Context: an optimization exercise on an open-source flow, tuned for small area. The choices shown serve that exercise and are no tape-out recipe.
Only simulation tests tie the RTL to the original design; equivalence was not proved.
The series may have gaps, and a smaller design here may also do less where the tests do not look.
The clock cells of runs 5, 8 and 9 come from the design's own scripts or RTL, not from TritonCTS.
The clock input has no modelled driver; a real chip could not lean on it and would need a root buffer or a full tree.
Power figures rest on the tool's default switching activity, not on a simulated workload.

==> design.v <==
localparam COLOR_BOARD  = 12'h985;
localparam COLOR_BG     = 12'h333;
localparam COLOR_BLACK  = 12'h111;
localparam COLOR_WHITE  = 12'heee;
localparam COLOR_CURSOR = 12'h4af;
localparam COLOR_ERROR  = 12'he3e;
`timescale 1ns/1ps
`default_nettype none
module Debounce(
    input var logic clk,
    input var logic rst,
    input var logic in,
    output var logic out
);
    logic [5:0] cnt;
    logic lvl;
    logic change, z, fb, sat, clr;
    assign change = in ^ lvl;
    assign z = ~(|cnt[4:0]);
    assign fb = cnt[5] ^ cnt[4] ^ z;
    assign sat = cnt[5] & z;
    assign clr = rst | change;
    always_ff @(posedge clk) begin
        lvl <= in;
        cnt[0] <= ~rst & (change | fb);
        cnt[4:1] <= clr ? 4'b0 : cnt[3:0];
        cnt[5] <= ~clr & (cnt[4] | sat);
        if (rst) out <= 1'b0;
        else if (sat) out <= lvl;
    end
endmodule
`timescale 1ns/1ps
`default_nettype none
module Button(
    input var logic clk,
    input var logic rst,
    input var logic in,
    output var logic out
);
    logic deb_out, out_delay;
    Debounce deb(
        .clk, .rst, .in, .out(deb_out)
    );
    always_ff @(posedge clk) begin
        out <= deb_out & (~out_delay);
        out_delay <= deb_out;
    end
endmodule
`timescale 1ns/1ps
`default_nettype none
module VgaCtrl(
    input var logic clk,
    input var logic reset,
    output var logic hsync,
    output var logic vsync,
    output var logic [11:0] hc,
    output var logic [9:0] lc
);
    logic h_end, v_end;
    logic [9:0] px;
    assign px = hc[11:2];
    assign h_end = hc[11] & hc[10] & (&hc[6:0]);
    assign v_end = lc[9] & lc[4] & lc[3] & lc[2];
    logic [11:0] hcy;
    logic [9:0] lcy;
    always_comb begin
        hcy[0] = 1'b1;
        for (int i = 1; i < 12; i++) hcy[i] = hcy[i - 1] & hc[i - 1];
        lcy[0] = h_end;
        for (int i = 1; i < 10; i++) lcy[i] = lcy[i - 1] & lc[i - 1];
    end
    always_ff @(posedge clk) begin
        if (reset) begin
            hc <= 12'd3;
            lc <= 10'd16;
        end else begin
            hc <= h_end ? 12'd0 : hc ^ hcy;
            if (h_end & v_end) lc <= 10'd16;
            else lc <= lc ^ lcy;
        end
    end
    assign hsync = ~(px[9] & ~px[8] & px[7] & (|px[6:4]) & ~(&px[6:4]));
    logic px0;
    assign px0 = ~(|px);
    assign vsync = ~((lc[9:3] == 7'b0111111)
                     & (px0 ? (~lc[2] & lc[1]) : (~lc[2] & (lc[1] ^ lc[0]))));
endmodule
`timescale 1ns/1ps
`default_nettype none
module CellPixelLut(
    input var logic [5:0] local_v,
    input var logic [5:0] local_h,
    input var logic black,
    input var logic white,
    input var logic cell_selected,
    output var logic [11:0] cell_rgb
);
    logic [4:0] fv, fh;
    assign fv = local_v[4:0] ^ {5{local_v[5]}};
    assign fh = local_h[4:0] ^ {5{local_h[5]}};
    logic on_grid, on_border, in_circle;
    assign on_grid = (fv == 5'd31) | (fh == 5'd31);
    assign on_border = (fv[4:1] == 4'd0) | (fh[4:1] == 4'd0);
    logic [31:0] mask;
    always_comb begin
        case (fv)
            5'd0 : mask = 32'h00000000;
            5'd1 : mask = 32'h00000000;
            5'd2 : mask = 32'h00000000;
            5'd3 : mask = 32'hfe000000;
            5'd4 : mask = 32'hffe00000;
            5'd5 : mask = 32'hfff80000;
            5'd6 : mask = 32'hfffe0000;
            5'd7 : mask = 32'hffff0000;
            5'd8 : mask = 32'hffffc000;
            5'd9 : mask = 32'hffffe000;
            5'd10 : mask = 32'hfffff000;
            5'd11 : mask = 32'hfffff800;
            5'd12 : mask = 32'hfffffc00;
            5'd13 : mask = 32'hfffffe00;
            5'd14 : mask = 32'hfffffe00;
            5'd15 : mask = 32'hffffff00;
            5'd16 : mask = 32'hffffff80;
            5'd17 : mask = 32'hffffff80;
            5'd18 : mask = 32'hffffffc0;
            5'd19 : mask = 32'hffffffc0;
            5'd20 : mask = 32'hffffffe0;
            5'd21 : mask = 32'hffffffe0;
            5'd22 : mask = 32'hfffffff0;
            5'd23 : mask = 32'hfffffff0;
            5'd24 : mask = 32'hfffffff0;
            5'd25 : mask = 32'hfffffff0;
            5'd26 : mask = 32'hfffffff8;
            5'd27 : mask = 32'hfffffff8;
            5'd28 : mask = 32'hfffffff8;
            5'd29 : mask = 32'hfffffff8;
            5'd30 : mask = 32'hfffffff8;
            5'd31 : mask = 32'hfffffff8;
            default : mask = 32'h0;
        endcase
    end
    assign in_circle = mask[fh];
    always_comb begin
        if (cell_selected & on_border) cell_rgb = COLOR_CURSOR;
        else if (black & in_circle) cell_rgb = COLOR_BLACK;
        else if (white & in_circle) cell_rgb = COLOR_WHITE;
        else if (on_grid) cell_rgb = COLOR_BG;
        else cell_rgb = COLOR_BOARD;
    end
endmodule
`timescale 1ns/1ps
`default_nettype none
module VgaPixelGen(
    input var logic [11:0] hc,
    input var logic [9:0] lc,
    output var logic [3:0] vga_red,
    output var logic [3:0] vga_grn,
    output var logic [3:0] vga_blu,
    input var logic [35:0][1:0] bw,
    input var logic [2:0] cr,
    input var logic [2:0] cc
);
    logic [9:0] px;
    assign px = hc[11:2];
    logic visible;
    assign visible = ~(px[9] & (px[8] | px[7])) & ~(lc[9] | (&lc[8:4]));
    logic on_board;
    assign on_board = ~px[9] & (px[8] | px[7])
                      & ~lc[9] & (lc[8:6] != 3'd0) & (lc[8:6] != 3'd7);
    logic [5:0] vr, vcol;
    always_comb begin
        for (int k = 0; k < 6; k++) begin
            vr[k] = (lc[8:6] == 3'(k + 1));
            vcol[k] = (px[8:6] == 3'(k + 2));
        end
    end
    logic [1:0] cellv;
    always_comb begin
        cellv = 2'b00;
        for (int r = 0; r < 6; r++)
            for (int c = 0; c < 6; c++)
                cellv = cellv | ({2{vr[r] & vcol[c]}} & bw[6 * r + c]);
    end
    logic selected;
    assign selected = (cr == lc[8:6]) & (cc == px[8:6]);
    logic [11:0] cell_rgb;
    CellPixelLut cell_pixel_lut(
        .local_v(lc[5:0]), .local_h(px[5:0]),
        .black(cellv[0]), .white(cellv[1]),
        .cell_selected(selected), .cell_rgb
    );
    always_comb begin
        if (~visible) {vga_red, vga_grn, vga_blu} = 12'h0;
        else if (~on_board) {vga_red, vga_grn, vga_blu} = COLOR_BG;
        else {vga_red, vga_grn, vga_blu} = cell_rgb;
    end
endmodule
`timescale 1ns/1ps
`default_nettype none
module GameStatusGen(
    input var logic [35:0][1:0] bw,
    output var logic [1:0] status
);
    logic black_win, white_win;
    assign black_win =
        (bw[1][0] & bw[2][0] & bw[3][0] & bw[4][0] & (bw[0][0] ^ bw[5][0]))
        | (bw[6][0] & bw[12][0] & bw[18][0] & bw[24][0] & (bw[0][0] ^ bw[30][0]))
        | (bw[7][0] & bw[8][0] & bw[9][0] & bw[10][0] & (bw[6][0] ^ bw[11][0]))
        | (bw[7][0] & bw[13][0] & bw[19][0] & bw[25][0] & (bw[1][0] ^ bw[31][0]))
        | (bw[13][0] & bw[14][0] & bw[15][0] & bw[16][0] & (bw[12][0] ^ bw[17][0]))
        | (bw[8][0] & bw[14][0] & bw[20][0] & bw[26][0] & (bw[2][0] ^ bw[32][0]))
        | (bw[19][0] & bw[20][0] & bw[21][0] & bw[22][0] & (bw[18][0] ^ bw[23][0]))
        | (bw[9][0] & bw[15][0] & bw[21][0] & bw[27][0] & (bw[3][0] ^ bw[33][0]))
        | (bw[25][0] & bw[26][0] & bw[27][0] & bw[28][0] & (bw[24][0] ^ bw[29][0]))
        | (bw[10][0] & bw[16][0] & bw[22][0] & bw[28][0] & (bw[4][0] ^ bw[34][0]))
        | (bw[31][0] & bw[32][0] & bw[33][0] & bw[34][0] & (bw[30][0] ^ bw[35][0]))
        | (bw[11][0] & bw[17][0] & bw[23][0] & bw[29][0] & (bw[5][0] ^ bw[35][0]))
        | (bw[7][0] & bw[14][0] & bw[21][0] & bw[28][0] & (bw[0][0] ^ bw[35][0]))
        | (bw[10][0] & bw[15][0] & bw[20][0] & bw[25][0] & (bw[5][0] ^ bw[30][0]))
        | (bw[1][0] & bw[8][0] & bw[15][0] & bw[22][0] & bw[29][0])
        | (bw[6][0] & bw[13][0] & bw[20][0] & bw[27][0] & bw[34][0])
        | (bw[4][0] & bw[9][0] & bw[14][0] & bw[19][0] & bw[24][0])
        | (bw[11][0] & bw[16][0] & bw[21][0] & bw[26][0] & bw[31][0]);
    assign white_win =
        (bw[1][1] & bw[2][1] & bw[3][1] & bw[4][1] & (bw[0][1] ^ bw[5][1]))
        | (bw[6][1] & bw[12][1] & bw[18][1] & bw[24][1] & (bw[0][1] ^ bw[30][1]))
        | (bw[7][1] & bw[8][1] & bw[9][1] & bw[10][1] & (bw[6][1] ^ bw[11][1]))
        | (bw[7][1] & bw[13][1] & bw[19][1] & bw[25][1] & (bw[1][1] ^ bw[31][1]))
        | (bw[13][1] & bw[14][1] & bw[15][1] & bw[16][1] & (bw[12][1] ^ bw[17][1]))
        | (bw[8][1] & bw[14][1] & bw[20][1] & bw[26][1] & (bw[2][1] ^ bw[32][1]))
        | (bw[19][1] & bw[20][1] & bw[21][1] & bw[22][1] & (bw[18][1] ^ bw[23][1]))
        | (bw[9][1] & bw[15][1] & bw[21][1] & bw[27][1] & (bw[3][1] ^ bw[33][1]))
        | (bw[25][1] & bw[26][1] & bw[27][1] & bw[28][1] & (bw[24][1] ^ bw[29][1]))
        | (bw[10][1] & bw[16][1] & bw[22][1] & bw[28][1] & (bw[4][1] ^ bw[34][1]))
        | (bw[31][1] & bw[32][1] & bw[33][1] & bw[34][1] & (bw[30][1] ^ bw[35][1]))
        | (bw[11][1] & bw[17][1] & bw[23][1] & bw[29][1] & (bw[5][1] ^ bw[35][1]))
        | (bw[7][1] & bw[14][1] & bw[21][1] & bw[28][1] & (bw[0][1] ^ bw[35][1]))
        | (bw[10][1] & bw[15][1] & bw[20][1] & bw[25][1] & (bw[5][1] ^ bw[30][1]))
        | (bw[1][1] & bw[8][1] & bw[15][1] & bw[22][1] & bw[29][1])
        | (bw[6][1] & bw[13][1] & bw[20][1] & bw[27][1] & bw[34][1])
        | (bw[4][1] & bw[9][1] & bw[14][1] & bw[19][1] & bw[24][1])
        | (bw[11][1] & bw[16][1] & bw[21][1] & bw[26][1] & bw[31][1]);
    assign status = black_win ? 2'b01 : (white_win ? 2'b10 : 2'b00);
endmodule
`timescale 1ns/1ps
`default_nettype none
module GameFsm(
    input var logic clk,
    input var logic rst,
    output var logic [35:0][1:0] bw,
    output var logic pw,
    output var logic [2:0] cr,
    output var logic [2:0] cc,
    input var logic up, down, left, right, center
);
    logic [5:0] rs, cs;
    always_comb begin
        for (int k = 0; k < 6; k++) begin
            rs[k] = (cr == 3'(k + 1));
            cs[k] = (cc == 3'(k + 2));
        end
    end
    logic occ;
    always_comb begin
        occ = 1'b0;
        for (int r = 0; r < 6; r++)
            for (int c = 0; c < 6; c++)
                occ = occ | (rs[r] & cs[c] & (bw[6 * r + c][0] | bw[6 * r + c][1]));
    end
    logic place;
    assign place = center & ~occ;
    logic [5:0] ycol, xb, xw;
    always_comb begin
        for (int k = 0; k < 6; k++) begin
            ycol[k] = ~rst & cs[k];
            xb[k] = place & ~pw & rs[k];
            xw[k] = place & pw & rs[k];
        end
    end
    always_ff @(posedge clk) begin
        for (int r = 0; r < 6; r++)
            for (int c = 0; c < 6; c++) begin
                bw[6 * r + c][0] <= (bw[6 * r + c][0] & ~rst) | (xb[r] & ycol[c]);
                bw[6 * r + c][1] <= (bw[6 * r + c][1] & ~rst) | (xw[r] & ycol[c]);
            end
        if (rst) pw <= 1'b0;
        else if (place) pw <= ~pw;
    end
    logic [2:0] cr_dec, cr_inc, cc_dec, cc_inc;
    always_comb begin
        case (cr)
            3'd2: begin cr_dec = 3'd1; cr_inc = 3'd3; end
            3'd3: begin cr_dec = 3'd2; cr_inc = 3'd4; end
            3'd4: begin cr_dec = 3'd3; cr_inc = 3'd5; end
            3'd5: begin cr_dec = 3'd4; cr_inc = 3'd6; end
            3'd6: begin cr_dec = 3'd5; cr_inc = 3'bx; end
            default: begin cr_dec = 3'bx; cr_inc = 3'd2; end
        endcase
        case (cc)
            3'd3: begin cc_dec = 3'd2; cc_inc = 3'd4; end
            3'd4: begin cc_dec = 3'd3; cc_inc = 3'd5; end
            3'd5: begin cc_dec = 3'd4; cc_inc = 3'd6; end
            3'd6: begin cc_dec = 3'd5; cc_inc = 3'd7; end
            3'd7: begin cc_dec = 3'd6; cc_inc = 3'bx; end
            default: begin cc_dec = 3'bx; cc_inc = 3'd3; end
        endcase
    end
    logic c_lo, c_hi, r_lo, r_hi;
    assign c_lo = (cc == 3'd2);
    assign c_hi = (cc == 3'd7);
    assign r_lo = (cr == 3'd1);
    assign r_hi = (cr == 3'd6);
    always_ff @(posedge clk) begin
        if (rst) begin
            cr <= 3'd1;
            cc <= 3'd2;
        end else if (left) begin
            if (~c_lo) cc <= cc_dec;
            else if (~r_lo) begin
                cc <= 3'd7;
                cr <= cr_dec;
            end
        end else if (right) begin
            if (~c_hi) cc <= cc_inc;
            else if (~r_hi) begin
                cc <= 3'd2;
                cr <= cr_inc;
            end
        end else if (up) begin
            if (~r_lo) cr <= cr_dec;
        end else if (down) begin
            if (~r_hi) cr <= cr_inc;
        end
    end
endmodule
`timescale 1ns/1ps
`default_nettype none
module Top(
    input var logic clk,
    input var logic rst,
    output var logic [3:0] vga_red,
    output var logic [3:0] vga_grn,
    output var logic [3:0] vga_blu,
    output var logic hsync,
    output var logic vsync,
    input var logic raw_up,
    input var logic raw_down,
    input var logic raw_left,
    input var logic raw_right,
    input var logic raw_center,
    output var logic [15:0] led
);
    logic [11:0] hc;
    logic [9:0] lc;
    logic [35:0][1:0] bw;
    logic pw;
    logic [2:0] cr, cc;
    logic [1:0] status;
    logic up, down, left, right, center;
    Button btn_up(.clk, .rst, .in(raw_up), .out(up));
    Button btn_down(.clk, .rst, .in(raw_down), .out(down));
    Button btn_left(.clk, .rst, .in(raw_left), .out(left));
    Button btn_right(.clk, .rst, .in(raw_right), .out(right));
    Button btn_center(.clk, .rst, .in(raw_center), .out(center));
    assign led[15:2] = 14'b0;
    assign led[1:0] = status;
    GameFsm game_fsm(
        .clk, .rst, .bw, .pw, .cr, .cc,
        .up, .down, .left, .right, .center
    );
    GameStatusGen game_status_gen(.bw, .status);
    VgaPixelGen vga_pixel_gen(
        .hc, .lc, .vga_red, .vga_grn, .vga_blu, .bw, .cr, .cc
    );
    VgaCtrl vga_ctrl(
        .clk, .reset(rst), .hsync, .vsync, .hc, .lc
    );
endmodule
==> run.sh <==
#!/bin/bash
# synth_recipe.tcl (not shown) runs the flow's synth.tcl, then flattens the netlist and writes it again
# the make line also repeats each setting of config.mk as NAME=value (left out here)
make -C /OpenROAD-flow-scripts/flow DESIGN_CONFIG=/design/flow/config.mk WORK_HOME=/design/flow/orfs CLKGATE_MAP_FILE= SYNTH_SCRIPT=/design/flow/synth_recipe.tcl finish
==> config.mk <==
export PLATFORM = sky130hd
export DESIGN_NAME = Top
export DESIGN_NICKNAME = Top
export VERILOG_FILES = /design/flow/design.v
export SDC_FILE = /design/flow/constraint.sdc
export NUM_CORES = 4
export LEC_CHECK = 0
export ABC_AREA = 1
export CAP_MARGIN = 20
export CORE_MARGIN = 2
export CORE_UTILIZATION = 40
export SLEW_MARGIN = 20
==> constraint.sdc <==
create_clock -name core_clock -period 10.0 [get_ports {clk}]
set_input_delay 2.0000 -clock core_clock [delete_from_list [all_inputs] [get_ports {clk}]]
set_output_delay 2.0000 -clock core_clock [all_outputs]
set_load 0.01 [all_outputs]
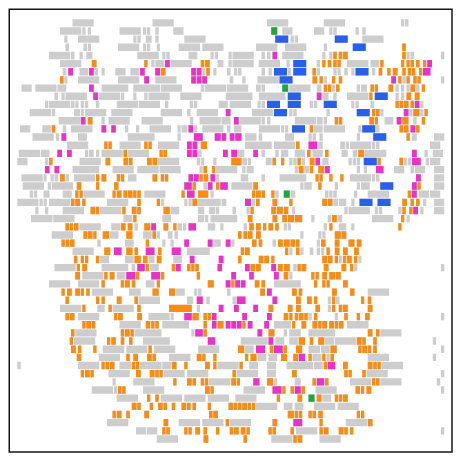
Fig. 1. Logic cells by family (run 1).
Drawn at 3 px/um.
| family | color | cells |
|---|---|---|
| inverting AOI/OAI gates | magenta | 116 |
| adder and majority cells | blue | 22 |
| AND and OR gates | green | 4 |
| NAND gates | orange | 513 |
commonest non-fill, non-tap cell in the layout: nand2_1
post-route insts no fill: 1,479
fraction of area in multi-input gates: 48.1%

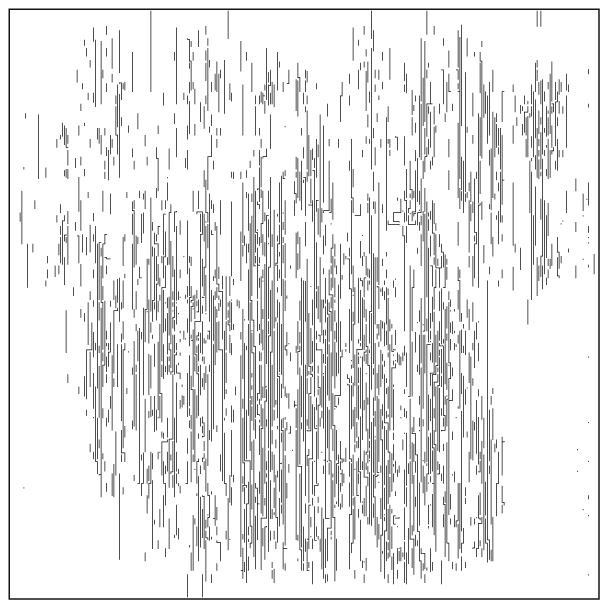
Fig. 2. Signal wires on met2 (run 1).
Drawn at 4 px/um.
longest straight run: 64.8 um
main direction: vertical
nets with wire on the layer: 873

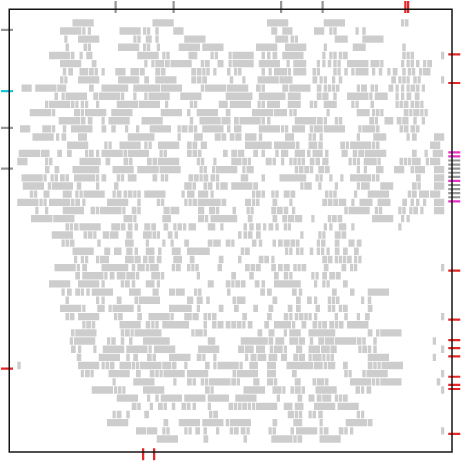
Fig. 3. Pin placement (run 1).
Drawn at 3 px/um. Pins as bars across the die edge, other pins in gray.
| port | color | pins | direction | edge |
|---|---|---|---|---|
| `led` | red | 16 | output | 11 east, 2 south, 2 north, 1 west |
| `vga_blu` | magenta | 4 | output | east |
| `raw_right` | cyan | 1 | input | west |
all pins by edge: 24 east, 6 north, 5 west, 2 south

[run 1: cell type report]
cell class,count,area share [%]
Inverter,135,5.59
Sequential cell,151,33.4
Clock buffer,18,4.74
Timing Repair Buffer,29,3.01
Clock inverter,14,1.48
Multi-Input combinational cell,862,48.1
Tap cell,270,3.73
[run 1: kinds of logic (layout without fill, tap and decap cells)]
| family | Yosys count | in the layout | share of synthesized area [%] |
|---|---|---|---|
| simple gates | 666 | 666 | 36.0 |
| compound gates | 118 | 118 | 8.34 |
| other cells | 1 | 14 | 0.0458 |
| buf+inv | 202 | 196 | 10.9 |
| xor+xnor | 42 | 42 | 4.49 |
| fa+ha+maj | 22 | 22 | 3.36 |
| flops | 151 | 151 | 36.9 |
[run 1: per-layer routing]
layer / GRT usage [%] / part of all wire, % / vias to the layer above
li1: - / - / 3889
met1: 32.5 / 44 / 3641
met2: 37.1 / 43 / 355
met3: 5.65 / 8.9 / 88
met4: 10.5 / 4.4 / 0
met5: 0 / 0 / -
[run 1: critical path: stages (launching register included)]
cell and delay [ns]:
dfxtp_1 0.51, nand2_1 0.15, nor2_1 0.72, nand3_1 0.15, nand2_1 0.12, nor2_1 0.04
nand4_1 0.07, nor2_1 0.05, nand3b_1 0.12, nand2_1 0.11, nand2_1 0.12, nand2_1 0.06
a21oi_1 0.13, clkdlybuf4s50_1 0.54
[run 1: report_power, final]
part	internal (mW)	total [mW]	switching, mW
Sequential	0.608	0.613	0.00505
Clock	0.331	0.626	0.295
Combinational	0.0160	0.0467	0.0307
[run 1: flip-flops by register name (all words and copies together), names as in the netlist, 2 cells and up, named ones only]
signal / count
game_fsm.cr: 3
btn_down.deb.cnt: 6
btn_left.deb.cnt: 6
vga_ctrl.hc: 12
btn_right.deb.cnt: 6
game_fsm.cc: 2
btn_up.deb.cnt: 6
game_fsm.bw: 72
btn_center.deb.cnt: 6
vga_ctrl.lc: 10
[run 1: cell usage after synthesis, types with 4 or more instances]
master      n  area [um2]
a21oi_1    24         120
a31oi_1     4        25.0
buf_2       9        45.0
buf_4      18         135
buf_6       7        78.8
clkbuf_1   31         116
clkinv_1    4        15.0
dfxtp_1   151        3020
ha_1       22         275
inv_1     118         443
inv_2      13        48.8
nand2_1   312        1170
nand3_1   163         816
nand4_1    33         206
nor2_1    116         435
nor3_1     14        70.1
nor4_1     14        87.6
o211ai_1    5        37.5
o21ai_0    56         280
o22ai_1     4        25.0
o32ai_1     5        43.8
xnor2_1    25         219
xor2_1     17         149
[run 1: worst max-delay path by stage]
stage | from | end | slack, ns | depth (start not counted)
floorplan | vga_ctrl.lc[8] | vga_grn[3] | 6.06 | 15
global placement | vga_ctrl.lc[8] | vga_grn[0] | 5.02 | 13
detailed placement | vga_ctrl.lc[7] | vga_blu[3] | 5.17 | 13
CTS | vga_ctrl.lc[7] | vga_blu[3] | 4.70 | 13
global route | vga_ctrl.hc[10] | vga_grn[0] | 4.38 | 13
finish | vga_ctrl.lc[7] | vga_grn[0] | 4.69 | 13
[run 1: through the flow]
step | power, mW | setup slack, ns | area (um2) | hold slack (ns)
6_report | 1.29 | 4.69 | 9060 | 0.350
2_1_floorplan | 0.666 | 6.06 | 8240 | 0.331
3_3_place_gp | 0.674 | 5.02 | 8480 | 0.332
3_5_place_dp | 0.674 | 5.17 | 8490 | 0.335
4_1_cts | 1.30 | 4.70 | 9050 | 0.351
5_1_grt | 1.33 | 4.38 | 9060 | 0.362
==> results_dict.tcl, run 1 <==
set metrics [dict create \
    status "no timing/DRC/antenna violations" \
    min_delay_worst_endpoint "btn_right.out_delay" \
    overflow 0 \
    worst_pin_slew_ns 1.08 \
    grt_max_degree 78 \
    drt_iter0_drc 827 \
    first_pass_iters 6 \
    hold_start "btn_right.deb.out" \
    drtAntennaViolNets 0 \
    hold_class "register to register" \
    final_cell_mix "312 x nand2_1, 163 x nand3_1, 151 x dfxtp_1" \
    synth-edff-count 0 \
    routed_wl_um 25500 \
    via_count 7973 \
    cts_inserted_buffers 17 \
    rrSetupSlack_ns 6.99 \
    setup-violations-final 0 \
    synth-seq-area-share_pct 36.9 \
    die_x_um 147 \
    ctsHoldBuffers 0 \
    cts_tree "done" \
    rsz0062_at_grt "no" \
    setup.worst_path.start_class "register" \
    detailed_place_hpwl_um 17800 \
    hold_depth 0 \
    yosys_warnings 6 \
    clkTransAtPathRegs_ns 0.07 \
    critPathArrivalTime_ns 3.31 \
    cts_max_level 4 \
    worstSetupPathType "register to output pin" \
    slew_headroom_pct 27.7 \
    maxCapViolations 0 \
    syn_area_per_cell_um2 6.81 \
    fmax_ghz 0.188 \
    register_area_um2 3020 \
    num_rows 52 \
    finClkSkew_ns 0.0168 \
    die_y_um 147 \
    synth_cells 1202 \
    synth_cell_types 47 \
]
Fig. 4: run 1, placement view
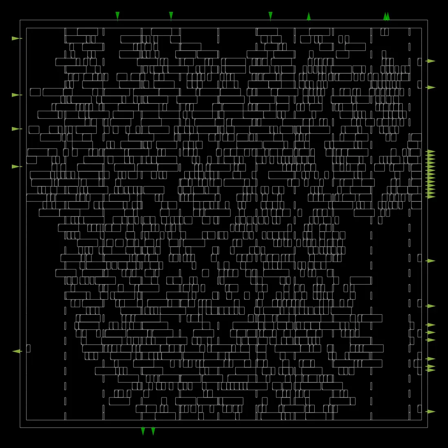

==> run 2: changes to the inputs <==
--- a/config.mk
+++ b/config.mk
@@ -5,7 +5,6 @@
 export SDC_FILE = /design/flow/constraint.sdc
 export NUM_CORES = 4
 export LEC_CHECK = 0
-export ABC_AREA = 1
 export CAP_MARGIN = 20
 export CORE_MARGIN = 2
 export CORE_UTILIZATION = 40
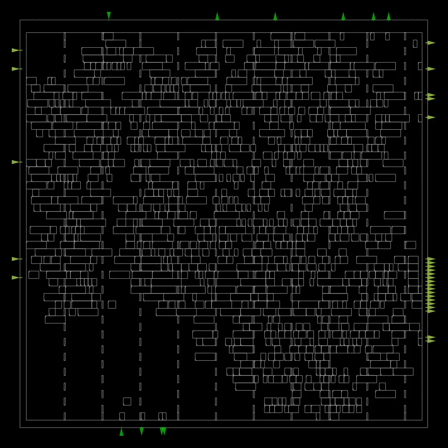
Fig. 5. Placement view (run 2).
proportion of cell area occupied by registers: 32.9%
Tapcell Cnt: 270

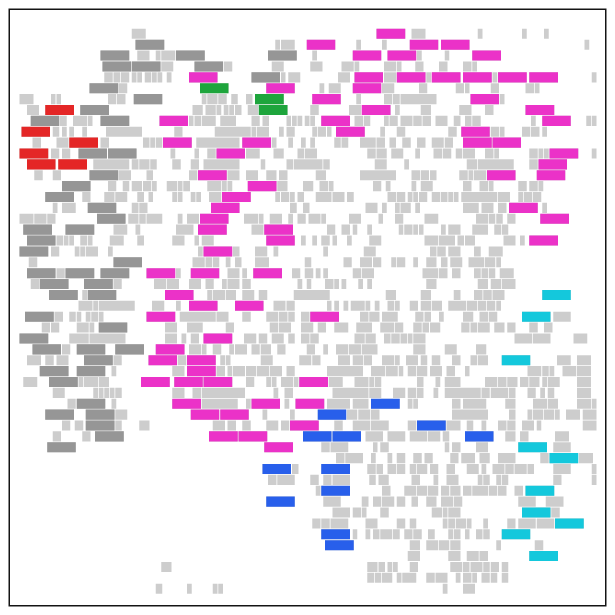
Fig. 6. Where the registers sit (run 2).
Drawn at 4 px/um. Other sequential cells in the stronger gray, the rest of the logic in the fainter gray.
| signal | color | sequential cells |
|---|---|---|
| `btn_right.deb.cnt` | red | 6 |
| `vga_ctrl.lc` | cyan | 10 |
| `game_fsm.cr` | green | 3 |
| `game_fsm.bw` | magenta | 72 |
| `vga_ctrl.hc` | blue | 12 |
not colored: 48

==> results_dict.tcl, run 2 <==
set metrics [dict create \
    finalWorstSetupSlack_ns 4.20 \
    cts_inserted_buffers 17 \
    yosys.area.top_type "dfxtp_1" \
    hold_depth 0 \
    syn_area_per_cell_um2 8.31 \
    drtAntennaViolNets 0 \
    ctsHoldBuffers 0 \
    critPathArrivalTime_ns 3.80 \
    whs_ns 0.363 \
    synth.most_common_cell "dfxtp_1" \
    p_switching_uw 327 \
    rrSetupSlack_ns 6.53 \
    synth-edff-count 0 \
    status "no timing/DRC/antenna violations" \
    die_x_um 149 \
    fmax_ghz 0.172 \
    min_delay_worst_endpoint "btn_left.out_delay" \
    rsz0062_at_grt "no" \
    top_regs "game_fsm.bw (72), vga_ctrl.hc (12), vga_ctrl.lc (10)" \
    largest_register "game_fsm.bw" \
    detailed_place_hpwl_um 17100 \
    cp-startpoint "vga_ctrl.lc[8]" \
    yosys-top-cells-count "151 x dfxtp_1, 133 x nor2_1, 46 x nand4_1" \
    power_frac_comb_pct 3.8 \
    p_int_mw 1.01 \
    clockPowerShare_pct 49.9 \
    finClkSkew_ns 0.00802 \
    synth_top_area_share_pct 36.1 \
    setup.worst_path.start_class "register" \
    place_area_um2 8560 \
    synth-seq-area-share_pct 36.1 \
    cts_tree "done" \
    via_count 7795 \
    wl_met2_um 11000 \
    die_y_um 149 \
    overflow 0 \
    synth_cells 1009 \
    clkTransAtPathRegs_ns 0.06 \
    yosys_warnings 6 \
]
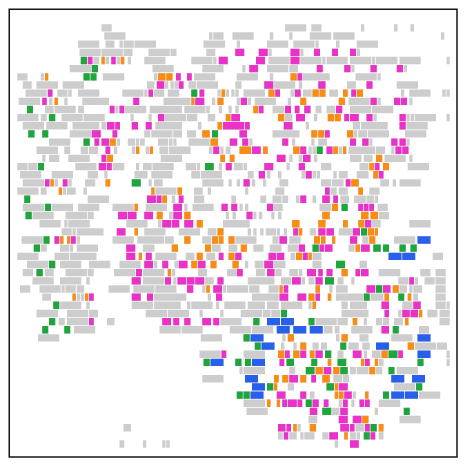
Fig. 7. Logic cells by family (run 2).
Drawn at 3 px/um.
fraction of area in multi-input gates: 52.5%
commonest non-fill, non-tap cell in the layout: dfxtp_1
post-route insts no fill: 1,267

-- run 2: stage by stage --
step / power [mW] / util (%)
after floorplan: 0.675 / -
after global placement: 0.684 / 41.9
after detailed placement: 0.685 / 41.9
after CTS: 1.35 / 44.9
after global routing: 1.39 / 44.9
final: 1.34 / 44.9
-- run 2: layout make-up --
| class | instances | area, um2 |
|---|---|---|
| Tap cell | 270 | 338 |
| Timing Repair Buffer | 26 | 245 |
| Multi-Input combinational cell | 753 | 4820 |
| Sequential cell | 151 | 3020 |
| Fill cell | 2025 | 11200 |
| Inverter | 35 | 131 |
| Clock buffer | 18 | 439 |
| Clock inverter | 14 | 184 |
-- run 2: cell families after synthesis --
group	after synthesis	synth area share, %
XOR/XNOR	43	4.49
flip-flops	151	36.1
AND/OR/NAND/NOR	396	24.7
multiplexers	31	3.88
adder cells (fa/ha/maj)	22	3.28
AO/OA/AOI/OAI	247	20.5
other	1	0.0447
buffers and inverters	118	7.08
-- run 2: per-layer routing --
metal  GRT usage (%)  up-vias
met1            31.1     3659
met4            9.86        0
li1                -     3656
met5               0        -
met3            5.44       80
met2            34.4      400
-- run 2: worst max-delay path by stage --
| stage | end | slack (ns) | depth (start not counted) |
|---|---|---|---|
| 2_1_floorplan | vga_grn[3] | 5.33 | 10 |
| 3_3_place_gp | vga_grn[3] | 4.72 | 8 |
| 3_5_place_dp | vga_grn[3] | 4.69 | 8 |
| 4_1_cts | vga_grn[3] | 4.23 | 8 |
| 5_1_grt | vga_grn[3] | 3.92 | 8 |
| 6_report | vga_grn[3] | 4.20 | 8 |
-- run 2: power groups by stage --
stage                     combinational [mW]  sequential [mW]  clock [mW]
final                                 0.0503            0.621       0.669
after global routing                  0.0572            0.622       0.707
after CTS                             0.0508            0.621       0.677
after detailed placement              0.0505            0.634           0
after global placement                0.0503            0.634           0
after floorplan                       0.0491            0.626           0
-- run 2: critical path, cell delays in order (launching register included) --
cell and delay [ns]:
dfxtp_1 0.88, mux2_2 0.41, a22oi_1 0.14, nor3_1 0.08, o22a_1 0.24, nor4_1 0.53, nor3b_2 0.16, o31ai_1 0.33
clkdlybuf4s50_1 0.60
Fig. 8: run 2, pin placement
Drawn at 3 px/um. Pins as bars across the die edge, other pins in gray.
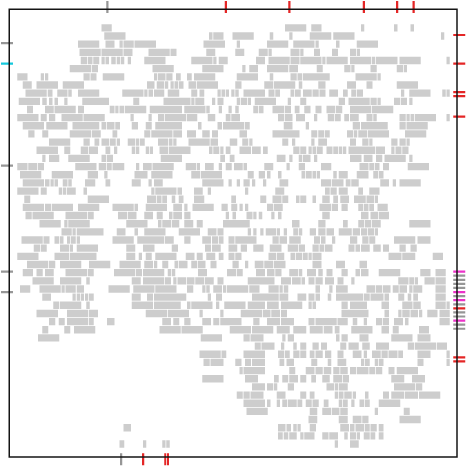

==> run 3: changes to the inputs <==
--- a/config.mk
+++ b/config.mk
@@ -5,7 +5,11 @@
 export SDC_FILE = /design/flow/constraint.sdc
 export NUM_CORES = 4
 export LEC_CHECK = 0
+export ABC_AREA = 1
 export CAP_MARGIN = 20
 export CORE_MARGIN = 2
 export CORE_UTILIZATION = 40
+export CTS_BUF_LIST = sky130_fd_sc_hd__clkbuf_8
+export CTS_CLUSTER_DIAMETER = 200
+export CTS_CLUSTER_SIZE = 50
 export SLEW_MARGIN = 20
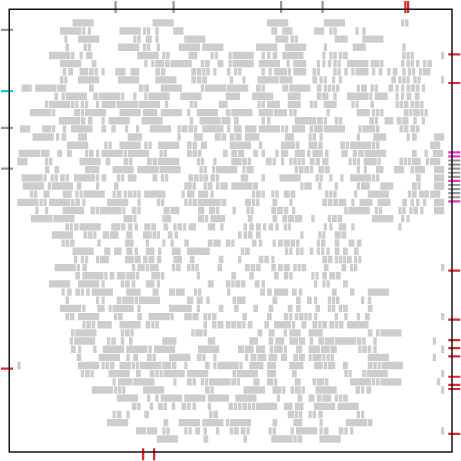
Fig. 9. Pin placement (run 3).
Drawn at 3 px/um. Pins as bars across the die edge, other pins in gray.
| port | color | pins | direction | edge |
|---|---|---|---|---|
| `led` | red | 16 | output | 11 east, 2 south, 2 north, 1 west |
| `vga_blu` | magenta | 4 | output | east |
| `raw_right` | cyan | 1 | input | west |

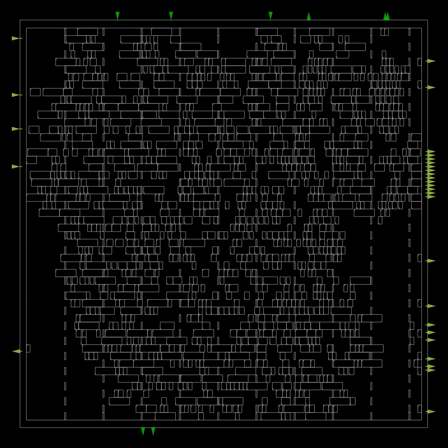
Fig. 10. Placement view (run 3).
fillcell total: 2,166
Final Util: 44.0%
FFs & Latches: 151

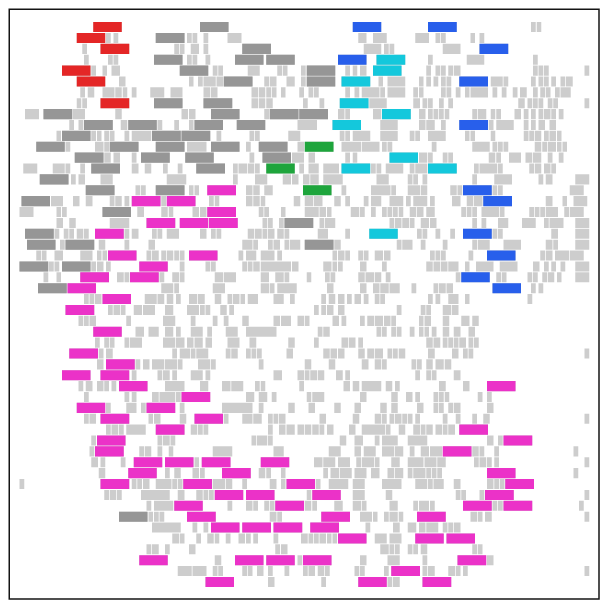
Fig. 11. Where the registers sit (run 3).
Drawn at 4 px/um. Other sequential cells in the stronger gray, the rest of the logic in the fainter gray.
proportion of cell area occupied by registers: 34.1%
FF+latch area: 3020 um2
flip-flop and latch power: 613 uW

==> results_dict.tcl, run 3 <==
set metrics [dict create \
    rsz0062_at_grt "no" \
    critPathArrivalTime_ns 3.34 \
    via_count 7925 \
    overflow 0 \
    finalPower_mw 1.12 \
    slowest_stage "nor2_1" \
    yosys-top-cells-count "312 x nand2_1, 163 x nand3_1, 151 x dfxtp_1" \
    cpMostUsedCell "nand2_1" \
    largest_reg_flops 72 \
    path_cells "nand2_1 > nor2_1 > nand3_1 > nand2_1 > nor2_1 > nand4_1 > nor2_1 > nand3b_1 > nand2_1 > nand2_1 > nand2_1 > a21oi_1 > clkdlybuf4s50_1" \
    synth-edff-count 0 \
    drt_iter0_drc 936 \
    mostFrequentLayoutCell "nand2_1" \
    final_cell_mix "312 x nand2_1, 163 x nand3_1, 151 x dfxtp_1" \
    yosys_warnings 6 \
    worst_pin_slew_ns 1.10 \
    fmax_ghz 0.187 \
    wl_met3_um 2090 \
    slowest_delay_ns 0.71 \
    status "no timing/DRC/antenna violations" \
    num_rows 52 \
    cts_max_level 4 \
    first_pass_iters 6 \
    drtAntennaViolNets 0 \
    layout.cells.non_filler 1479 \
    ys_top_cells_by_area "dfxtp_1 37%, nand2_1 14%, nand3_1 10%, inv_1 5.4%, nor2_1 5.3%" \
    routed.top_layer "met4" \
    synth_cell_types 47 \
    synth.most_common_cell "nand2_1" \
]
[run 3: routing by layer]
layer,track usage [%],vias to the layer above
li1,-,3885
met3,5.93,76
met1,32.3,3639
met4,10.9,0
met2,36.8,325
met5,0,-
[run 3: kinds of logic (layout without fill, tap and decap cells)]
| family | Yosys count | after routing | synth area share (%) |
|---|---|---|---|
| other | 1 | 14 | 0.0458 |
| buffers and inverters | 202 | 196 | 10.9 |
| and+or+nand+nor | 666 | 666 | 36.0 |
| adders and majority gates | 22 | 22 | 3.36 |
| AOI/OAI and AO/OA | 118 | 118 | 8.34 |
| DFF | 151 | 151 | 36.9 |
| xor gates and xnor gates | 42 | 42 | 4.49 |
[run 3: final timing paths]
kind / end / start / cells past startpoint / slack [ns]
min: btn_right.out_delay / btn_right.deb.out / 0 / 0.35
min reg2reg: btn_right.out_delay / btn_right.deb.out / 0 / 0.35
max: vga_grn[0] / vga_ctrl.lc[7] / 13 / 4.66
max reg2reg: vga_ctrl.lc[9] / vga_ctrl.hc[10] / 13 / 7.01
[run 3: worst max-delay path, delay by kind of cell (launching register included)]
kind | cells | cell delay, ns
compound gates | 1 | 0.13
flops | 1 | 0.51
simple gates | 11 | 1.69
buf+inv | 1 | 0.54
[run 3: per-stage QoR]
stage          util [%]  hold WS, ns  instance area [um2]
2_1_floorplan         -        0.331                 8240
3_3_place_gp       42.1        0.332                 8480
3_5_place_dp       42.1        0.335                 8490
4_1_cts            43.9        0.355                 8860
5_1_grt            44.0        0.367                 8870
6_report           44.0        0.354                 8870
[run 3: report_power, final]
group | internal (mW) | switching, mW
logic | 0.0160 | 0.0306
clock network | 0.184 | 0.276
registers | 0.608 | 0.00510
total | 0.808 | 0.312
[run 3: area by class of cell]
type	count	area share, %
multi-input cells	862	49.1
repair buffers	29	3.08
flip-flops and latches	151	34.1
inverters	135	5.71
well taps	270	3.81
clock inverters	15	1.55
clock buffers	17	2.64
Fig. 12: run 3, logic cells by family
Drawn at 3 px/um.
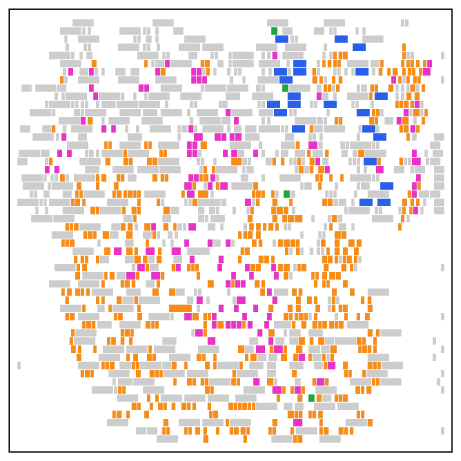

==> run 4: changes to the inputs <==
--- a/design.v
+++ b/design.v
@@ -12,21 +12,15 @@
     input var logic in,
     output var logic out
 );
-    logic [5:0] cnt;
-    logic lvl;
-    logic change, z, fb, sat, clr;
-    assign change = in ^ lvl;
-    assign z = ~(|cnt[4:0]);
-    assign fb = cnt[5] ^ cnt[4] ^ z;
-    assign sat = cnt[5] & z;
-    assign clr = rst | change;
+    logic [5:0] d;
+    logic z, flip, a;
+    assign z = ~(|d[4:0]);
+    assign flip = d[5] & z;
+    assign a = ~rst & (in ^ out ^ flip);
     always_ff @(posedge clk) begin
-        lvl <= in;
-        cnt[0] <= ~rst & (change | fb);
-        cnt[4:1] <= clr ? 4'b0 : cnt[3:0];
-        cnt[5] <= ~clr & (cnt[4] | sat);
-        if (rst) out <= 1'b0;
-        else if (sat) out <= lvl;
+        d[0] <= a & (z | (d[5] ^ d[4]));
+        d[5:1] <= {5{a}} & d[4:0];
+        out <= ~rst & (out ^ flip);
     end
 endmodule
 `timescale 1ns/1ps
@@ -157,8 +151,8 @@
     output var logic [3:0] vga_grn,
     output var logic [3:0] vga_blu,
     input var logic [35:0][1:0] bw,
-    input var logic [2:0] cr,
-    input var logic [2:0] cc
+    input var logic [5:0] rs,
+    input var logic [5:0] cs
 );
     logic [9:0] px;
     assign px = hc[11:2];
@@ -182,7 +176,7 @@
                 cellv = cellv | ({2{vr[r] & vcol[c]}} & bw[6 * r + c]);
     end
     logic selected;
-    assign selected = (cr == lc[8:6]) & (cc == px[8:6]);
+    assign selected = (|(rs & vr)) & (|(cs & vcol));
     logic [11:0] cell_rgb;
     CellPixelLut cell_pixel_lut(
         .local_v(lc[5:0]), .local_h(px[5:0]),
@@ -251,15 +245,14 @@
     output var logic pw,
     output var logic [2:0] cr,
     output var logic [2:0] cc,
+    output var logic [5:0] rs,
+    output var logic [5:0] cs,
     input var logic up, down, left, right, center
 );
-    logic [5:0] rs, cs;
-    always_comb begin
-        for (int k = 0; k < 6; k++) begin
-            rs[k] = (cr == 3'(k + 1));
-            cs[k] = (cc == 3'(k + 2));
-        end
-    end
+    assign rs = {cr[2] & ~cr[1], cr[1] & ~cr[0], cr[2] & cr[0],
+                 ~cr[2] & cr[1], ~cr[1] & cr[0], ~cr[2] & ~cr[0]};
+    assign cs = {cc[2] & ~cc[1], cc[1] & ~cc[0], cc[2] & cc[0],
+                 ~cc[2] & cc[1], ~cc[1] & cc[0], ~cc[2] & ~cc[0]};
     logic occ;
     always_comb begin
         occ = 1'b0;
@@ -286,44 +279,30 @@
         if (rst) pw <= 1'b0;
         else if (place) pw <= ~pw;
     end
-    logic [2:0] cr_dec, cr_inc, cc_dec, cc_inc;
-    always_comb begin
-        case (cr)
-            3'd2: begin cr_dec = 3'd1; cr_inc = 3'd3; end
-            3'd3: begin cr_dec = 3'd2; cr_inc = 3'd4; end
-            3'd4: begin cr_dec = 3'd3; cr_inc = 3'd5; end
-            3'd5: begin cr_dec = 3'd4; cr_inc = 3'd6; end
-            3'd6: begin cr_dec = 3'd5; cr_inc = 3'bx; end
-            default: begin cr_dec = 3'bx; cr_inc = 3'd2; end
-        endcase
-        case (cc)
-            3'd3: begin cc_dec = 3'd2; cc_inc = 3'd4; end
-            3'd4: begin cc_dec = 3'd3; cc_inc = 3'd5; end
-            3'd5: begin cc_dec = 3'd4; cc_inc = 3'd6; end
-            3'd6: begin cc_dec = 3'd5; cc_inc = 3'd7; end
-            3'd7: begin cc_dec = 3'd6; cc_inc = 3'bx; end
-            default: begin cc_dec = 3'bx; cc_inc = 3'd3; end
-        endcase
-    end
     logic c_lo, c_hi, r_lo, r_hi;
-    assign c_lo = (cc == 3'd2);
-    assign c_hi = (cc == 3'd7);
-    assign r_lo = (cr == 3'd1);
-    assign r_hi = (cr == 3'd6);
+    assign c_lo = cs[0];
+    assign c_hi = cs[5];
+    assign r_lo = rs[0];
+    assign r_hi = rs[5];
+    logic [2:0] cr_dec, cr_inc, cc_dec, cc_inc;
+    assign cr_inc = {cr[1], cr[0], ~cr[2]};
+    assign cr_dec = {~cr[0], cr[2], cr[1]};
+    assign cc_inc = {cc[1], cc[0], ~cc[2]};
+    assign cc_dec = {~cc[0], cc[2], cc[1]};
     always_ff @(posedge clk) begin
         if (rst) begin
-            cr <= 3'd1;
-            cc <= 3'd2;
+            cr <= 3'b000;
+            cc <= 3'b000;
         end else if (left) begin
             if (~c_lo) cc <= cc_dec;
             else if (~r_lo) begin
-                cc <= 3'd7;
+                cc <= 3'b100;
                 cr <= cr_dec;
             end
         end else if (right) begin
             if (~c_hi) cc <= cc_inc;
             else if (~r_hi) begin
-                cc <= 3'd2;
+                cc <= 3'b000;
                 cr <= cr_inc;
             end
         end else if (up) begin
@@ -355,6 +334,7 @@
     logic [35:0][1:0] bw;
     logic pw;
     logic [2:0] cr, cc;
+    logic [5:0] rs, cs;
     logic [1:0] status;
     logic up, down, left, right, center;
     Button btn_up(.clk, .rst, .in(raw_up), .out(up));
@@ -365,12 +345,12 @@
     assign led[15:2] = 14'b0;
     assign led[1:0] = status;
     GameFsm game_fsm(
-        .clk, .rst, .bw, .pw, .cr, .cc,
+        .clk, .rst, .bw, .pw, .cr, .cc, .rs, .cs,
         .up, .down, .left, .right, .center
     );
     GameStatusGen game_status_gen(.bw, .status);
     VgaPixelGen vga_pixel_gen(
-        .hc, .lc, .vga_red, .vga_grn, .vga_blu, .bw, .cr, .cc
+        .hc, .lc, .vga_red, .vga_grn, .vga_blu, .bw, .rs, .cs
     );
     VgaCtrl vga_ctrl(
         .clk, .reset(rst), .hsync, .vsync, .hc, .lc
==> flow/run.sh (new file) <==
#!/bin/bash
# Layout flow: the standard flow (standard.sh) with three changes.
#  1. Synthesis runs ORFS's own synthesis script unchanged, but with a copy of
#     ORFS's scripts folder whose ABC area script (abc_area.script, selected by
#     ABC_AREA 1) is replaced by flow/abc_area.script: repeated choice
#     computation and area-oriented mapping. Registers are mapped before ABC
#     runs. The standard synthesis is also run on its own, and if the two
#     netlists' registers (instance name, cell type, output net) differ, the
#     standard synthesis is used instead.
#  2. CTS uses clkbuf_8 buffers only and no dummy loads.
#  3. Port buffers are buf_1 cells.
# Each tool's output goes to a log file in this folder.
set -euo pipefail
W=$PWD
RES=orfs/results/$FLOW_PLATFORM/Top/base

# the standard synthesis, in a folder of its own
sed -e "s|WORK_HOME=[^ ]*|WORK_HOME=$W/refsyn|" standard.sh > refsyn.sh
bash refsyn.sh synth > "$W/refsyn.log" 2>&1

# the synthesis with the replaced ABC script
rm -rf "$W/scripts_abc"
cp -r "$FLOW_HOME/scripts" "$W/scripts_abc"
cp "$W/flow/abc_area.script" "$W/scripts_abc/abc_area.script"
SCRIPTS_DIR="$W/scripts_abc" bash standard.sh synth > "$W/synth.log" 2>&1

regs() {
  python3 - "$1" <<'PY'
import re, sys
text = open(sys.argv[1]).read()
out = []
for m in re.finditer(r'^\s*(sky130_fd_sc_hd__(?:df|ed|sdf|dl)\w*)\s+(\S+)\s*\((.*?)\);', text, re.M | re.S):
    q = re.search(r'\.Q\(([^)]*)\)', m.group(3))
    out.append((m.group(2), re.sub(r'_\d+$', '', m.group(1)), q.group(1).strip() if q else ''))
for r in sorted(out):
    print(*r)
PY
}
regs "$W/refsyn/results/$FLOW_PLATFORM/Top/base/1_2_yosys.v" > regs_ref.txt
regs "$W/$RES/1_2_yosys.v" > regs_new.txt
if ! cmp -s regs_ref.txt regs_new.txt; then
  echo "registers differ from the standard synthesis; using it" >> "$W/synth.log"
  rm -rf orfs
  bash standard.sh synth > "$W/synth2.log" 2>&1
fi

export CTS_ARGS="-sink_clustering_enable -repair_clock_nets -buf_list sky130_fd_sc_hd__clkbuf_8 -dont_use_dummy_load"
export BUFFER_PORTS_ARGS="-buffer_cell sky130_fd_sc_hd__buf_1"
bash standard.sh > "$W/layout.log" 2>&1
==> flow/abc_area.script (new file) <==
strash
dch -f
map -a
strash
dch -f
map -a
strash
dch -f
map -a
topo
dnsize -c
==> standard.sh (new file) <==
#!/bin/bash
# synth_recipe.tcl (not shown) runs the flow's synth.tcl, then flattens the netlist and writes it again
# the make line also repeats each setting of config.mk as NAME=value (left out here)
make -C /OpenROAD-flow-scripts/flow DESIGN_CONFIG=/design/flow/config.mk WORK_HOME=/design/flow/orfs CLKGATE_MAP_FILE= SYNTH_SCRIPT=/design/flow/synth_recipe.tcl "${@:-finish}"
--- a/config.mk
+++ b/config.mk
@@ -9,7 +9,4 @@
 export CAP_MARGIN = 20
 export CORE_MARGIN = 2
 export CORE_UTILIZATION = 40
-export CTS_BUF_LIST = sky130_fd_sc_hd__clkbuf_8
-export CTS_CLUSTER_DIAMETER = 200
-export CTS_CLUSTER_SIZE = 50
 export SLEW_MARGIN = 20
removed: run.sh
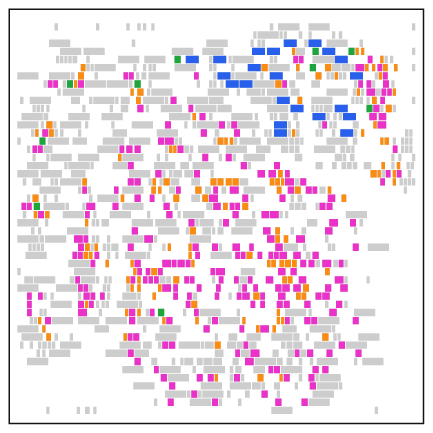
Fig. 13. Logic cells by family (run 4).
Drawn at 3 px/um.
| family | color | cells | most used |
|---|---|---|---|
| AND and OR gates | green | 10 | or2_2 |
| adder and majority cells | blue | 22 | ha_1 |
| inverting AOI/OAI gates | magenta | 241 | o22ai_1 |
| NAND gates | orange | 131 | nand2_1 |

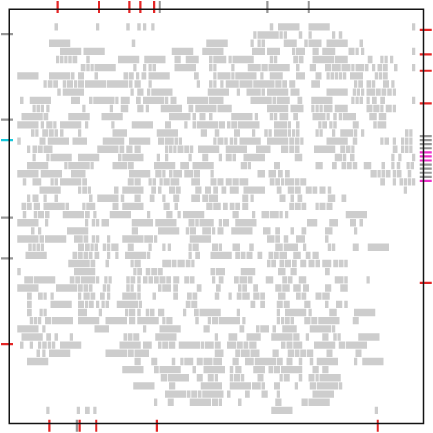
Fig. 14. Pin placement (run 4).
Drawn at 3 px/um. Pins as bars across the die edge, other pins in gray.
| port | color | pins | direction | edge |
|---|---|---|---|---|
| `raw_right` | cyan | 1 | input | west |
| `led` | red | 16 | output | 5 east, 5 north, 5 south, 1 west |
| `vga_blu` | magenta | 4 | output | east |
all pins by edge: 17 east, 8 north, 6 west, 6 south

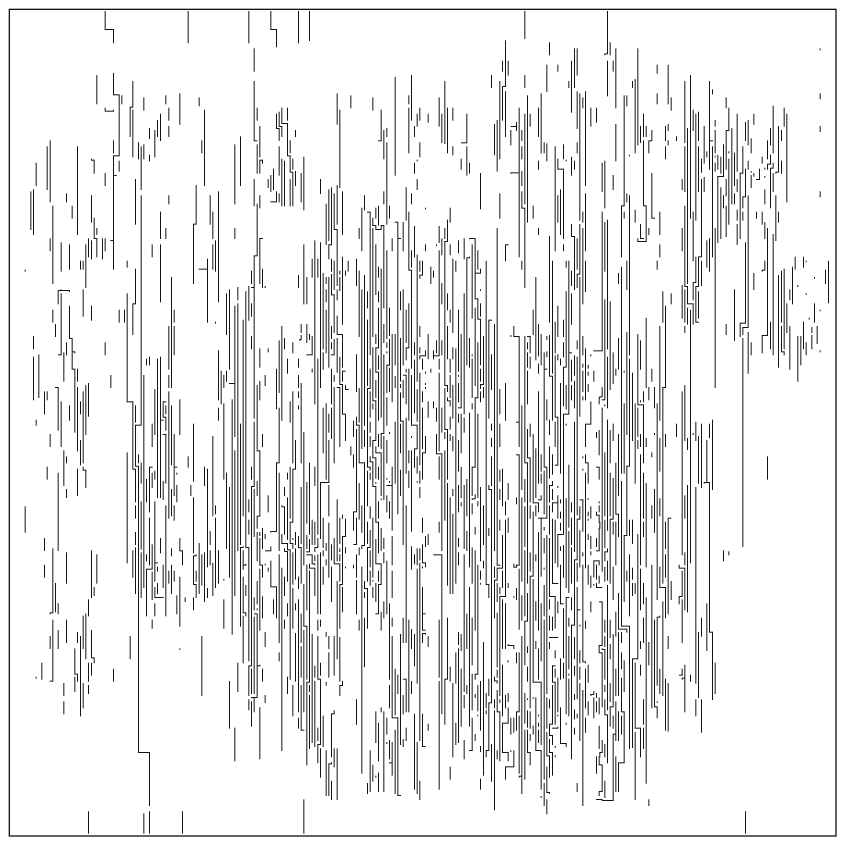
Fig. 15. Signal wires on met2 (run 4).
Drawn at 6 px/um.
nets with wire on the layer: 811
share of all routed wire: 43%
longest straight run: 56.1 um
wire length on this layer: 10,100 um
global routing met2 resource utilization: 38.8%
via count: 7,003

==> results_dict.tcl, run 4 <==
set metrics [dict create \
    status "no timing/DRC/antenna violations" \
    slowest_stage "nor3_1" \
    drtAntennaViolNets 0 \
    cts_max_level 4 \
    rsz0062_at_grt "no" \
    rrSetupSlack_ns 7.00 \
    r2r-start "game_fsm.cc[2]" \
    layout.cells.non_filler 1202 \
    path_cells "clkinv_1 > nor3_1 > clkinv_1 > o311ai_0 > nor3_1 > o2111ai_1 > nand4_1 > o21ai_0 > nand2_1 > nand2_1 > nor2_1 > buf_1" \
    synth_top_area_share_pct 41.0 \
    synth_cell_types 34 \
    mostFrequentLayoutCell "clkinv_1" \
    synthMuxAreaShare_pct 0 \
    worst_pin_slew_ns 1.08 \
    synth-seq-area-share_pct 41.0 \
    synth_top_family_by_area "compound AO/OA/AOI/OAI gates" \
    multi_input_area_um2 3480 \
    detailed_place_hpwl_um 17600 \
    largest_reg_flops 72 \
    hold_start "btn_right.deb.out" \
    synth-edff-count 0 \
    yosys_warnings 6 \
    final_cell_area_um2 7710 \
    fill_cells 1818 \
    overflow 0 \
    ctsHoldBuffers 0 \
    clkTransAtPathRegs_ns 0.08 \
    cts_inserted_buffers 17 \
    top_regs "game_fsm.bw (72), vga_ctrl.hc (12), vga_ctrl.lc (10)" \
    num_rows 48 \
    yosys-top-cells-count "172 x clkinv_1, 146 x dfxtp_1, 101 x nor2_1" \
    setup-violations-final 0 \
    place_area_um2 7470 \
    min_delay_worst_endpoint "btn_right.out_delay" \
    die_y_um 138 \
    critPathArrivalTime_ns 3.60 \
    path_delay_family "simple AND/OR/NAND/NOR gates" \
    whs_ns 0.382 \
    yosys.area.top_type "dfxtp_1" \
    hold_depth 0 \
    first_pass_iters 6 \
    slew_headroom_pct 27.7 \
    routed_wl_um 23500 \
    hold_class "register to register" \
    syn_area_per_cell_um2 7.63 \
    ys_top_cells_by_area "dfxtp_1 41%, clkinv_1 9.0%, o22ai_1 7.4%, nor2_1 5.3%, o21ai_0 4.3%" \
    largest_register "game_fsm.bw" \
    cts_tree "done" \
    synth.most_common_cell "clkinv_1" \
]
-- run 4: changes by cell type after synthesis, moves of 13 or more --
cell,previous run,this run
inv_2,13,0
clkinv_1,4,172
o22ai_1,4,84
clkbuf_1,31,0
nand3_1,163,30
nand2_1,312,69
a22oi_1,1,15
nor2_1,116,101
inv_1,118,0
nor3_1,14,35
-- run 4: worst max path at each step --
| stage | from | to | slack (ns) | cells past startpoint |
|---|---|---|---|---|
| finish | vga_ctrl.hc[10] | vga_grn[0] | 4.40 | 12 |
| detailed placement | vga_ctrl.hc[10] | vga_grn[0] | 4.91 | 12 |
| global placement | vga_ctrl.hc[10] | vga_grn[1] | 5.02 | 11 |
| global route | vga_ctrl.hc[10] | vga_grn[0] | 4.06 | 12 |
| floorplan | vga_ctrl.hc[10] | vga_red[2] | 5.48 | 11 |
| CTS | vga_ctrl.hc[10] | vga_grn[0] | 4.41 | 12 |
-- run 4: kinds of logic (layout without fill, tap and decap cells) --
| group | after synthesis | count (layout) |
|---|---|---|
| flip-flops | 146 | 146 |
| buffers and inverters | 190 | 219 |
| AND/OR/NAND/NOR | 299 | 299 |
| other | 1 | 14 |
| adder cells (fa/ha/maj) | 22 | 22 |
| XOR/XNOR | 31 | 31 |
| AO/OA/AOI/OAI | 246 | 246 |
-- run 4: worst register-to-register path: stages, from the launching register on --
cell and delay [ns]:
dfxtp_1 0.36, clkinv_1 0.08, nor2_1 0.15, o21ai_0 0.12, nand2_1 0.09, o41ai_1 0.47
o2111ai_1 0.21, nor4_1 0.76, nand2_1 0.42, o21ai_0 0.26
-- run 4: layout make-up --
class | count | share of cell area, %
clock buffer | 17 | 3.04
inverter | 172 | 8.38
multi-input combinational | 612 | 45.1
sequential | 146 | 37.9
tap | 225 | 3.65
timing repair buffer | 30 | 1.87
-- run 4: layer usage --
layer	track usage, %	routed length [um]	part of all wire (%)	up-vias
met1	34.5	10200	44	3194
met5	0	0	0	-
met2	38.8	10100	43	374
li1	-	-	-	3353
met3	6.55	2200	9.4	82
met4	10.8	966	4.1	0
-- run 4: per-stage QoR --
stage,setup slack [ns],utilization [%]
after floorplan,5.48,-
after global placement,5.02,43.1
after detailed placement,4.91,43.1
after CTS,4.41,44.4
after global routing,4.06,44.4
final,4.40,44.4
-- run 4: power breakdown --
part           internal (mW)  switching (mW)  total (mW)
Sequential             0.586         0.00302       0.589
Combinational        0.00916          0.0248      0.0340
Clock                  0.150           0.194       0.343
Total                  0.744           0.222       0.966
Fig. 16: run 4, placement view
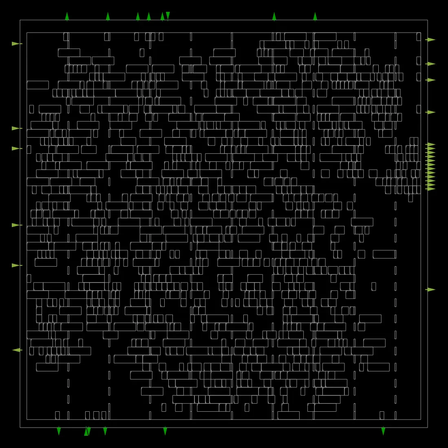

==> run 5: changes to the inputs <==
==> flow/run.sh (replaced) <==
#!/bin/bash
# Layout flow: the standard flow (standard.sh) with these changes.
#  1. Synthesis runs ORFS's own synthesis script with a copy of ORFS's
#     scripts folder in which the one ABC call maps the design with each
#     flow/abc_cand_*.script and keeps the smallest result (multi_abc.tcl).
#     Registers are mapped before ABC runs. The standard synthesis is also
#     run on its own, and if the two netlists' registers (instance name, cell
#     type, output net) differ, the standard synthesis is used instead.
#  2. Clock tree: manual_cts.tcl (sourced before ORFS's CTS step) replaces
#     TritonCTS with a two-level tree: a root buffer and MCTS_K leaf buffers,
#     each driving an equal share of the registers, grouped by position.
#  3. Port buffers are buf_1 cells; constant outputs share one tie cell.
# Each tool's output goes to a log file in this folder.
set -euo pipefail
W=$PWD
RES=orfs/results/$FLOW_PLATFORM/Top/base

# the standard synthesis, in a folder of its own
sed -e "s|WORK_HOME=[^ ]*|WORK_HOME=$W/refsyn|" standard.sh > refsyn.sh
bash refsyn.sh synth > "$W/refsyn.log" 2>&1

# the synthesis with the best of several ABC scripts
rm -rf "$W/scripts_abc"
cp -r "$FLOW_HOME/scripts" "$W/scripts_abc"
cp "$W"/flow/abc_cand_*.script "$W/flow/multi_abc.tcl" "$W/scripts_abc/"
python3 - "$W/scripts_abc/synth.tcl" <<'PY'
import sys
p = sys.argv[1]
s = open(p).read()
old = "  log_cmd abc {*}$abc_args\n"
assert s.count(old) == 1
s = s.replace(old, "  source $::env(SCRIPTS_DIR)/multi_abc.tcl\n"
                   "  set ::multi_abc_dir $::env(SCRIPTS_DIR)\n"
                   "  multi_abc $abc_args $lib_args\n")
open(p, "w").write(s)
PY
SCRIPTS_DIR="$W/scripts_abc" bash standard.sh synth > "$W/synth.log" 2>&1

regs() {
  python3 - "$1" <<'PY'
import re, sys
text = open(sys.argv[1]).read()
out = []
for m in re.finditer(r'^\s*(sky130_fd_sc_hd__(?:df|ed|sdf|dl)\w*)\s+(\S+)\s*\((.*?)\);', text, re.M | re.S):
    q = re.search(r'\.Q\(([^)]*)\)', m.group(3))
    out.append((m.group(2), re.sub(r'_\d+$', '', m.group(1)), q.group(1).strip() if q else ''))
for r in sorted(out):
    print(*r)
PY
}
regs "$W/refsyn/results/$FLOW_PLATFORM/Top/base/1_2_yosys.v" > regs_ref.txt
regs "$W/$RES/1_2_yosys.v" > regs_new.txt
if ! cmp -s regs_ref.txt regs_new.txt; then
  echo "registers differ from the standard synthesis; using it" >> "$W/synth.log"
  rm -rf orfs
  bash standard.sh synth > "$W/synth2.log" 2>&1
fi

export PRE_CTS_TCL="$W/flow/manual_cts.tcl"
export MCTS_K=${MCTS_K:-16}
export MCTS_BUF=${MCTS_BUF:-sky130_fd_sc_hd__clkbuf_4}
export MCTS_ROOT=${MCTS_ROOT:-sky130_fd_sc_hd__clkbuf_16}
export BUFFER_PORTS_ARGS="-buffer_cell sky130_fd_sc_hd__buf_1"
export SKIP_REPAIR_TIE_FANOUT=1
bash standard.sh > "$W/layout.log" 2>&1
==> flow/abc_cand_s15.script (new file) <==
strash
dch -f
map -a
strash
dch -f
map -a
strash
dch -f
map -a
strash
dch -f
map -a
strash
dch -f
map -a
topo
dnsize -c
==> flow/abc_cand_s18.script (new file) <==
&get -n
&st
&dch -f
&nf -R 1000 -E 1000
&put
==> flow/abc_cand_s4.script (new file) <==
strash
dch -f
map -a
strash
dch -f
map -a
strash
dch -f
map -a
topo
dnsize -c
==> flow/abc_cand_s7.script (new file) <==
&get -n
&st
&dch -f
&nf -R 1000
&put
topo
dnsize -c
==> flow/manual_cts.tcl (new file) <==
# Clock distribution for a small design, in place of TritonCTS's H-tree:
# the clock port drives MCTS_K buffers (MCTS_BUF), each of which drives the
# clock pins of one cluster of registers (k-means on their placed positions).
# Sourced as PRE_CTS_TCL; it replaces the clock_tree_synthesis command that
# ORFS's cts.tcl then calls.
if { [info commands orig_clock_tree_synthesis] == "" } {
  rename clock_tree_synthesis orig_clock_tree_synthesis
}
proc clock_tree_synthesis { args } {
  set K [expr { [info exists ::env(MCTS_K)] ? $::env(MCTS_K) : 4 }]
  set bufname [expr { [info exists ::env(MCTS_BUF)] ? $::env(MCTS_BUF) : "sky130_fd_sc_hd__clkbuf_8" }]
  set db [ord::get_db]
  set block [ord::get_db_block]
  set master [$db findMaster $bufname]
  set clkport [$block findBTerm clk]
  set clknet [$clkport getNet]
  set sinks {}
  set xs {}
  set ys {}
  foreach it [$clknet getITerms] {
    set inst [$it getInst]
    set bb [$inst getBBox]
    lappend sinks $it
    lappend xs [expr { ([$bb xMin] + [$bb xMax]) / 2.0 }]
    lappend ys [expr { ([$bb yMin] + [$bb yMax]) / 2.0 }]
  }
  set n [llength $sinks]
  # clusters of equal size: split the sinks in halves by the median of the
  # wider coordinate, recursively, until there are K groups (K a power of 2)
  set groups [list [lsearch -all -inline -not [lrepeat $n x] y]]
  set groups [list {}]
  set all {}
  for { set i 0 } { $i < $n } { incr i } { lappend all $i }
  set groups [list $all]
  while { [llength $groups] < $K } {
    set next {}
    foreach g $groups {
      set gx [lmap i $g { lindex $xs $i }]
      set gy [lmap i $g { lindex $ys $i }]
      set wx [expr { [tcl::mathfunc::max {*}$gx] - [tcl::mathfunc::min {*}$gx] }]
      set wy [expr { [tcl::mathfunc::max {*}$gy] - [tcl::mathfunc::min {*}$gy] }]
      set key [expr { $wx >= $wy ? $gx : $gy }]
      set idx [lsort -real -indices $key]
      set h [expr { [llength $g] / 2 }]
      lappend next [lmap j [lrange $idx 0 [expr { $h - 1 }]] { lindex $g $j }]
      lappend next [lmap j [lrange $idx $h end] { lindex $g $j }]
    }
    set groups $next
  }
  set assign [lrepeat $n 0]
  set cx {}
  set cy {}
  set sc {}
  set k 0
  foreach g $groups {
    set sx 0.0
    set sy 0.0
    foreach i $g {
      lset assign $i $k
      set sx [expr { $sx + [lindex $xs $i] }]
      set sy [expr { $sy + [lindex $ys $i] }]
    }
    lappend cx [expr { $sx / [llength $g] }]
    lappend cy [expr { $sy / [llength $g] }]
    lappend sc [llength $g]
    incr k
  }
  set src $clknet
  if { $K > 4 } {
    set rootname [expr { [info exists ::env(MCTS_ROOT)] ? $::env(MCTS_ROOT) : "sky130_fd_sc_hd__clkbuf_8" }]
    set root [odb::dbInst_create $block [$db findMaster $rootname] "clkbuf_m_root"]
    set src [odb::dbNet_create $block "clknet_m_root"]
    $src setSigType CLOCK
    [$root findITerm A] connect $clknet
    [$root findITerm X] connect $src
    set mx 0.0
    set my 0.0
    for { set k 0 } { $k < $K } { incr k } {
      set mx [expr { $mx + [lindex $cx $k] / $K }]
      set my [expr { $my + [lindex $cy $k] / $K }]
    }
    $root setLocation [expr { int($mx) }] [expr { int($my) }]
    $root setPlacementStatus PLACED
  }
  for { set k 0 } { $k < $K } { incr k } {
    set buf [odb::dbInst_create $block $master "clkbuf_m_$k"]
    set net [odb::dbNet_create $block "clknet_m_$k"]
    $net setSigType CLOCK
    [$buf findITerm A] connect $src
    [$buf findITerm X] connect $net
    for { set i 0 } { $i < $n } { incr i } {
      if { [lindex $assign $i] == $k } {
        set it [lindex $sinks $i]
        $it disconnect
        $it connect $net
      }
    }
    $buf setLocation [expr { int([lindex $cx $k]) }] [expr { int([lindex $cy $k]) }]
    $buf setPlacementStatus PLACED
    puts "manual CTS: buffer clkbuf_m_$k drives [lindex $sc $k] clock pins"
  }
  $clknet setSigType CLOCK
  set_propagated_clock [all_clocks]
}
==> flow/multi_abc.tcl (new file) <==
# Runs ABC once per candidate script (abc_cand_*.script beside this file) and
# keeps, for each module of the design, the mapping with the smallest area.
# abc_args are ORFS's abc arguments; their -script is replaced.
proc multi_abc { abc_args lib_args } {
  set cands [lsort [glob -nocomplain [file dirname [info script]]/abc_cand_*.script]]
  if { [info exists ::multi_abc_dir] } {
    set cands [lsort [glob -nocomplain $::multi_abc_dir/abc_cand_*.script]]
  }
  set si [lsearch -exact $abc_args -script]
  design -save multi_abc_pre
  array set best {}
  foreach c $cands {
    design -load multi_abc_pre
    set args [lreplace $abc_args [expr { $si + 1 }] [expr { $si + 1 }] $c]
    abc {*}$args
    set st [tee -q -s result.string stat {*}$lib_args]
    foreach {all m a} [regexp -all -inline {Chip area for module '\\?([^']+)': ([0-9.]+)} $st] {
      puts "multi_abc: $c $m $a"
      if { ![info exists best($m)] || $a < [lindex $best($m) 1] } {
        set best($m) [list $c $a]
      }
    }
  }
  design -load multi_abc_pre
  foreach m [array names best] {
    set c [lindex $best($m) 0]
    puts "multi_abc: module $m uses $c ([lindex $best($m) 1])"
    set args [lreplace $abc_args [expr { $si + 1 }] [expr { $si + 1 }] $c]
    abc {*}$args $m
  }
}
removed: flow/abc_area.script
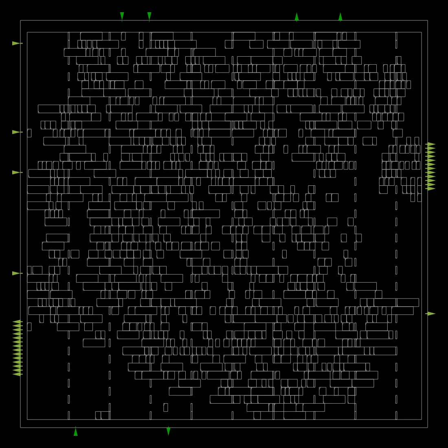
Fig. 17. Placement view (run 5).
FFs & Latches: 146
post-route insts no fill: 1,190
core area: 17,400 um2

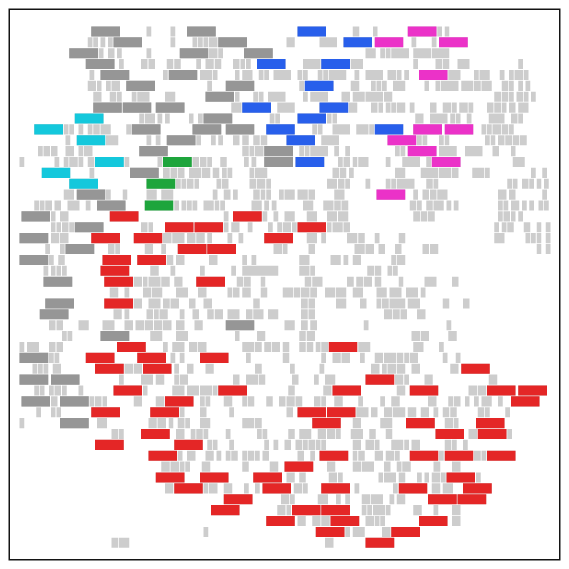
Fig. 18. Where the registers sit (run 5).
Drawn at 4 px/um. Other sequential cells in the stronger gray, the rest of the logic in the fainter gray.
| signal | color | sequential cells |
|---|---|---|
| `game_fsm.bw` | red | 72 |
| `vga_ctrl.lc` | magenta | 10 |
| `vga_ctrl.hc` | blue | 12 |
| `game_fsm.cc` | green | 3 |
| `btn_right.deb.d` | cyan | 6 |
not colored: 43
flip-flop and latch power: 588 uW
Final Util: 43.6%

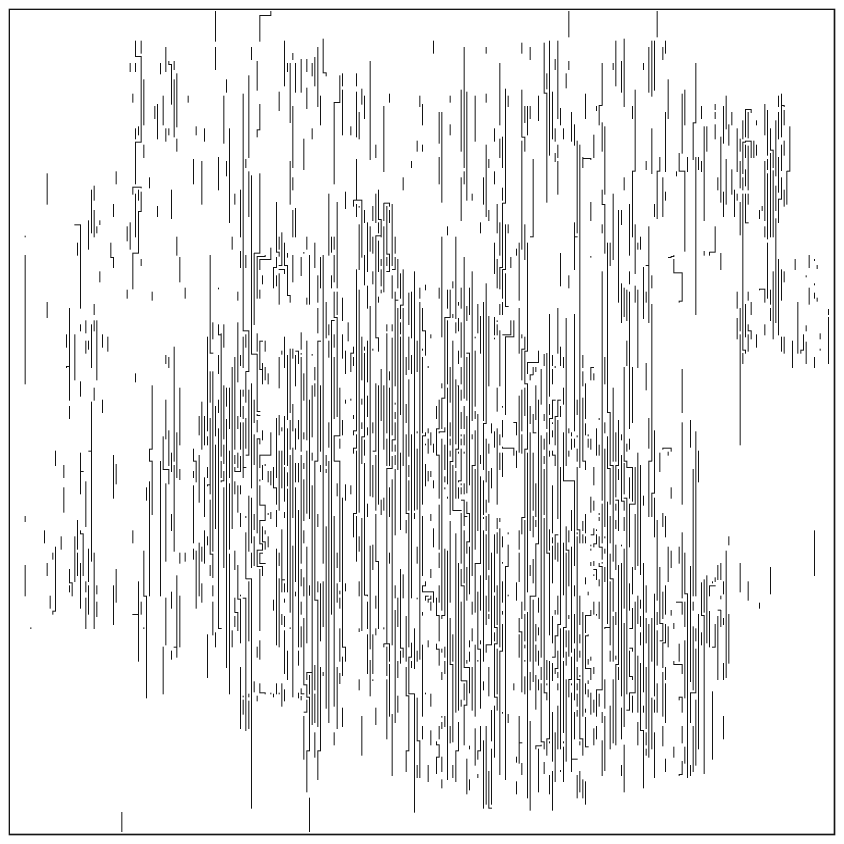
Fig. 19. Signal wires on met2 (run 5).
Drawn at 6 px/um.
DRT Wirelength: 23,200 um
global routing met2 resource utilization: 36.7%
via count: 6,900

==> results_dict.tcl, run 5 <==
set metrics [dict create \
    slowest_stage "nor3_1" \
    setup.worst_path.start_class "register" \
    detailed_place_hpwl_um 17300 \
    grt_max_degree 44 \
    mostFrequentLayoutCell "clkinv_1" \
    die_y_um 137 \
    synth_fa_ha_area_share_pct 3.87 \
    drtAntennaViolNets 0 \
    cp-endpoint "vga_grn[1]" \
    whs_ns 0.383 \
    ctsHoldBuffers 0 \
    hold_class "register to register" \
    ys_top_cells_by_area "dfxtp_1 41%, clkinv_1 8.9%, o22ai_1 7.0%, nor2_1 5.4%, o21ai_0 4.7%" \
    syn_area_per_cell_um2 7.62 \
    cp-startpoint "vga_ctrl.hc[10]" \
    place_area_um2 7420 \
    fmax_ghz 0.184 \
    path_delay_family "simple AND/OR/NAND/NOR gates" \
    first_pass_iters 6 \
    dp_slack_ns 5.02 \
    final_cell_mix "169 x clkinv_1, 146 x dfxtp_1, 102 x nor2_1" \
    clkTransAtPathRegs_ns 0.10 \
    synth.most_common_cell "clkinv_1" \
    finalWorstSetupSlack_ns 4.55 \
    r2r_cells 9 \
    top_regs "game_fsm.bw (72), vga_ctrl.hc (12), vga_ctrl.lc (10)" \
    synth_top_family_by_area "compound AO/OA/AOI/OAI gates" \
    path_cells "clkinv_1 > nor3_1 > clkinv_1 > o22ai_1 > a221oi_1 > o221a_2 > o2111ai_1 > nand3b_1 > nand3_1 > nand2_1 > o21ai_0 > buf_1" \
    synthMuxAreaShare_pct 0 \
    num_rows 48 \
    yosys_warnings 6 \
    r2r_end "game_fsm.bw[32]" \
    slew_headroom_pct 32.8 \
    cpMostUsedCell "clkinv_1" \
    status "no timing/DRC/antenna violations" \
    yosys-top-cells-count "169 x clkinv_1, 146 x dfxtp_1, 102 x nor2_1" \
    slowest_delay_ns 0.59 \
    synth-seq-area-share_pct 41.1 \
    synth-edff-count 0 \
    drt_iter0_drc 829 \
    synth_top_area_share_pct 41.1 \
    overflow 0 \
    r2r-start "game_fsm.cc[1]" \
    die_x_um 137 \
    largest_register "game_fsm.bw" \
    maxCapViolations 0 \
]
-- run 5: cell types whose count changed in the layout (fill, tap and decap cells not counted), moves of 5 or more --
cell | before | now
o21ai_0 | 62 | 67
a21oi_1 | 36 | 46
a22oi_1 | 15 | 21
nand3_1 | 30 | 24
clkbuf_4 | 0 | 16
conb_1 | 14 | 1
clkbuf_8 | 17 | 0
-- run 5: worst min path at each step --
| stage | slack [ns] | startpoint | to | cells after the start |
|---|---|---|---|---|
| 2_1_floorplan | 0.37 | btn_down.out_delay | btn_down.out | 1 |
| 6_report | 0.38 | btn_right.out_delay | btn_right.out | 1 |
| 3_3_place_gp | 0.37 | btn_right.out_delay | btn_right.out | 1 |
| 4_1_cts | 0.39 | btn_right.out_delay | btn_right.out | 1 |
| 5_1_grt | 0.39 | btn_right.out_delay | btn_right.out | 1 |
| 3_5_place_dp | 0.37 | btn_left.out_delay | btn_left.out | 1 |
-- run 5: power breakdown --
part / internal, mW / leakage (nW) / switching [mW] / total, mW
clock network: 0.0930 / 0.0859 / 0.189 / 0.282
logic: 0.00957 / 1.23 / 0.0256 / 0.0352
registers: 0.585 / 1.18 / 0.00298 / 0.588
-- run 5: final cells by class --
class	instances	area, um2
Multi-Input combinational cell	600	3410
Fill cell	1801	9790
Timing Repair Buffer	33	166
Buffer	17	145
Inverter	169	634
Tap cell	225	282
Sequential cell	146	2920
-- run 5: metal layers --
metal / track usage [%] / wire length, um
met4: 9.05 / 949
met2: 36.7 / 9560
met3: 4.30 / 2230
met5: 0 / 0
met1: 35.3 / 10500
-- run 5: per-stage QoR --
stage / cells / util, %
final: 1190 / 43.6
after global routing: 1190 / 43.6
after CTS: 1190 / 43.6
after floorplan: 933 / -
after detailed placement: 1173 / 42.7
after global placement: 1173 / 42.7
-- run 5: cell families after synthesis --
logic type,Yosys count
adder cells (fa/ha/maj),22
AO/OA/AOI/OAI,255
AND/OR/NAND/NOR,292
flip-flops,146
buffers and inverters,187
XOR/XNOR,30
other,1
-- run 5: worst reg2reg max path: stages, from the launching register on --
cell and delay, ns:
dfxtp_1 0.34, clkinv_1 0.09, nor2_1 0.18, o21ai_0 0.14
nand3_1 0.13, o41ai_1 0.39, o2111ai_1 0.19, nor4_1 0.79
nand2_1 0.41, o21ai_0 0.25
Fig. 20: run 5, logic cells by family
Drawn at 3 px/um.
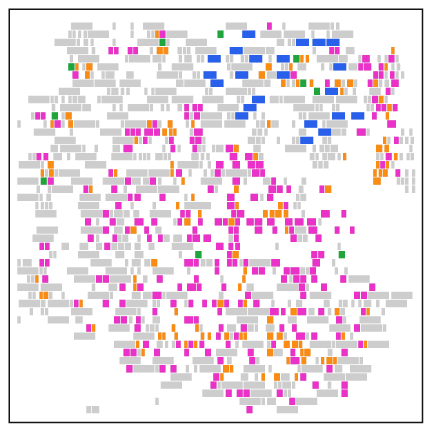

==> run 6: changes to the inputs <==
--- a/design.v
+++ b/design.v
@@ -197,39 +197,39 @@
 );
     logic black_win, white_win;
     assign black_win =
-        (bw[1][0] & bw[2][0] & bw[3][0] & bw[4][0] & (bw[0][0] ^ bw[5][0]))
-        | (bw[6][0] & bw[12][0] & bw[18][0] & bw[24][0] & (bw[0][0] ^ bw[30][0]))
-        | (bw[7][0] & bw[8][0] & bw[9][0] & bw[10][0] & (bw[6][0] ^ bw[11][0]))
-        | (bw[7][0] & bw[13][0] & bw[19][0] & bw[25][0] & (bw[1][0] ^ bw[31][0]))
-        | (bw[13][0] & bw[14][0] & bw[15][0] & bw[16][0] & (bw[12][0] ^ bw[17][0]))
-        | (bw[8][0] & bw[14][0] & bw[20][0] & bw[26][0] & (bw[2][0] ^ bw[32][0]))
-        | (bw[19][0] & bw[20][0] & bw[21][0] & bw[22][0] & (bw[18][0] ^ bw[23][0]))
-        | (bw[9][0] & bw[15][0] & bw[21][0] & bw[27][0] & (bw[3][0] ^ bw[33][0]))
-        | (bw[25][0] & bw[26][0] & bw[27][0] & bw[28][0] & (bw[24][0] ^ bw[29][0]))
-        | (bw[10][0] & bw[16][0] & bw[22][0] & bw[28][0] & (bw[4][0] ^ bw[34][0]))
-        | (bw[31][0] & bw[32][0] & bw[33][0] & bw[34][0] & (bw[30][0] ^ bw[35][0]))
-        | (bw[11][0] & bw[17][0] & bw[23][0] & bw[29][0] & (bw[5][0] ^ bw[35][0]))
-        | (bw[7][0] & bw[14][0] & bw[21][0] & bw[28][0] & (bw[0][0] ^ bw[35][0]))
-        | (bw[10][0] & bw[15][0] & bw[20][0] & bw[25][0] & (bw[5][0] ^ bw[30][0]))
+        (bw[1][0] & bw[2][0] & bw[3][0] & bw[4][0] & (bw[0][0] | bw[5][0]) & ~(bw[0][0] & bw[5][0]))
+        | (bw[6][0] & bw[12][0] & bw[18][0] & bw[24][0] & (bw[0][0] | bw[30][0]) & ~(bw[0][0] & bw[30][0]))
+        | (bw[7][0] & bw[8][0] & bw[9][0] & bw[10][0] & (bw[6][0] | bw[11][0]) & ~(bw[6][0] & bw[11][0]))
+        | (bw[7][0] & bw[13][0] & bw[19][0] & bw[25][0] & (bw[1][0] | bw[31][0]) & ~(bw[1][0] & bw[31][0]))
+        | (bw[13][0] & bw[14][0] & bw[15][0] & bw[16][0] & (bw[12][0] | bw[17][0]) & ~(bw[12][0] & bw[17][0]))
+        | (bw[8][0] & bw[14][0] & bw[20][0] & bw[26][0] & (bw[2][0] | bw[32][0]) & ~(bw[2][0] & bw[32][0]))
+        | (bw[19][0] & bw[20][0] & bw[21][0] & bw[22][0] & (bw[18][0] | bw[23][0]) & ~(bw[18][0] & bw[23][0]))
+        | (bw[9][0] & bw[15][0] & bw[21][0] & bw[27][0] & (bw[3][0] | bw[33][0]) & ~(bw[3][0] & bw[33][0]))
+        | (bw[25][0] & bw[26][0] & bw[27][0] & bw[28][0] & (bw[24][0] | bw[29][0]) & ~(bw[24][0] & bw[29][0]))
+        | (bw[10][0] & bw[16][0] & bw[22][0] & bw[28][0] & (bw[4][0] | bw[34][0]) & ~(bw[4][0] & bw[34][0]))
+        | (bw[31][0] & bw[32][0] & bw[33][0] & bw[34][0] & (bw[30][0] | bw[35][0]) & ~(bw[30][0] & bw[35][0]))
+        | (bw[11][0] & bw[17][0] & bw[23][0] & bw[29][0] & (bw[5][0] | bw[35][0]) & ~(bw[5][0] & bw[35][0]))
+        | (bw[7][0] & bw[14][0] & bw[21][0] & bw[28][0] & (bw[0][0] | bw[35][0]) & ~(bw[0][0] & bw[35][0]))
+        | (bw[10][0] & bw[15][0] & bw[20][0] & bw[25][0] & (bw[5][0] | bw[30][0]) & ~(bw[5][0] & bw[30][0]))
         | (bw[1][0] & bw[8][0] & bw[15][0] & bw[22][0] & bw[29][0])
         | (bw[6][0] & bw[13][0] & bw[20][0] & bw[27][0] & bw[34][0])
         | (bw[4][0] & bw[9][0] & bw[14][0] & bw[19][0] & bw[24][0])
         | (bw[11][0] & bw[16][0] & bw[21][0] & bw[26][0] & bw[31][0]);
     assign white_win =
-        (bw[1][1] & bw[2][1] & bw[3][1] & bw[4][1] & (bw[0][1] ^ bw[5][1]))
-        | (bw[6][1] & bw[12][1] & bw[18][1] & bw[24][1] & (bw[0][1] ^ bw[30][1]))
-        | (bw[7][1] & bw[8][1] & bw[9][1] & bw[10][1] & (bw[6][1] ^ bw[11][1]))
-        | (bw[7][1] & bw[13][1] & bw[19][1] & bw[25][1] & (bw[1][1] ^ bw[31][1]))
-        | (bw[13][1] & bw[14][1] & bw[15][1] & bw[16][1] & (bw[12][1] ^ bw[17][1]))
-        | (bw[8][1] & bw[14][1] & bw[20][1] & bw[26][1] & (bw[2][1] ^ bw[32][1]))
-        | (bw[19][1] & bw[20][1] & bw[21][1] & bw[22][1] & (bw[18][1] ^ bw[23][1]))
-        | (bw[9][1] & bw[15][1] & bw[21][1] & bw[27][1] & (bw[3][1] ^ bw[33][1]))
-        | (bw[25][1] & bw[26][1] & bw[27][1] & bw[28][1] & (bw[24][1] ^ bw[29][1]))
-        | (bw[10][1] & bw[16][1] & bw[22][1] & bw[28][1] & (bw[4][1] ^ bw[34][1]))
-        | (bw[31][1] & bw[32][1] & bw[33][1] & bw[34][1] & (bw[30][1] ^ bw[35][1]))
-        | (bw[11][1] & bw[17][1] & bw[23][1] & bw[29][1] & (bw[5][1] ^ bw[35][1]))
-        | (bw[7][1] & bw[14][1] & bw[21][1] & bw[28][1] & (bw[0][1] ^ bw[35][1]))
-        | (bw[10][1] & bw[15][1] & bw[20][1] & bw[25][1] & (bw[5][1] ^ bw[30][1]))
+        (bw[1][1] & bw[2][1] & bw[3][1] & bw[4][1] & (bw[0][1] | bw[5][1]) & ~(bw[0][1] & bw[5][1]))
+        | (bw[6][1] & bw[12][1] & bw[18][1] & bw[24][1] & (bw[0][1] | bw[30][1]) & ~(bw[0][1] & bw[30][1]))
+        | (bw[7][1] & bw[8][1] & bw[9][1] & bw[10][1] & (bw[6][1] | bw[11][1]) & ~(bw[6][1] & bw[11][1]))
+        | (bw[7][1] & bw[13][1] & bw[19][1] & bw[25][1] & (bw[1][1] | bw[31][1]) & ~(bw[1][1] & bw[31][1]))
+        | (bw[13][1] & bw[14][1] & bw[15][1] & bw[16][1] & (bw[12][1] | bw[17][1]) & ~(bw[12][1] & bw[17][1]))
+        | (bw[8][1] & bw[14][1] & bw[20][1] & bw[26][1] & (bw[2][1] | bw[32][1]) & ~(bw[2][1] & bw[32][1]))
+        | (bw[19][1] & bw[20][1] & bw[21][1] & bw[22][1] & (bw[18][1] | bw[23][1]) & ~(bw[18][1] & bw[23][1]))
+        | (bw[9][1] & bw[15][1] & bw[21][1] & bw[27][1] & (bw[3][1] | bw[33][1]) & ~(bw[3][1] & bw[33][1]))
+        | (bw[25][1] & bw[26][1] & bw[27][1] & bw[28][1] & (bw[24][1] | bw[29][1]) & ~(bw[24][1] & bw[29][1]))
+        | (bw[10][1] & bw[16][1] & bw[22][1] & bw[28][1] & (bw[4][1] | bw[34][1]) & ~(bw[4][1] & bw[34][1]))
+        | (bw[31][1] & bw[32][1] & bw[33][1] & bw[34][1] & (bw[30][1] | bw[35][1]) & ~(bw[30][1] & bw[35][1]))
+        | (bw[11][1] & bw[17][1] & bw[23][1] & bw[29][1] & (bw[5][1] | bw[35][1]) & ~(bw[5][1] & bw[35][1]))
+        | (bw[7][1] & bw[14][1] & bw[21][1] & bw[28][1] & (bw[0][1] | bw[35][1]) & ~(bw[0][1] & bw[35][1]))
+        | (bw[10][1] & bw[15][1] & bw[20][1] & bw[25][1] & (bw[5][1] | bw[30][1]) & ~(bw[5][1] & bw[30][1]))
         | (bw[1][1] & bw[8][1] & bw[15][1] & bw[22][1] & bw[29][1])
         | (bw[6][1] & bw[13][1] & bw[20][1] & bw[27][1] & bw[34][1])
         | (bw[4][1] & bw[9][1] & bw[14][1] & bw[19][1] & bw[24][1])
--- a/flow/run.sh
+++ b/flow/run.sh
@@ -6,11 +6,8 @@
 #     Registers are mapped before ABC runs. The standard synthesis is also
 #     run on its own, and if the two netlists' registers (instance name, cell
 #     type, output net) differ, the standard synthesis is used instead.
-#  2. Clock tree: manual_cts.tcl (sourced before ORFS's CTS step) replaces
-#     TritonCTS with a two-level tree: a root buffer and MCTS_K leaf buffers,
-#     each driving an equal share of the registers, grouped by position.
+#  2. CTS uses clkbuf_8 buffers only and no dummy loads.
 #  3. Port buffers are buf_1 cells; constant outputs share one tie cell.
-# Each tool's output goes to a log file in this folder.
 set -euo pipefail
 W=$PWD
 RES=orfs/results/$FLOW_PLATFORM/Top/base
@@ -56,10 +53,8 @@
   bash standard.sh synth > "$W/synth2.log" 2>&1
 fi
 
-export PRE_CTS_TCL="$W/flow/manual_cts.tcl"
-export MCTS_K=${MCTS_K:-16}
-export MCTS_BUF=${MCTS_BUF:-sky130_fd_sc_hd__clkbuf_4}
-export MCTS_ROOT=${MCTS_ROOT:-sky130_fd_sc_hd__clkbuf_16}
+export CTS_ARGS="-sink_clustering_enable -repair_clock_nets -buf_list sky130_fd_sc_hd__clkbuf_8 -dont_use_dummy_load"
+export REMOVE_ABC_BUFFERS=1
 export BUFFER_PORTS_ARGS="-buffer_cell sky130_fd_sc_hd__buf_1"
 export SKIP_REPAIR_TIE_FANOUT=1
 bash standard.sh > "$W/layout.log" 2>&1
--- a/config.mk
+++ b/config.mk
@@ -9,4 +9,5 @@
 export CAP_MARGIN = 20
 export CORE_MARGIN = 2
 export CORE_UTILIZATION = 40
+export GPL_TIMING_DRIVEN = 0
 export SLEW_MARGIN = 20
removed: flow/manual_cts.tcl
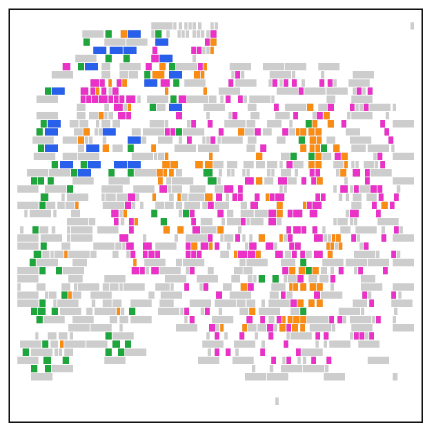
Fig. 21. Logic cells by family (run 6).
Drawn at 3 px/um.
| family | color | cells | most used |
|---|---|---|---|
| NAND gates | orange | 106 | nand4_1 |
| adder and majority cells | blue | 22 | ha_1 |
| AND and OR gates | green | 67 | and2_0 |
| inverting AOI/OAI gates | magenta | 202 | a21oi_1 |

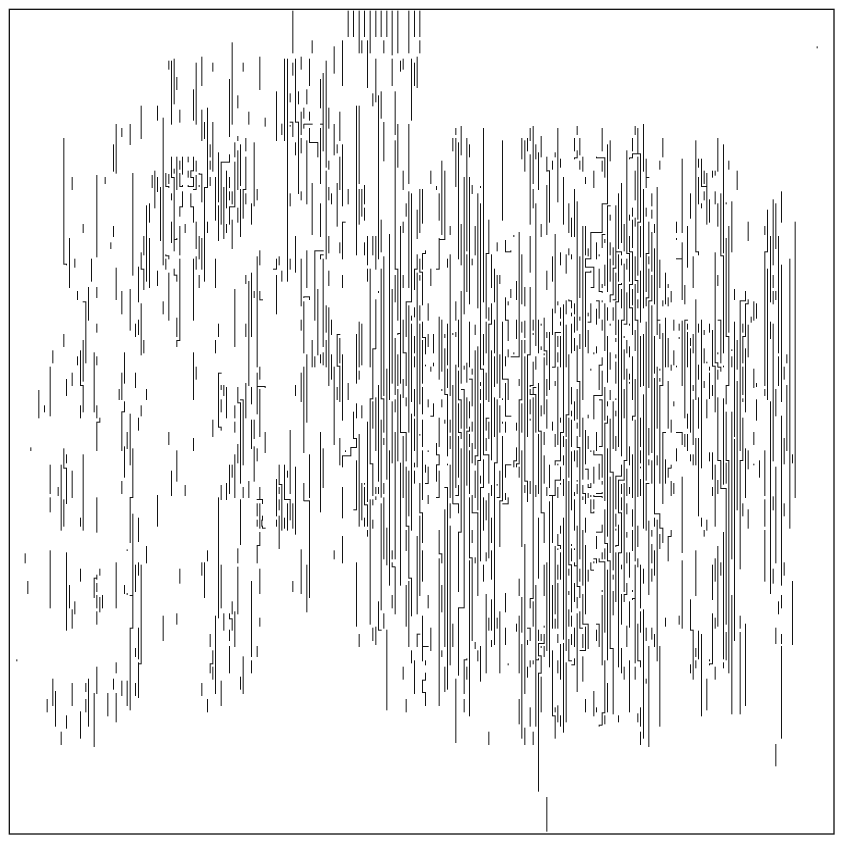
Fig. 22. Signal wires on met2 (run 6).
Drawn at 6 px/um.
share of all routed wire: 43%
wire length on this layer: 8,590 um

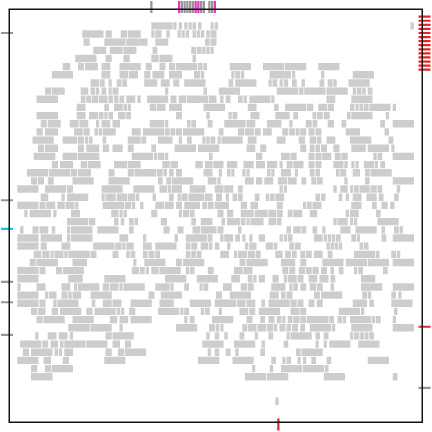
Fig. 23. Pin placement (run 6).
Drawn at 3 px/um. Pins as bars across the die edge, other pins in gray.
| port | color | pins | direction | edge |
|---|---|---|---|---|
| `led` | red | 16 | output | 15 east, 1 south |
| `raw_right` | cyan | 1 | input | west |
| `vga_blu` | magenta | 4 | output | north |
all pins by edge: 16 east, 14 north, 6 west, 1 south

==> results_dict.tcl, run 6 <==
set metrics [dict create \
    status "no timing/DRC/antenna violations" \
    fmax_ghz 0.121 \
    mostFrequentLayoutCell "nor2_1" \
    maxCapViolations 0 \
    cts_tree "done" \
    finClkSkew_ns 0.0329 \
    worst_pin_slew_ns 1.03 \
    synth_cell_types 45 \
    synth-edff-count 0 \
    hold_class "register to register" \
    yosys_warnings 6 \
    die_y_um 137 \
    yosys-top-cells-count "157 x nor2_1, 146 x dfxtp_1, 85 x a21oi_1" \
    synth_cells 847 \
    place_area_um2 7470 \
    routed_wl_um 20200 \
    ys_top_cells_by_area "dfxtp_1 41%, nor2_1 8.3%, a21oi_1 6.0%, xnor2_1 4.3%, and2_0 4.1%" \
    ctsHoldBuffers 0 \
    overflow 0 \
    drtAntennaViolNets 0 \
    die_x_um 137 \
    grt_max_degree 43 \
    coreArea_um2 17300 \
    syn_area_per_cell_um2 8.38 \
    synth.most_common_cell "nor2_1" \
    final_cell_area_um2 7710 \
    largest_reg_flops 72 \
    cts_max_level 4 \
    drt_iter0_drc 678 \
    via_count 6505 \
    critPathArrivalTime_ns 6.29 \
    rsz0062_at_grt "no" \
    yosys.area.top_type "dfxtp_1" \
    diodes 0 \
    dp_slack_ns 2.32 \
    clock_latency_ns 0.46 \
    final_cell_mix "154 x nor2_1, 146 x dfxtp_1, 85 x a21oi_1" \
    setup.worst_path.start_class "register" \
    synth_top_area_share_pct 41.2 \
    cts_inserted_buffers 17 \
    grt_pass1_wl_um 32100 \
    clkTransAtPathRegs_ns 0.08 \
    finalWorstSetupSlack_ns 1.71 \
    first_pass_iters 6 \
    num_rows 48 \
    grt_pass1_vias 5946 \
    power.density_nw_per_um2 124 \
    top_regs "game_fsm.bw (72), vga_ctrl.hc (12), vga_ctrl.lc (10)" \
    largest_register "game_fsm.bw" \
    synth-seq-area-share_pct 41.2 \
    detailed_place_hpwl_um 14200 \
]
## run 6: cell count changes in the layout (fill, tap and decap cells not counted), moves of 17 or more
cell / previous run / this run
clkinv_1: 169 / 7
o22ai_1: 80 / 18
nor2_1: 102 / 154
and2_0: 0 / 45
a21oi_1: 46 / 85
nand2_1: 71 / 35
nor3_1: 35 / 8
o21ai_0: 67 / 48
clkbuf_8: 0 / 17
## run 6: where the power goes
part | switching [mW] | internal, mW | leakage, nW
Combinational | 0.0198 | 0.0108 | 1.37
Sequential | 0.00344 | 0.586 | 1.18
Clock | 0.187 | 0.150 | 0.122
## run 6: cell families after synthesis
| kind of cell | synth area share (%) |
|---|---|
| AOI/OAI and AO/OA | 19.8 |
| xor gates and xnor gates | 7.03 |
| adders and majority gates | 3.88 |
| buffers and inverters | 2.27 |
| DFF | 41.2 |
| muxes | 0.423 |
| other | 0.0528 |
| and+or+nand+nor | 25.3 |
## run 6: area by class of cell
type | count | area (um2)
clock buffer | 17 | 234
fill | 1757 | 9590
inverter | 7 | 26.3
multi-input combinational | 676 | 4050
sequential | 146 | 2920
tap | 225 | 282
timing repair buffer | 29 | 195
## run 6: layer usage
layer / GRT usage [%] / wire length [um]
met1: 29.8 / 8960
met2: 33.2 / 8590
met3: 6.18 / 1830
met4: 9.68 / 777
met5: 0 / 0
## run 6: through the flow
| step | hold WS, ns | utilization (%) | cells |
|---|---|---|---|
| after floorplan | 0.358 | - | 829 |
| after global placement | 0.366 | 42.4 | 1076 |
| after detailed placement | 0.369 | 43.2 | 1083 |
| after CTS | 0.382 | 44.5 | 1100 |
| after global routing | 0.395 | 44.6 | 1100 |
| final | 0.376 | 44.6 | 1100 |
## run 6: final timing paths
path                    from  cells after the start          endpoint  slack [ns]
max          vga_ctrl.hc[10]                     25        vga_red[1]        1.71
min           btn_up.deb.out                      0  btn_up.out_delay        0.38
min reg2reg   btn_up.deb.out                      0  btn_up.out_delay        0.38
max reg2reg   game_fsm.cc[2]                     10    game_fsm.bw[5]        6.40
## run 6: critical path, cell delays in order, from the launching register on
cell and delay (ns):
dfxtp_1 0.50, nor2b_1 0.14, nand2b_1 0.36, nor2_1 0.11
a22o_1 0.19, a21oi_1 0.13, nand4_1 0.13, a221oi_1 0.25
nand3_1 0.11, a221o_1 0.27, a221o_1 0.26, a221o_1 0.27
a221o_1 0.26, a221o_1 0.28, a221o_1 0.28, a221o_1 0.28
a221o_1 0.28, a221o_1 0.27, a221o_1 0.27, a221o_1 0.26
a221o_1 0.29, nand2_1 0.11, o21ai_0 0.11, nand2b_1 0.16
a21oi_1 0.13, buf_1 0.16
Fig. 24: run 6, where the registers sit
Drawn at 4 px/um. Other sequential cells in the stronger gray, the rest of the logic in the fainter gray.
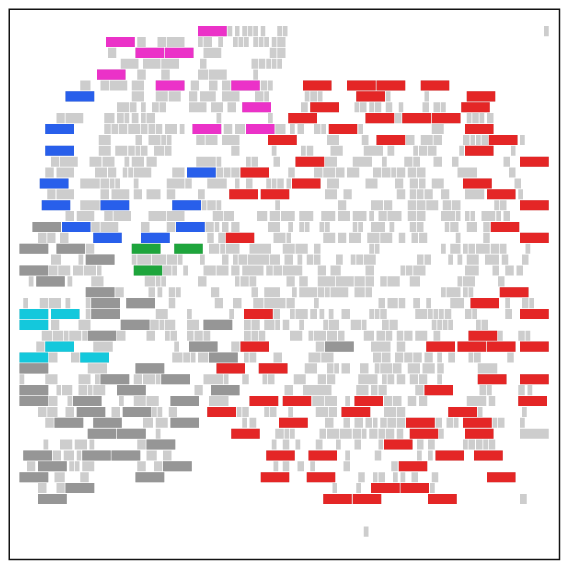

==> run 7: changes to the inputs <==
removed: flow/abc_cand_s18.script
removed: flow/abc_cand_s7.script
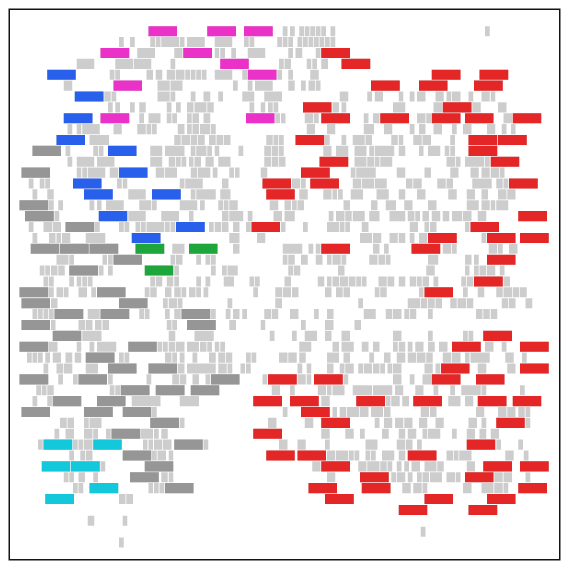
Fig. 25. Where the registers sit (run 7).
Drawn at 4 px/um. Other sequential cells in the stronger gray, the rest of the logic in the fainter gray.
| signal | color | sequential cells |
|---|---|---|
| `btn_right.deb.d` | cyan | 6 |
| `vga_ctrl.hc` | blue | 12 |
| `vga_ctrl.lc` | magenta | 10 |
| `game_fsm.cc` | green | 3 |
| `game_fsm.bw` | red | 72 |
Final Util: 44.0%
FF+latch area: 2920 um2
proportion of cell area occupied by registers: 38.4%

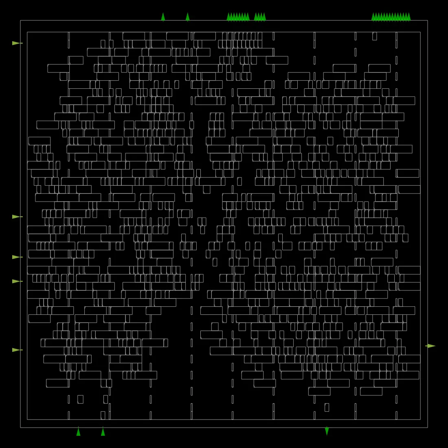
Fig. 26. Placement view (run 7).
Tapcell Cnt: 225
row cnt: 48
post-route insts no fill: 1,185
core area: 17,300 um2
fillcell total: 1,783

==> results_dict.tcl, run 7 <==
set metrics [dict create \
    grt_pass1_vias 6318 \
    yosys.area.top_type "dfxtp_1" \
    rsz0062_at_grt "no" \
    multi_input_area_um2 3360 \
    top_usage_layer "met2" \
    r2r_end "game_fsm.bw[13]" \
    place_area_um2 7370 \
    worstSetupPathType "register to output pin" \
    synth_cells 937 \
    syn_area_per_cell_um2 7.58 \
    mostFrequentLayoutCell "clkinv_1" \
    status "no timing/DRC/antenna violations" \
    p_switching_uw 222 \
    top_regs "game_fsm.bw (72), vga_ctrl.hc (12), vga_ctrl.lc (10)" \
    grtUsageMet3_pct 5.08 \
    setup.worst_path.start_class "register" \
    drt_iter0_drc 834 \
    overflow 0 \
    r2r_cells 11 \
    detailed_place_hpwl_um 16600 \
    synth.most_common_cell "clkinv_1" \
    synth_cell_types 32 \
    yosys-top-cells-count "182 x clkinv_1, 146 x dfxtp_1, 105 x nor2_1" \
    clockPowerShare_pct 35.6 \
    largest_reg_flops 72 \
]
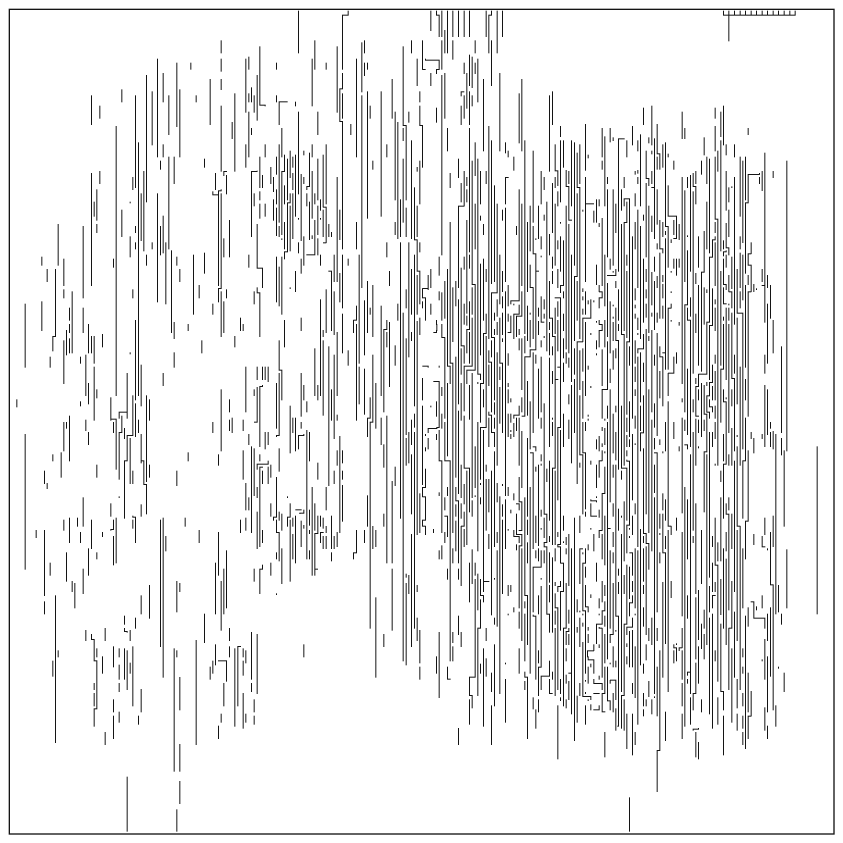
Fig. 27. Signal wires on met2 (run 7).
Drawn at 6 px/um.
wire length on this layer: 9,890 um
longest straight run: 58.0 um
nets with wire on the layer: 780
main direction: vertical
share of all routed wire: 44%
DRT Wirelength: 22,300 um
global routing met2 resource utilization: 37.8%
via count: 6,874

run 7: changes by cell type in the layout (fill, tap and decap cells not counted), moves of 13 or more:
cell / delta
a21oi_1: -40
a221o_1: -13
and2_0: -45
clkinv_1: +175
nand2_1: +22
nand4_1: -23
nor2_1: -49
nor2b_1: -13
nor3_1: +22
nor4_1: +21
o21ai_0: +32
o22ai_1: +78
xor2_1: -14
run 7: through the flow:
stage	setup slack [ns]	util (%)	cells	hold slack, ns	power (mW)
after floorplan	5.38	-	919	0.366	0.623
after global placement	1.72	42.4	1166	0.368	0.635
after detailed placement	4.24	42.6	1168	0.374	0.637
after CTS	3.74	44.0	1185	0.363	0.977
after global routing	3.37	44.0	1185	0.372	1.00
final	3.80	44.0	1185	0.358	0.968
run 7: critical path: stages (launching register included):
cell	delay (ns)
dfxtp_1	0.51
clkinv_1	0.19
nor3_1	0.71
clkinv_1	0.57
o22ai_1	0.24
o21ai_0	0.11
o2111a_1	0.18
a41oi_1	0.31
clkinv_1	0.15
nand2_1	0.10
nor2_1	0.08
a31oi_1	0.25
nand2_1	0.11
nor2_1	0.10
buf_1	0.15
run 7: how the worst max path moves through the flow:
| stage | from | endpoint | slack, ns | cells after the start |
|---|---|---|---|---|
| after floorplan | vga_ctrl.hc[9] | vga_grn[0] | 5.38 | 13 |
| after global placement | rst | game_fsm.bw[58] | 1.72 | 4 |
| after global routing | vga_ctrl.hc[10] | vga_grn[0] | 3.37 | 14 |
| final | vga_ctrl.hc[10] | vga_grn[0] | 3.80 | 14 |
| after CTS | vga_ctrl.hc[9] | vga_grn[0] | 3.74 | 14 |
| after detailed placement | vga_ctrl.hc[9] | vga_grn[0] | 4.24 | 14 |
run 7: kinds of logic (layout without fill, tap and decap cells):
kind of cell	Yosys count	count (layout)	synth area share [%]
other	1	1	0.0528
xor gates and xnor gates	34	34	4.19
AOI/OAI and AO/OA	263	263	22.0
and+or+nand+nor	271	271	17.2
buffers and inverters	200	223	11.5
DFF	146	146	41.2
adders and majority gates	22	22	3.88
run 7: layer usage:
metal	up-vias	part of all wire, %
li1	3305	-
met1	3129	43
met2	358	44
met3	82	8.3
met4	0	4.4
met5	-	0
run 7: final cells by class:
cell class              instances  share of cell area (%)
multi-input cells             591                    44.2
flip-flops and latches        146                    38.4
inverters                     182                    8.98
well taps                     225                    3.70
clock buffers                  17                    3.08
repair buffers                 24                    1.63
run 7: power groups by stage:
stage	Combinational (mW)	Sequential, mW	Clock [mW]
floorplan	0.0216	0.601	0
global placement	0.0339	0.602	0
detailed placement	0.0353	0.602	0
CTS	0.0355	0.588	0.353
global route	0.0403	0.589	0.374
finish	0.0354	0.588	0.344
Fig. 28: run 7, pin placement
Drawn at 3 px/um. Pins as bars across the die edge, other pins in gray.
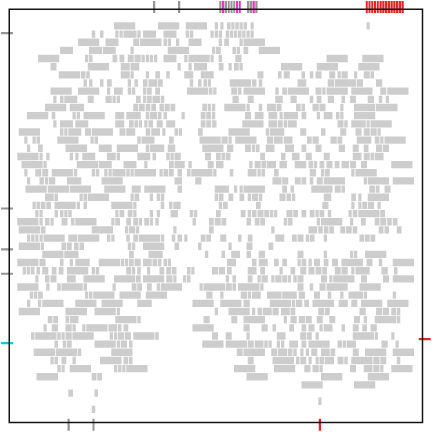

==> run 8: changes to the inputs <==
--- a/flow/run.sh
+++ b/flow/run.sh
@@ -53,7 +53,10 @@
   bash standard.sh synth > "$W/synth2.log" 2>&1
 fi
 
-export CTS_ARGS="-sink_clustering_enable -repair_clock_nets -buf_list sky130_fd_sc_hd__clkbuf_8 -dont_use_dummy_load"
+export PRE_CTS_TCL="$W/flow/manual_cts.tcl"
+export MCTS_K=16
+export MCTS_BUF=sky130_fd_sc_hd__clkbuf_4
+export MCTS_ROOT=sky130_fd_sc_hd__clkbuf_16
 export REMOVE_ABC_BUFFERS=1
 export BUFFER_PORTS_ARGS="-buffer_cell sky130_fd_sc_hd__buf_1"
 export SKIP_REPAIR_TIE_FANOUT=1
==> flow/manual_cts.tcl (new file) <==
# Clock distribution for a small design, in place of TritonCTS's H-tree:
# the clock port drives MCTS_K buffers (MCTS_BUF), each of which drives the
# clock pins of one cluster of registers (k-means on their placed positions).
# Sourced as PRE_CTS_TCL; it replaces the clock_tree_synthesis command that
# ORFS's cts.tcl then calls.
if { [info commands orig_clock_tree_synthesis] == "" } {
  rename clock_tree_synthesis orig_clock_tree_synthesis
}
proc clock_tree_synthesis { args } {
  set K [expr { [info exists ::env(MCTS_K)] ? $::env(MCTS_K) : 4 }]
  set bufname [expr { [info exists ::env(MCTS_BUF)] ? $::env(MCTS_BUF) : "sky130_fd_sc_hd__clkbuf_8" }]
  set db [ord::get_db]
  set block [ord::get_db_block]
  set master [$db findMaster $bufname]
  set clkport [$block findBTerm clk]
  set clknet [$clkport getNet]
  set sinks {}
  set xs {}
  set ys {}
  foreach it [$clknet getITerms] {
    set inst [$it getInst]
    set bb [$inst getBBox]
    lappend sinks $it
    lappend xs [expr { ([$bb xMin] + [$bb xMax]) / 2.0 }]
    lappend ys [expr { ([$bb yMin] + [$bb yMax]) / 2.0 }]
  }
  set n [llength $sinks]
  # clusters of equal size: split the sinks in halves by the median of the
  # wider coordinate, recursively, until there are K groups (K a power of 2)
  set groups [list [lsearch -all -inline -not [lrepeat $n x] y]]
  set groups [list {}]
  set all {}
  for { set i 0 } { $i < $n } { incr i } { lappend all $i }
  set groups [list $all]
  while { [llength $groups] < $K } {
    set next {}
    foreach g $groups {
      set gx [lmap i $g { lindex $xs $i }]
      set gy [lmap i $g { lindex $ys $i }]
      set wx [expr { [tcl::mathfunc::max {*}$gx] - [tcl::mathfunc::min {*}$gx] }]
      set wy [expr { [tcl::mathfunc::max {*}$gy] - [tcl::mathfunc::min {*}$gy] }]
      set key [expr { $wx >= $wy ? $gx : $gy }]
      set idx [lsort -real -indices $key]
      set h [expr { [llength $g] / 2 }]
      lappend next [lmap j [lrange $idx 0 [expr { $h - 1 }]] { lindex $g $j }]
      lappend next [lmap j [lrange $idx $h end] { lindex $g $j }]
    }
    set groups $next
  }
  set assign [lrepeat $n 0]
  set cx {}
  set cy {}
  set sc {}
  set k 0
  foreach g $groups {
    set sx 0.0
    set sy 0.0
    foreach i $g {
      lset assign $i $k
      set sx [expr { $sx + [lindex $xs $i] }]
      set sy [expr { $sy + [lindex $ys $i] }]
    }
    lappend cx [expr { $sx / [llength $g] }]
    lappend cy [expr { $sy / [llength $g] }]
    lappend sc [llength $g]
    incr k
  }
  set nmid [expr { [info exists ::env(MCTS_MID)] ? $::env(MCTS_MID) : 1 }]
  set srcs [lrepeat $K $clknet]
  if { $K > 4 } {
    set midname [expr { [info exists ::env(MCTS_ROOT)] ? $::env(MCTS_ROOT) : "sky130_fd_sc_hd__clkbuf_8" }]
    set per [expr { $K / $nmid }]
    for { set m 0 } { $m < $nmid } { incr m } {
      set mid [odb::dbInst_create $block [$db findMaster $midname] "clkbuf_m_mid$m"]
      set mnet [odb::dbNet_create $block "clknet_m_mid$m"]
      $mnet setSigType CLOCK
      [$mid findITerm A] connect $clknet
      [$mid findITerm X] connect $mnet
      set mx 0.0
      set my 0.0
      for { set k [expr { $m * $per }] } { $k < [expr { ($m + 1) * $per }] } { incr k } {
        set mx [expr { $mx + [lindex $cx $k] / $per }]
        set my [expr { $my + [lindex $cy $k] / $per }]
        lset srcs $k $mnet
      }
      $mid setLocation [expr { int($mx) }] [expr { int($my) }]
      $mid setPlacementStatus PLACED
    }
  }
  for { set k 0 } { $k < $K } { incr k } {
    set buf [odb::dbInst_create $block $master "clkbuf_m_$k"]
    set net [odb::dbNet_create $block "clknet_m_$k"]
    $net setSigType CLOCK
    [$buf findITerm A] connect [lindex $srcs $k]
    [$buf findITerm X] connect $net
    for { set i 0 } { $i < $n } { incr i } {
      if { [lindex $assign $i] == $k } {
        set it [lindex $sinks $i]
        $it disconnect
        $it connect $net
      }
    }
    $buf setLocation [expr { int([lindex $cx $k]) }] [expr { int([lindex $cy $k]) }]
    $buf setPlacementStatus PLACED
    puts "manual CTS: buffer clkbuf_m_$k drives [lindex $sc $k] clock pins"
  }
  $clknet setSigType CLOCK
  set_propagated_clock [all_clocks]
}
--- a/config.mk
+++ b/config.mk
@@ -6,8 +6,8 @@
 export NUM_CORES = 4
 export LEC_CHECK = 0
 export ABC_AREA = 1
-export CAP_MARGIN = 20
+export CAP_MARGIN = 0
 export CORE_MARGIN = 2
-export CORE_UTILIZATION = 40
+export CORE_UTILIZATION = 55
 export GPL_TIMING_DRIVEN = 0
-export SLEW_MARGIN = 20
+export SLEW_MARGIN = 0
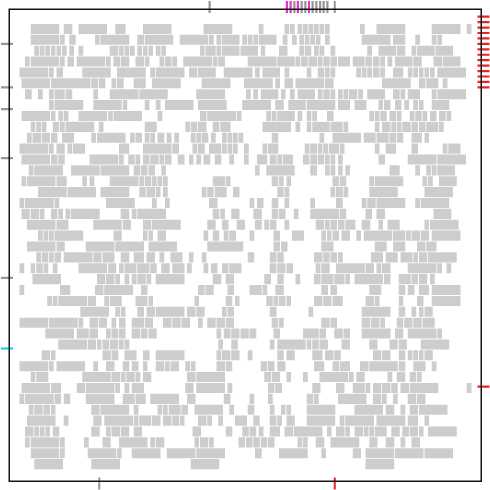
Fig. 29. Pin placement (run 8).
Drawn at 4 px/um. Pins as bars across the die edge, other pins in gray.
| port | color | pins | direction | edge |
|---|---|---|---|---|
| `vga_blu` | magenta | 4 | output | north |
| `raw_right` | cyan | 1 | input | west |
| `led` | red | 16 | output | 15 east, 1 south |
all pins by edge: 15 east, 14 north, 6 west, 2 south

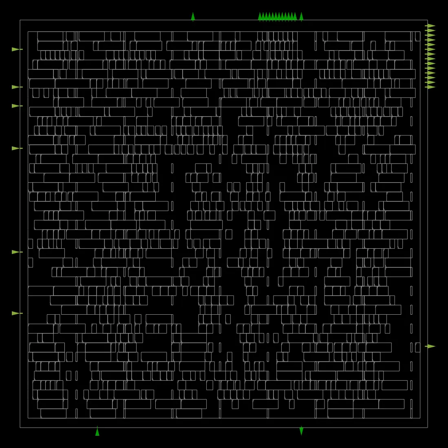
Fig. 30. Placement view (run 8).
Tapcell Cnt: 172
fillcell total: 1,219
post-route insts no fill: 1,132
Final Util: 59.1%

==> results_dict.tcl, run 8 <==
set metrics [dict create \
    min_delay_worst_endpoint "btn_left.out" \
    finalPower_uw 908 \
    setup.worst_path.start_class "register" \
    critPathArrivalTime_ns 4.43 \
    num_rows 41 \
    p_sw_share_pct 24.1 \
    drtAntennaViolNets 0 \
    finClkSkew_ns 0.0299 \
    drt_iter0_drc 991 \
    hold_start "btn_left.out_delay" \
    die_y_um 118 \
    largest_register "game_fsm.bw" \
    first_pass_iters 5 \
    ys_top_cells_by_area "dfxtp_1 41%, clkinv_1 9.6%, o22ai_1 8.5%, o21ai_0 5.6%, nor2_1 5.6%" \
    status "no timing/DRC/antenna violations" \
    overflow 0 \
    detailed_place_hpwl_um 17200 \
    synth-seq-area-share_pct 41.2 \
    r2r-start "game_fsm.cc[1]" \
    power_frac_comb_pct 4.1 \
    coreArea_um2 12600 \
    hold_class "register to register" \
    r2r_end "game_fsm.bw[23]" \
    register_area_um2 2920 \
    synth.most_common_cell "clkinv_1" \
    clock_latency_ns 0.42 \
    largest_reg_flops 72 \
    multi_input_area_um2 3360 \
    routed_wl_um 22900 \
    ctsHoldBuffers 0 \
    rrSetupSlack_ns 7.09 \
    p_switching_uw 219 \
    yosys.area.top_type "dfxtp_1" \
]
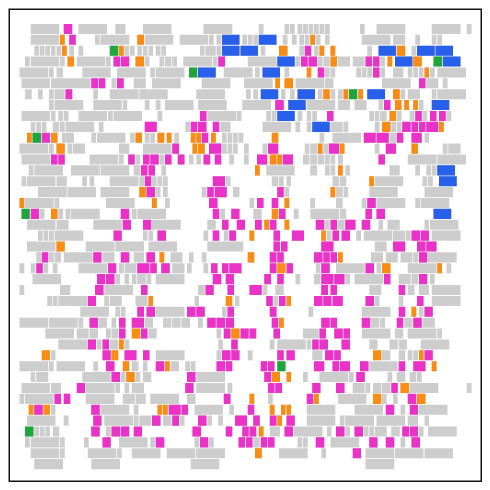
Fig. 31. Logic cells by family (run 8).
Drawn at 4 px/um.
commonest non-fill, non-tap cell in the layout: clkinv_1
fraction of area in multi-input gates: 45.0%

-- run 8: cell types whose count changed in the layout (fill, tap and decap cells not counted) --
cell,before,now
buf_12,2,1
buf_16,0,1
clkbuf_16,0,1
clkbuf_4,0,16
clkbuf_8,17,0
nor3_1,30,31
nor3_2,1,0
-- run 8: how the worst max path moves through the flow --
stage	slack (ns)	end	cells past startpoint	start
4_1_cts	3.73	vga_grn[0]	14	vga_ctrl.hc[9]
6_report	3.57	vga_grn[0]	14	vga_ctrl.hc[9]
2_1_floorplan	5.38	vga_grn[0]	13	vga_ctrl.hc[9]
3_3_place_gp	2.04	game_fsm.bw[13]	4	rst
3_5_place_dp	4.21	vga_grn[0]	14	vga_ctrl.hc[9]
5_1_grt	3.37	vga_grn[0]	14	vga_ctrl.hc[9]
-- run 8: through the flow --
stage | area, um2 | worst slack, ns | std cells
2_1_floorplan | 6960 | 5.38 | 919
3_3_place_gp | 7260 | 2.04 | 1113
3_5_place_dp | 7310 | 4.21 | 1115
4_1_cts | 7460 | 3.73 | 1132
5_1_grt | 7460 | 3.37 | 1132
6_report | 7460 | 3.57 | 1132
-- run 8: area by class of cell --
cell class / count / area share [%]
plain buffers: 17 / 1.95
flip-flops and latches: 146 / 39.2
repair buffers: 24 / 1.76
inverters: 182 / 9.16
well taps: 172 / 2.89
multi-input cells: 591 / 45.0
-- run 8: worst max-delay path: cells and delay by family, from the launching register on --
kind            cells  cell delay (ns)
flops               1             0.45
buf+inv             4             1.08
compound gates      5             1.23
simple gates        5             1.25
-- run 8: kinds of logic (layout without fill, tap and decap cells) --
family | Yosys count | after routing | share of synthesized area, %
and+or+nand+nor | 271 | 271 | 17.2
buffers and inverters | 200 | 223 | 11.5
other | 1 | 1 | 0.0528
xor gates and xnor gates | 34 | 34 | 4.19
AOI/OAI and AO/OA | 263 | 263 | 22.0
DFF | 146 | 146 | 41.2
adders and majority gates | 22 | 22 | 3.88
-- run 8: metal layers --
| metal | global-route usage, % | share of wire, % | vias to the layer above |
|---|---|---|---|
| li1 | - | - | 3324 |
| met1 | 44.1 | 42 | 3286 |
| met2 | 49.8 | 43 | 417 |
| met3 | 4.60 | 9.1 | 111 |
| met4 | 14.8 | 5.6 | 0 |
| met5 | 0 | 0 | - |
-- run 8: power by group through the flow --
| stage | Sequential [mW] | Combinational, mW | Clock [mW] |
|---|---|---|---|
| CTS | 0.589 | 0.0363 | 0.286 |
| global placement | 0.602 | 0.0327 | 0 |
| global route | 0.590 | 0.0403 | 0.309 |
| floorplan | 0.601 | 0.0216 | 0 |
| finish | 0.589 | 0.0368 | 0.282 |
| detailed placement | 0.602 | 0.0360 | 0 |
Fig. 32: run 8, signal wires on met2
Drawn at 6 px/um.
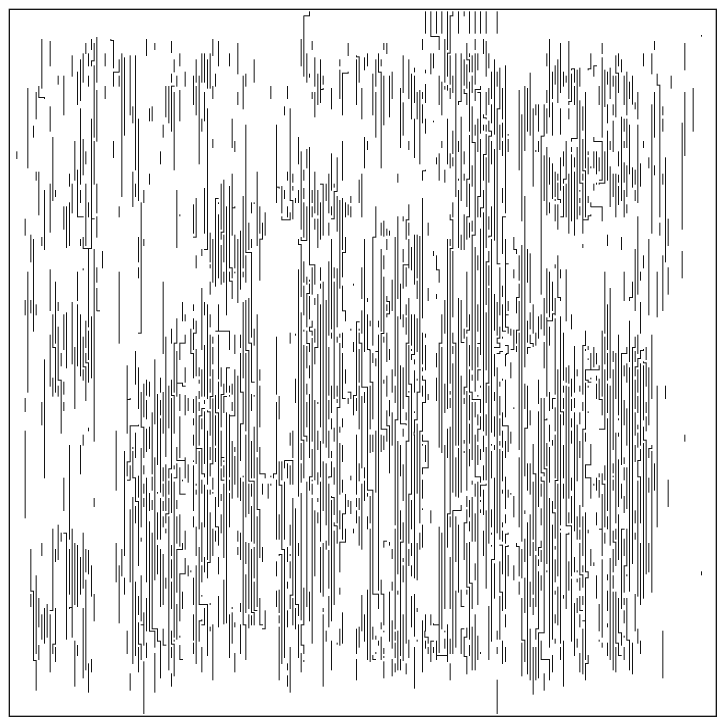

==> run 9: changes to the inputs <==
--- a/config.mk
+++ b/config.mk
@@ -8,6 +8,6 @@
 export ABC_AREA = 1
 export CAP_MARGIN = 0
 export CORE_MARGIN = 2
-export CORE_UTILIZATION = 55
+export CORE_UTILIZATION = 40
 export GPL_TIMING_DRIVEN = 0
 export SLEW_MARGIN = 0
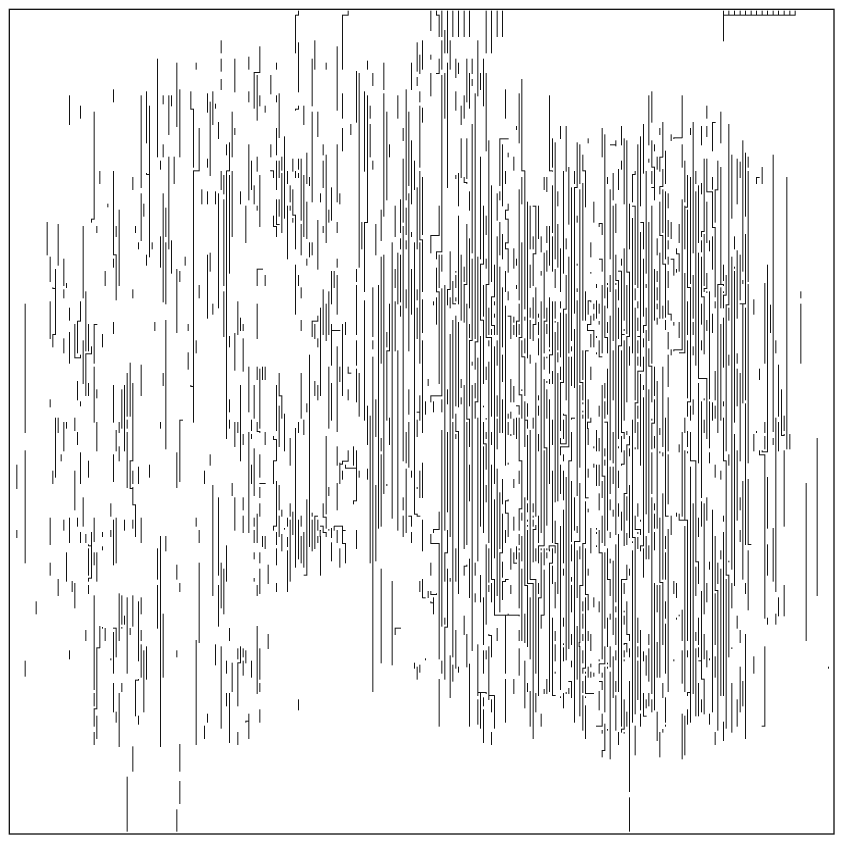
Fig. 33. Signal wires on met2 (run 9).
Drawn at 6 px/um.
longest straight run: 55.8 um
main direction: vertical
nets with wire on the layer: 767

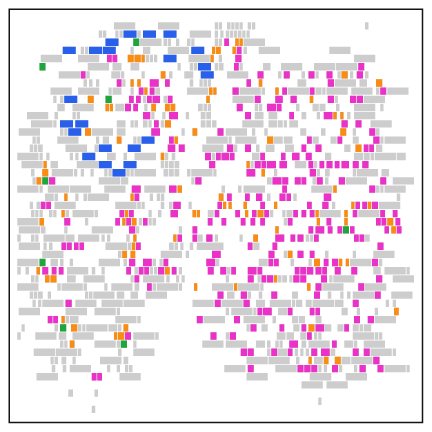
Fig. 34. Logic cells by family (run 9).
Drawn at 3 px/um.
| family | color | cells | most used |
|---|---|---|---|
| AND and OR gates | green | 8 | or2_2 |
| inverting AOI/OAI gates | magenta | 261 | o22ai_1 |
| adder and majority cells | blue | 22 | ha_1 |
| NAND gates | orange | 99 | nand2_1 |
fraction of area in multi-input gates: 44.7%
post-route insts no fill: 1,185

==> results_dict.tcl, run 9 <==
set metrics [dict create \
    status "no timing/DRC/antenna violations" \
    worstSetupPathType "register to output pin" \
    path_delay_family "simple AND/OR/NAND/NOR gates" \
    synth-seq-area-share_pct 41.2 \
    first_pass_iters 7 \
    syn_area_per_cell_um2 7.58 \
    grt_util_met2_pct 38.5 \
    slew_headroom_pct 25.6 \
    top_regs "game_fsm.bw (72), vga_ctrl.hc (12), vga_ctrl.lc (10)" \
    ys_top_cells_by_area "dfxtp_1 41%, clkinv_1 9.6%, o22ai_1 8.5%, o21ai_0 5.6%, nor2_1 5.6%" \
    critPathArrivalTime_ns 4.33 \
    largest_reg_flops 72 \
    slowest_delay_ns 0.87 \
    drt-met1-wl_um 9720 \
    grt_pass1_wl_um 34500 \
    multi_input_area_um2 3360 \
    hold_start "btn_down.out_delay" \
    final_cell_mix "182 x clkinv_1, 146 x dfxtp_1, 105 x nor2_1" \
    cpMostUsedCell "clkinv_1" \
    rsz0062_at_grt "no" \
    routed.top_layer "met4" \
    wl_met2_um 10200 \
    fill_cells 1805 \
    ctsHoldBuffers 0 \
    coreArea_um2 17300 \
    mostFrequentLayoutCell "clkinv_1" \
]
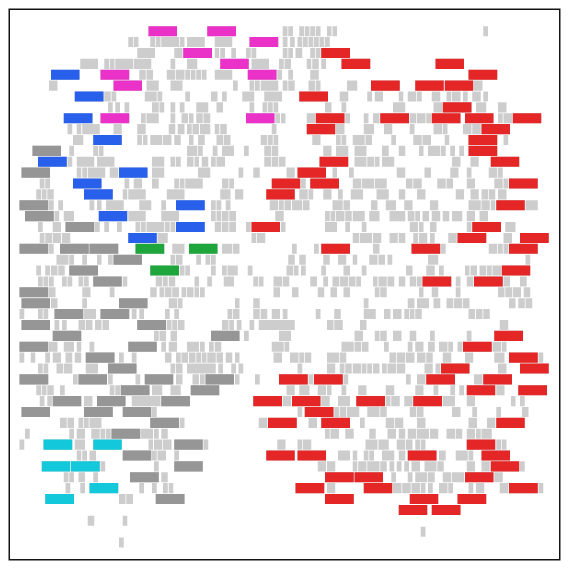
Fig. 35. Where the registers sit (run 9).
Drawn at 4 px/um. Other sequential cells in the stronger gray, the rest of the logic in the fainter gray.
| signal | color | sequential cells |
|---|---|---|
| `btn_right.deb.d` | cyan | 6 |
| `game_fsm.bw` | red | 72 |
| `vga_ctrl.hc` | blue | 12 |
| `game_fsm.cc` | green | 3 |
| `vga_ctrl.lc` | magenta | 10 |
not colored: 43

## run 9: power breakdown
part	switching [mW]	internal [mW]	leakage [nW]
registers	0.00272	0.585	1.18
logic	0.0249	0.0107	1.08
clock network	0.188	0.0930	0.0859
total	0.216	0.689	2.34
## run 9: kinds of logic (layout without fill, tap and decap cells)
kind of cell | count (synthesis) | count (layout) | synth area share [%]
simple gates | 271 | 271 | 17.2
compound gates | 263 | 263 | 22.0
buf+inv | 200 | 223 | 11.5
flops | 146 | 146 | 41.2
xor+xnor | 34 | 34 | 4.19
fa+ha+maj | 22 | 22 | 3.88
other cells | 1 | 1 | 0.0528
## run 9: final cells by class
cell class                 count  area share (%)
buffer                        17            1.93
inverter                     182            9.09
multi-input combinational    591            44.7
sequential                   146            38.9
tap                          225            3.75
timing repair buffer          24            1.65
## run 9: through the flow
stage / cell area [um2] / utilization (%)
after floorplan: 6960 / -
after global placement: 7330 / 42.4
after detailed placement: 7370 / 42.6
after CTS: 7510 / 43.4
after global routing: 7510 / 43.4
final: 7510 / 43.4
## run 9: worst max path at each step
stage | end | startpoint
global placement | game_fsm.bw[58] | rst
floorplan | vga_grn[0] | vga_ctrl.hc[9]
CTS | vga_grn[0] | vga_ctrl.hc[9]
global route | vga_grn[0] | vga_ctrl.hc[9]
finish | vga_grn[0] | vga_ctrl.hc[9]
detailed placement | vga_grn[0] | vga_ctrl.hc[9]

==> layout pictures side by side <==
Where the registers sit.
Drawn at 4 px/um. Other sequential cells in the stronger gray, the rest of the logic in the fainter gray.
panel A
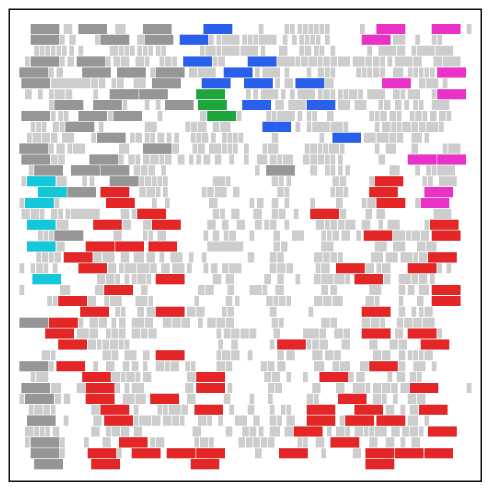
panel B
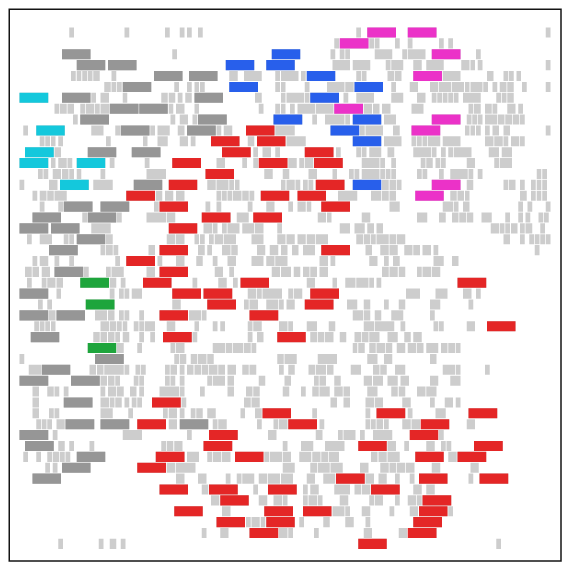
panel C
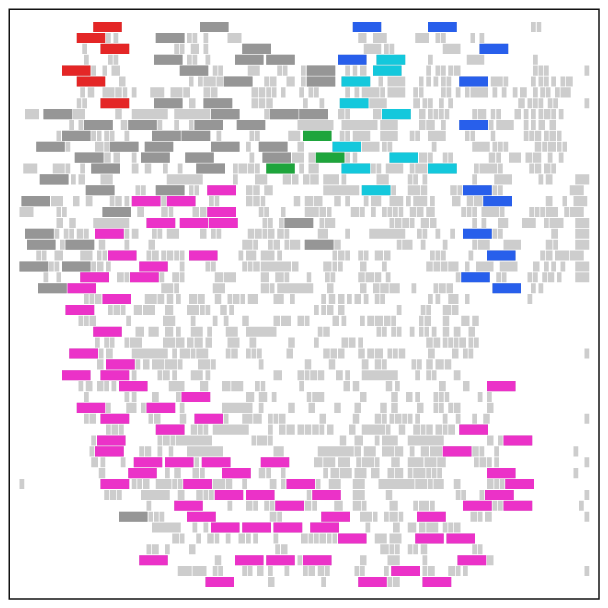
Run 4 is panel B.
Run 1 is panel C.
Run 8 is panel A.
- most cells: panel C

-- afterwards: timing with drivers on the ports --
In the flow no input, the clock included, has a driving cell. The finished layouts below were timed again as built, in two steps. Step 1: set_driving_cell puts a clkbuf_16 on clk and a buf_2 on each other input, an assumption about the parent block. Step 2 moves the port delays by t, midway between the first and last clock arrival at a register: inputs arrive t later, outputs are due t later. That takes back most of the time a late clock gives input paths. Three values: no drivers, after step 1, after step 2; two values: the first two.
run | t (ns) | setup WS [ns] | worst register clock-pin slew, ns | worst slew at a driven data input, ns | pins driven straight from the clock port
run 1 | 0.469 | 4.691 / 4.646 / 5.115 | 0.08 / 0.08 | 0.03 | 1
run 2 | 0.475 | 4.195 / 4.149 / 4.624 | 0.07 / 0.07 | 0.03 | 1
run 3 | 0.512 | 4.664 / 4.625 / 5.137 | 0.12 / 0.12 | 0.03 | 1
run 4 | 0.479 | 4.396 / 4.356 / 4.834 | 0.08 / 0.08 | 0.03 | 1
run 5 | 0.440 | 4.551 / 4.512 / 4.952 | 0.12 / 0.12 | 0.03 | 1
run 6 | 0.482 | 1.715 / 1.674 / 2.155 | 0.10 / 0.10 | 0.04 | 1
run 7 | 0.486 | 3.801 / 3.762 / 4.248 | 0.08 / 0.08 | 0.03 | 1
run 8 | 0.441 | 3.565 / 3.526 / 3.967 | 0.12 / 0.12 | 0.03 | 1
run 9 | 0.438 | 3.672 / 3.631 / 4.069 | 0.11 / 0.11 | 0.03 | 1
After both steps every run listed still meets setup and hold.
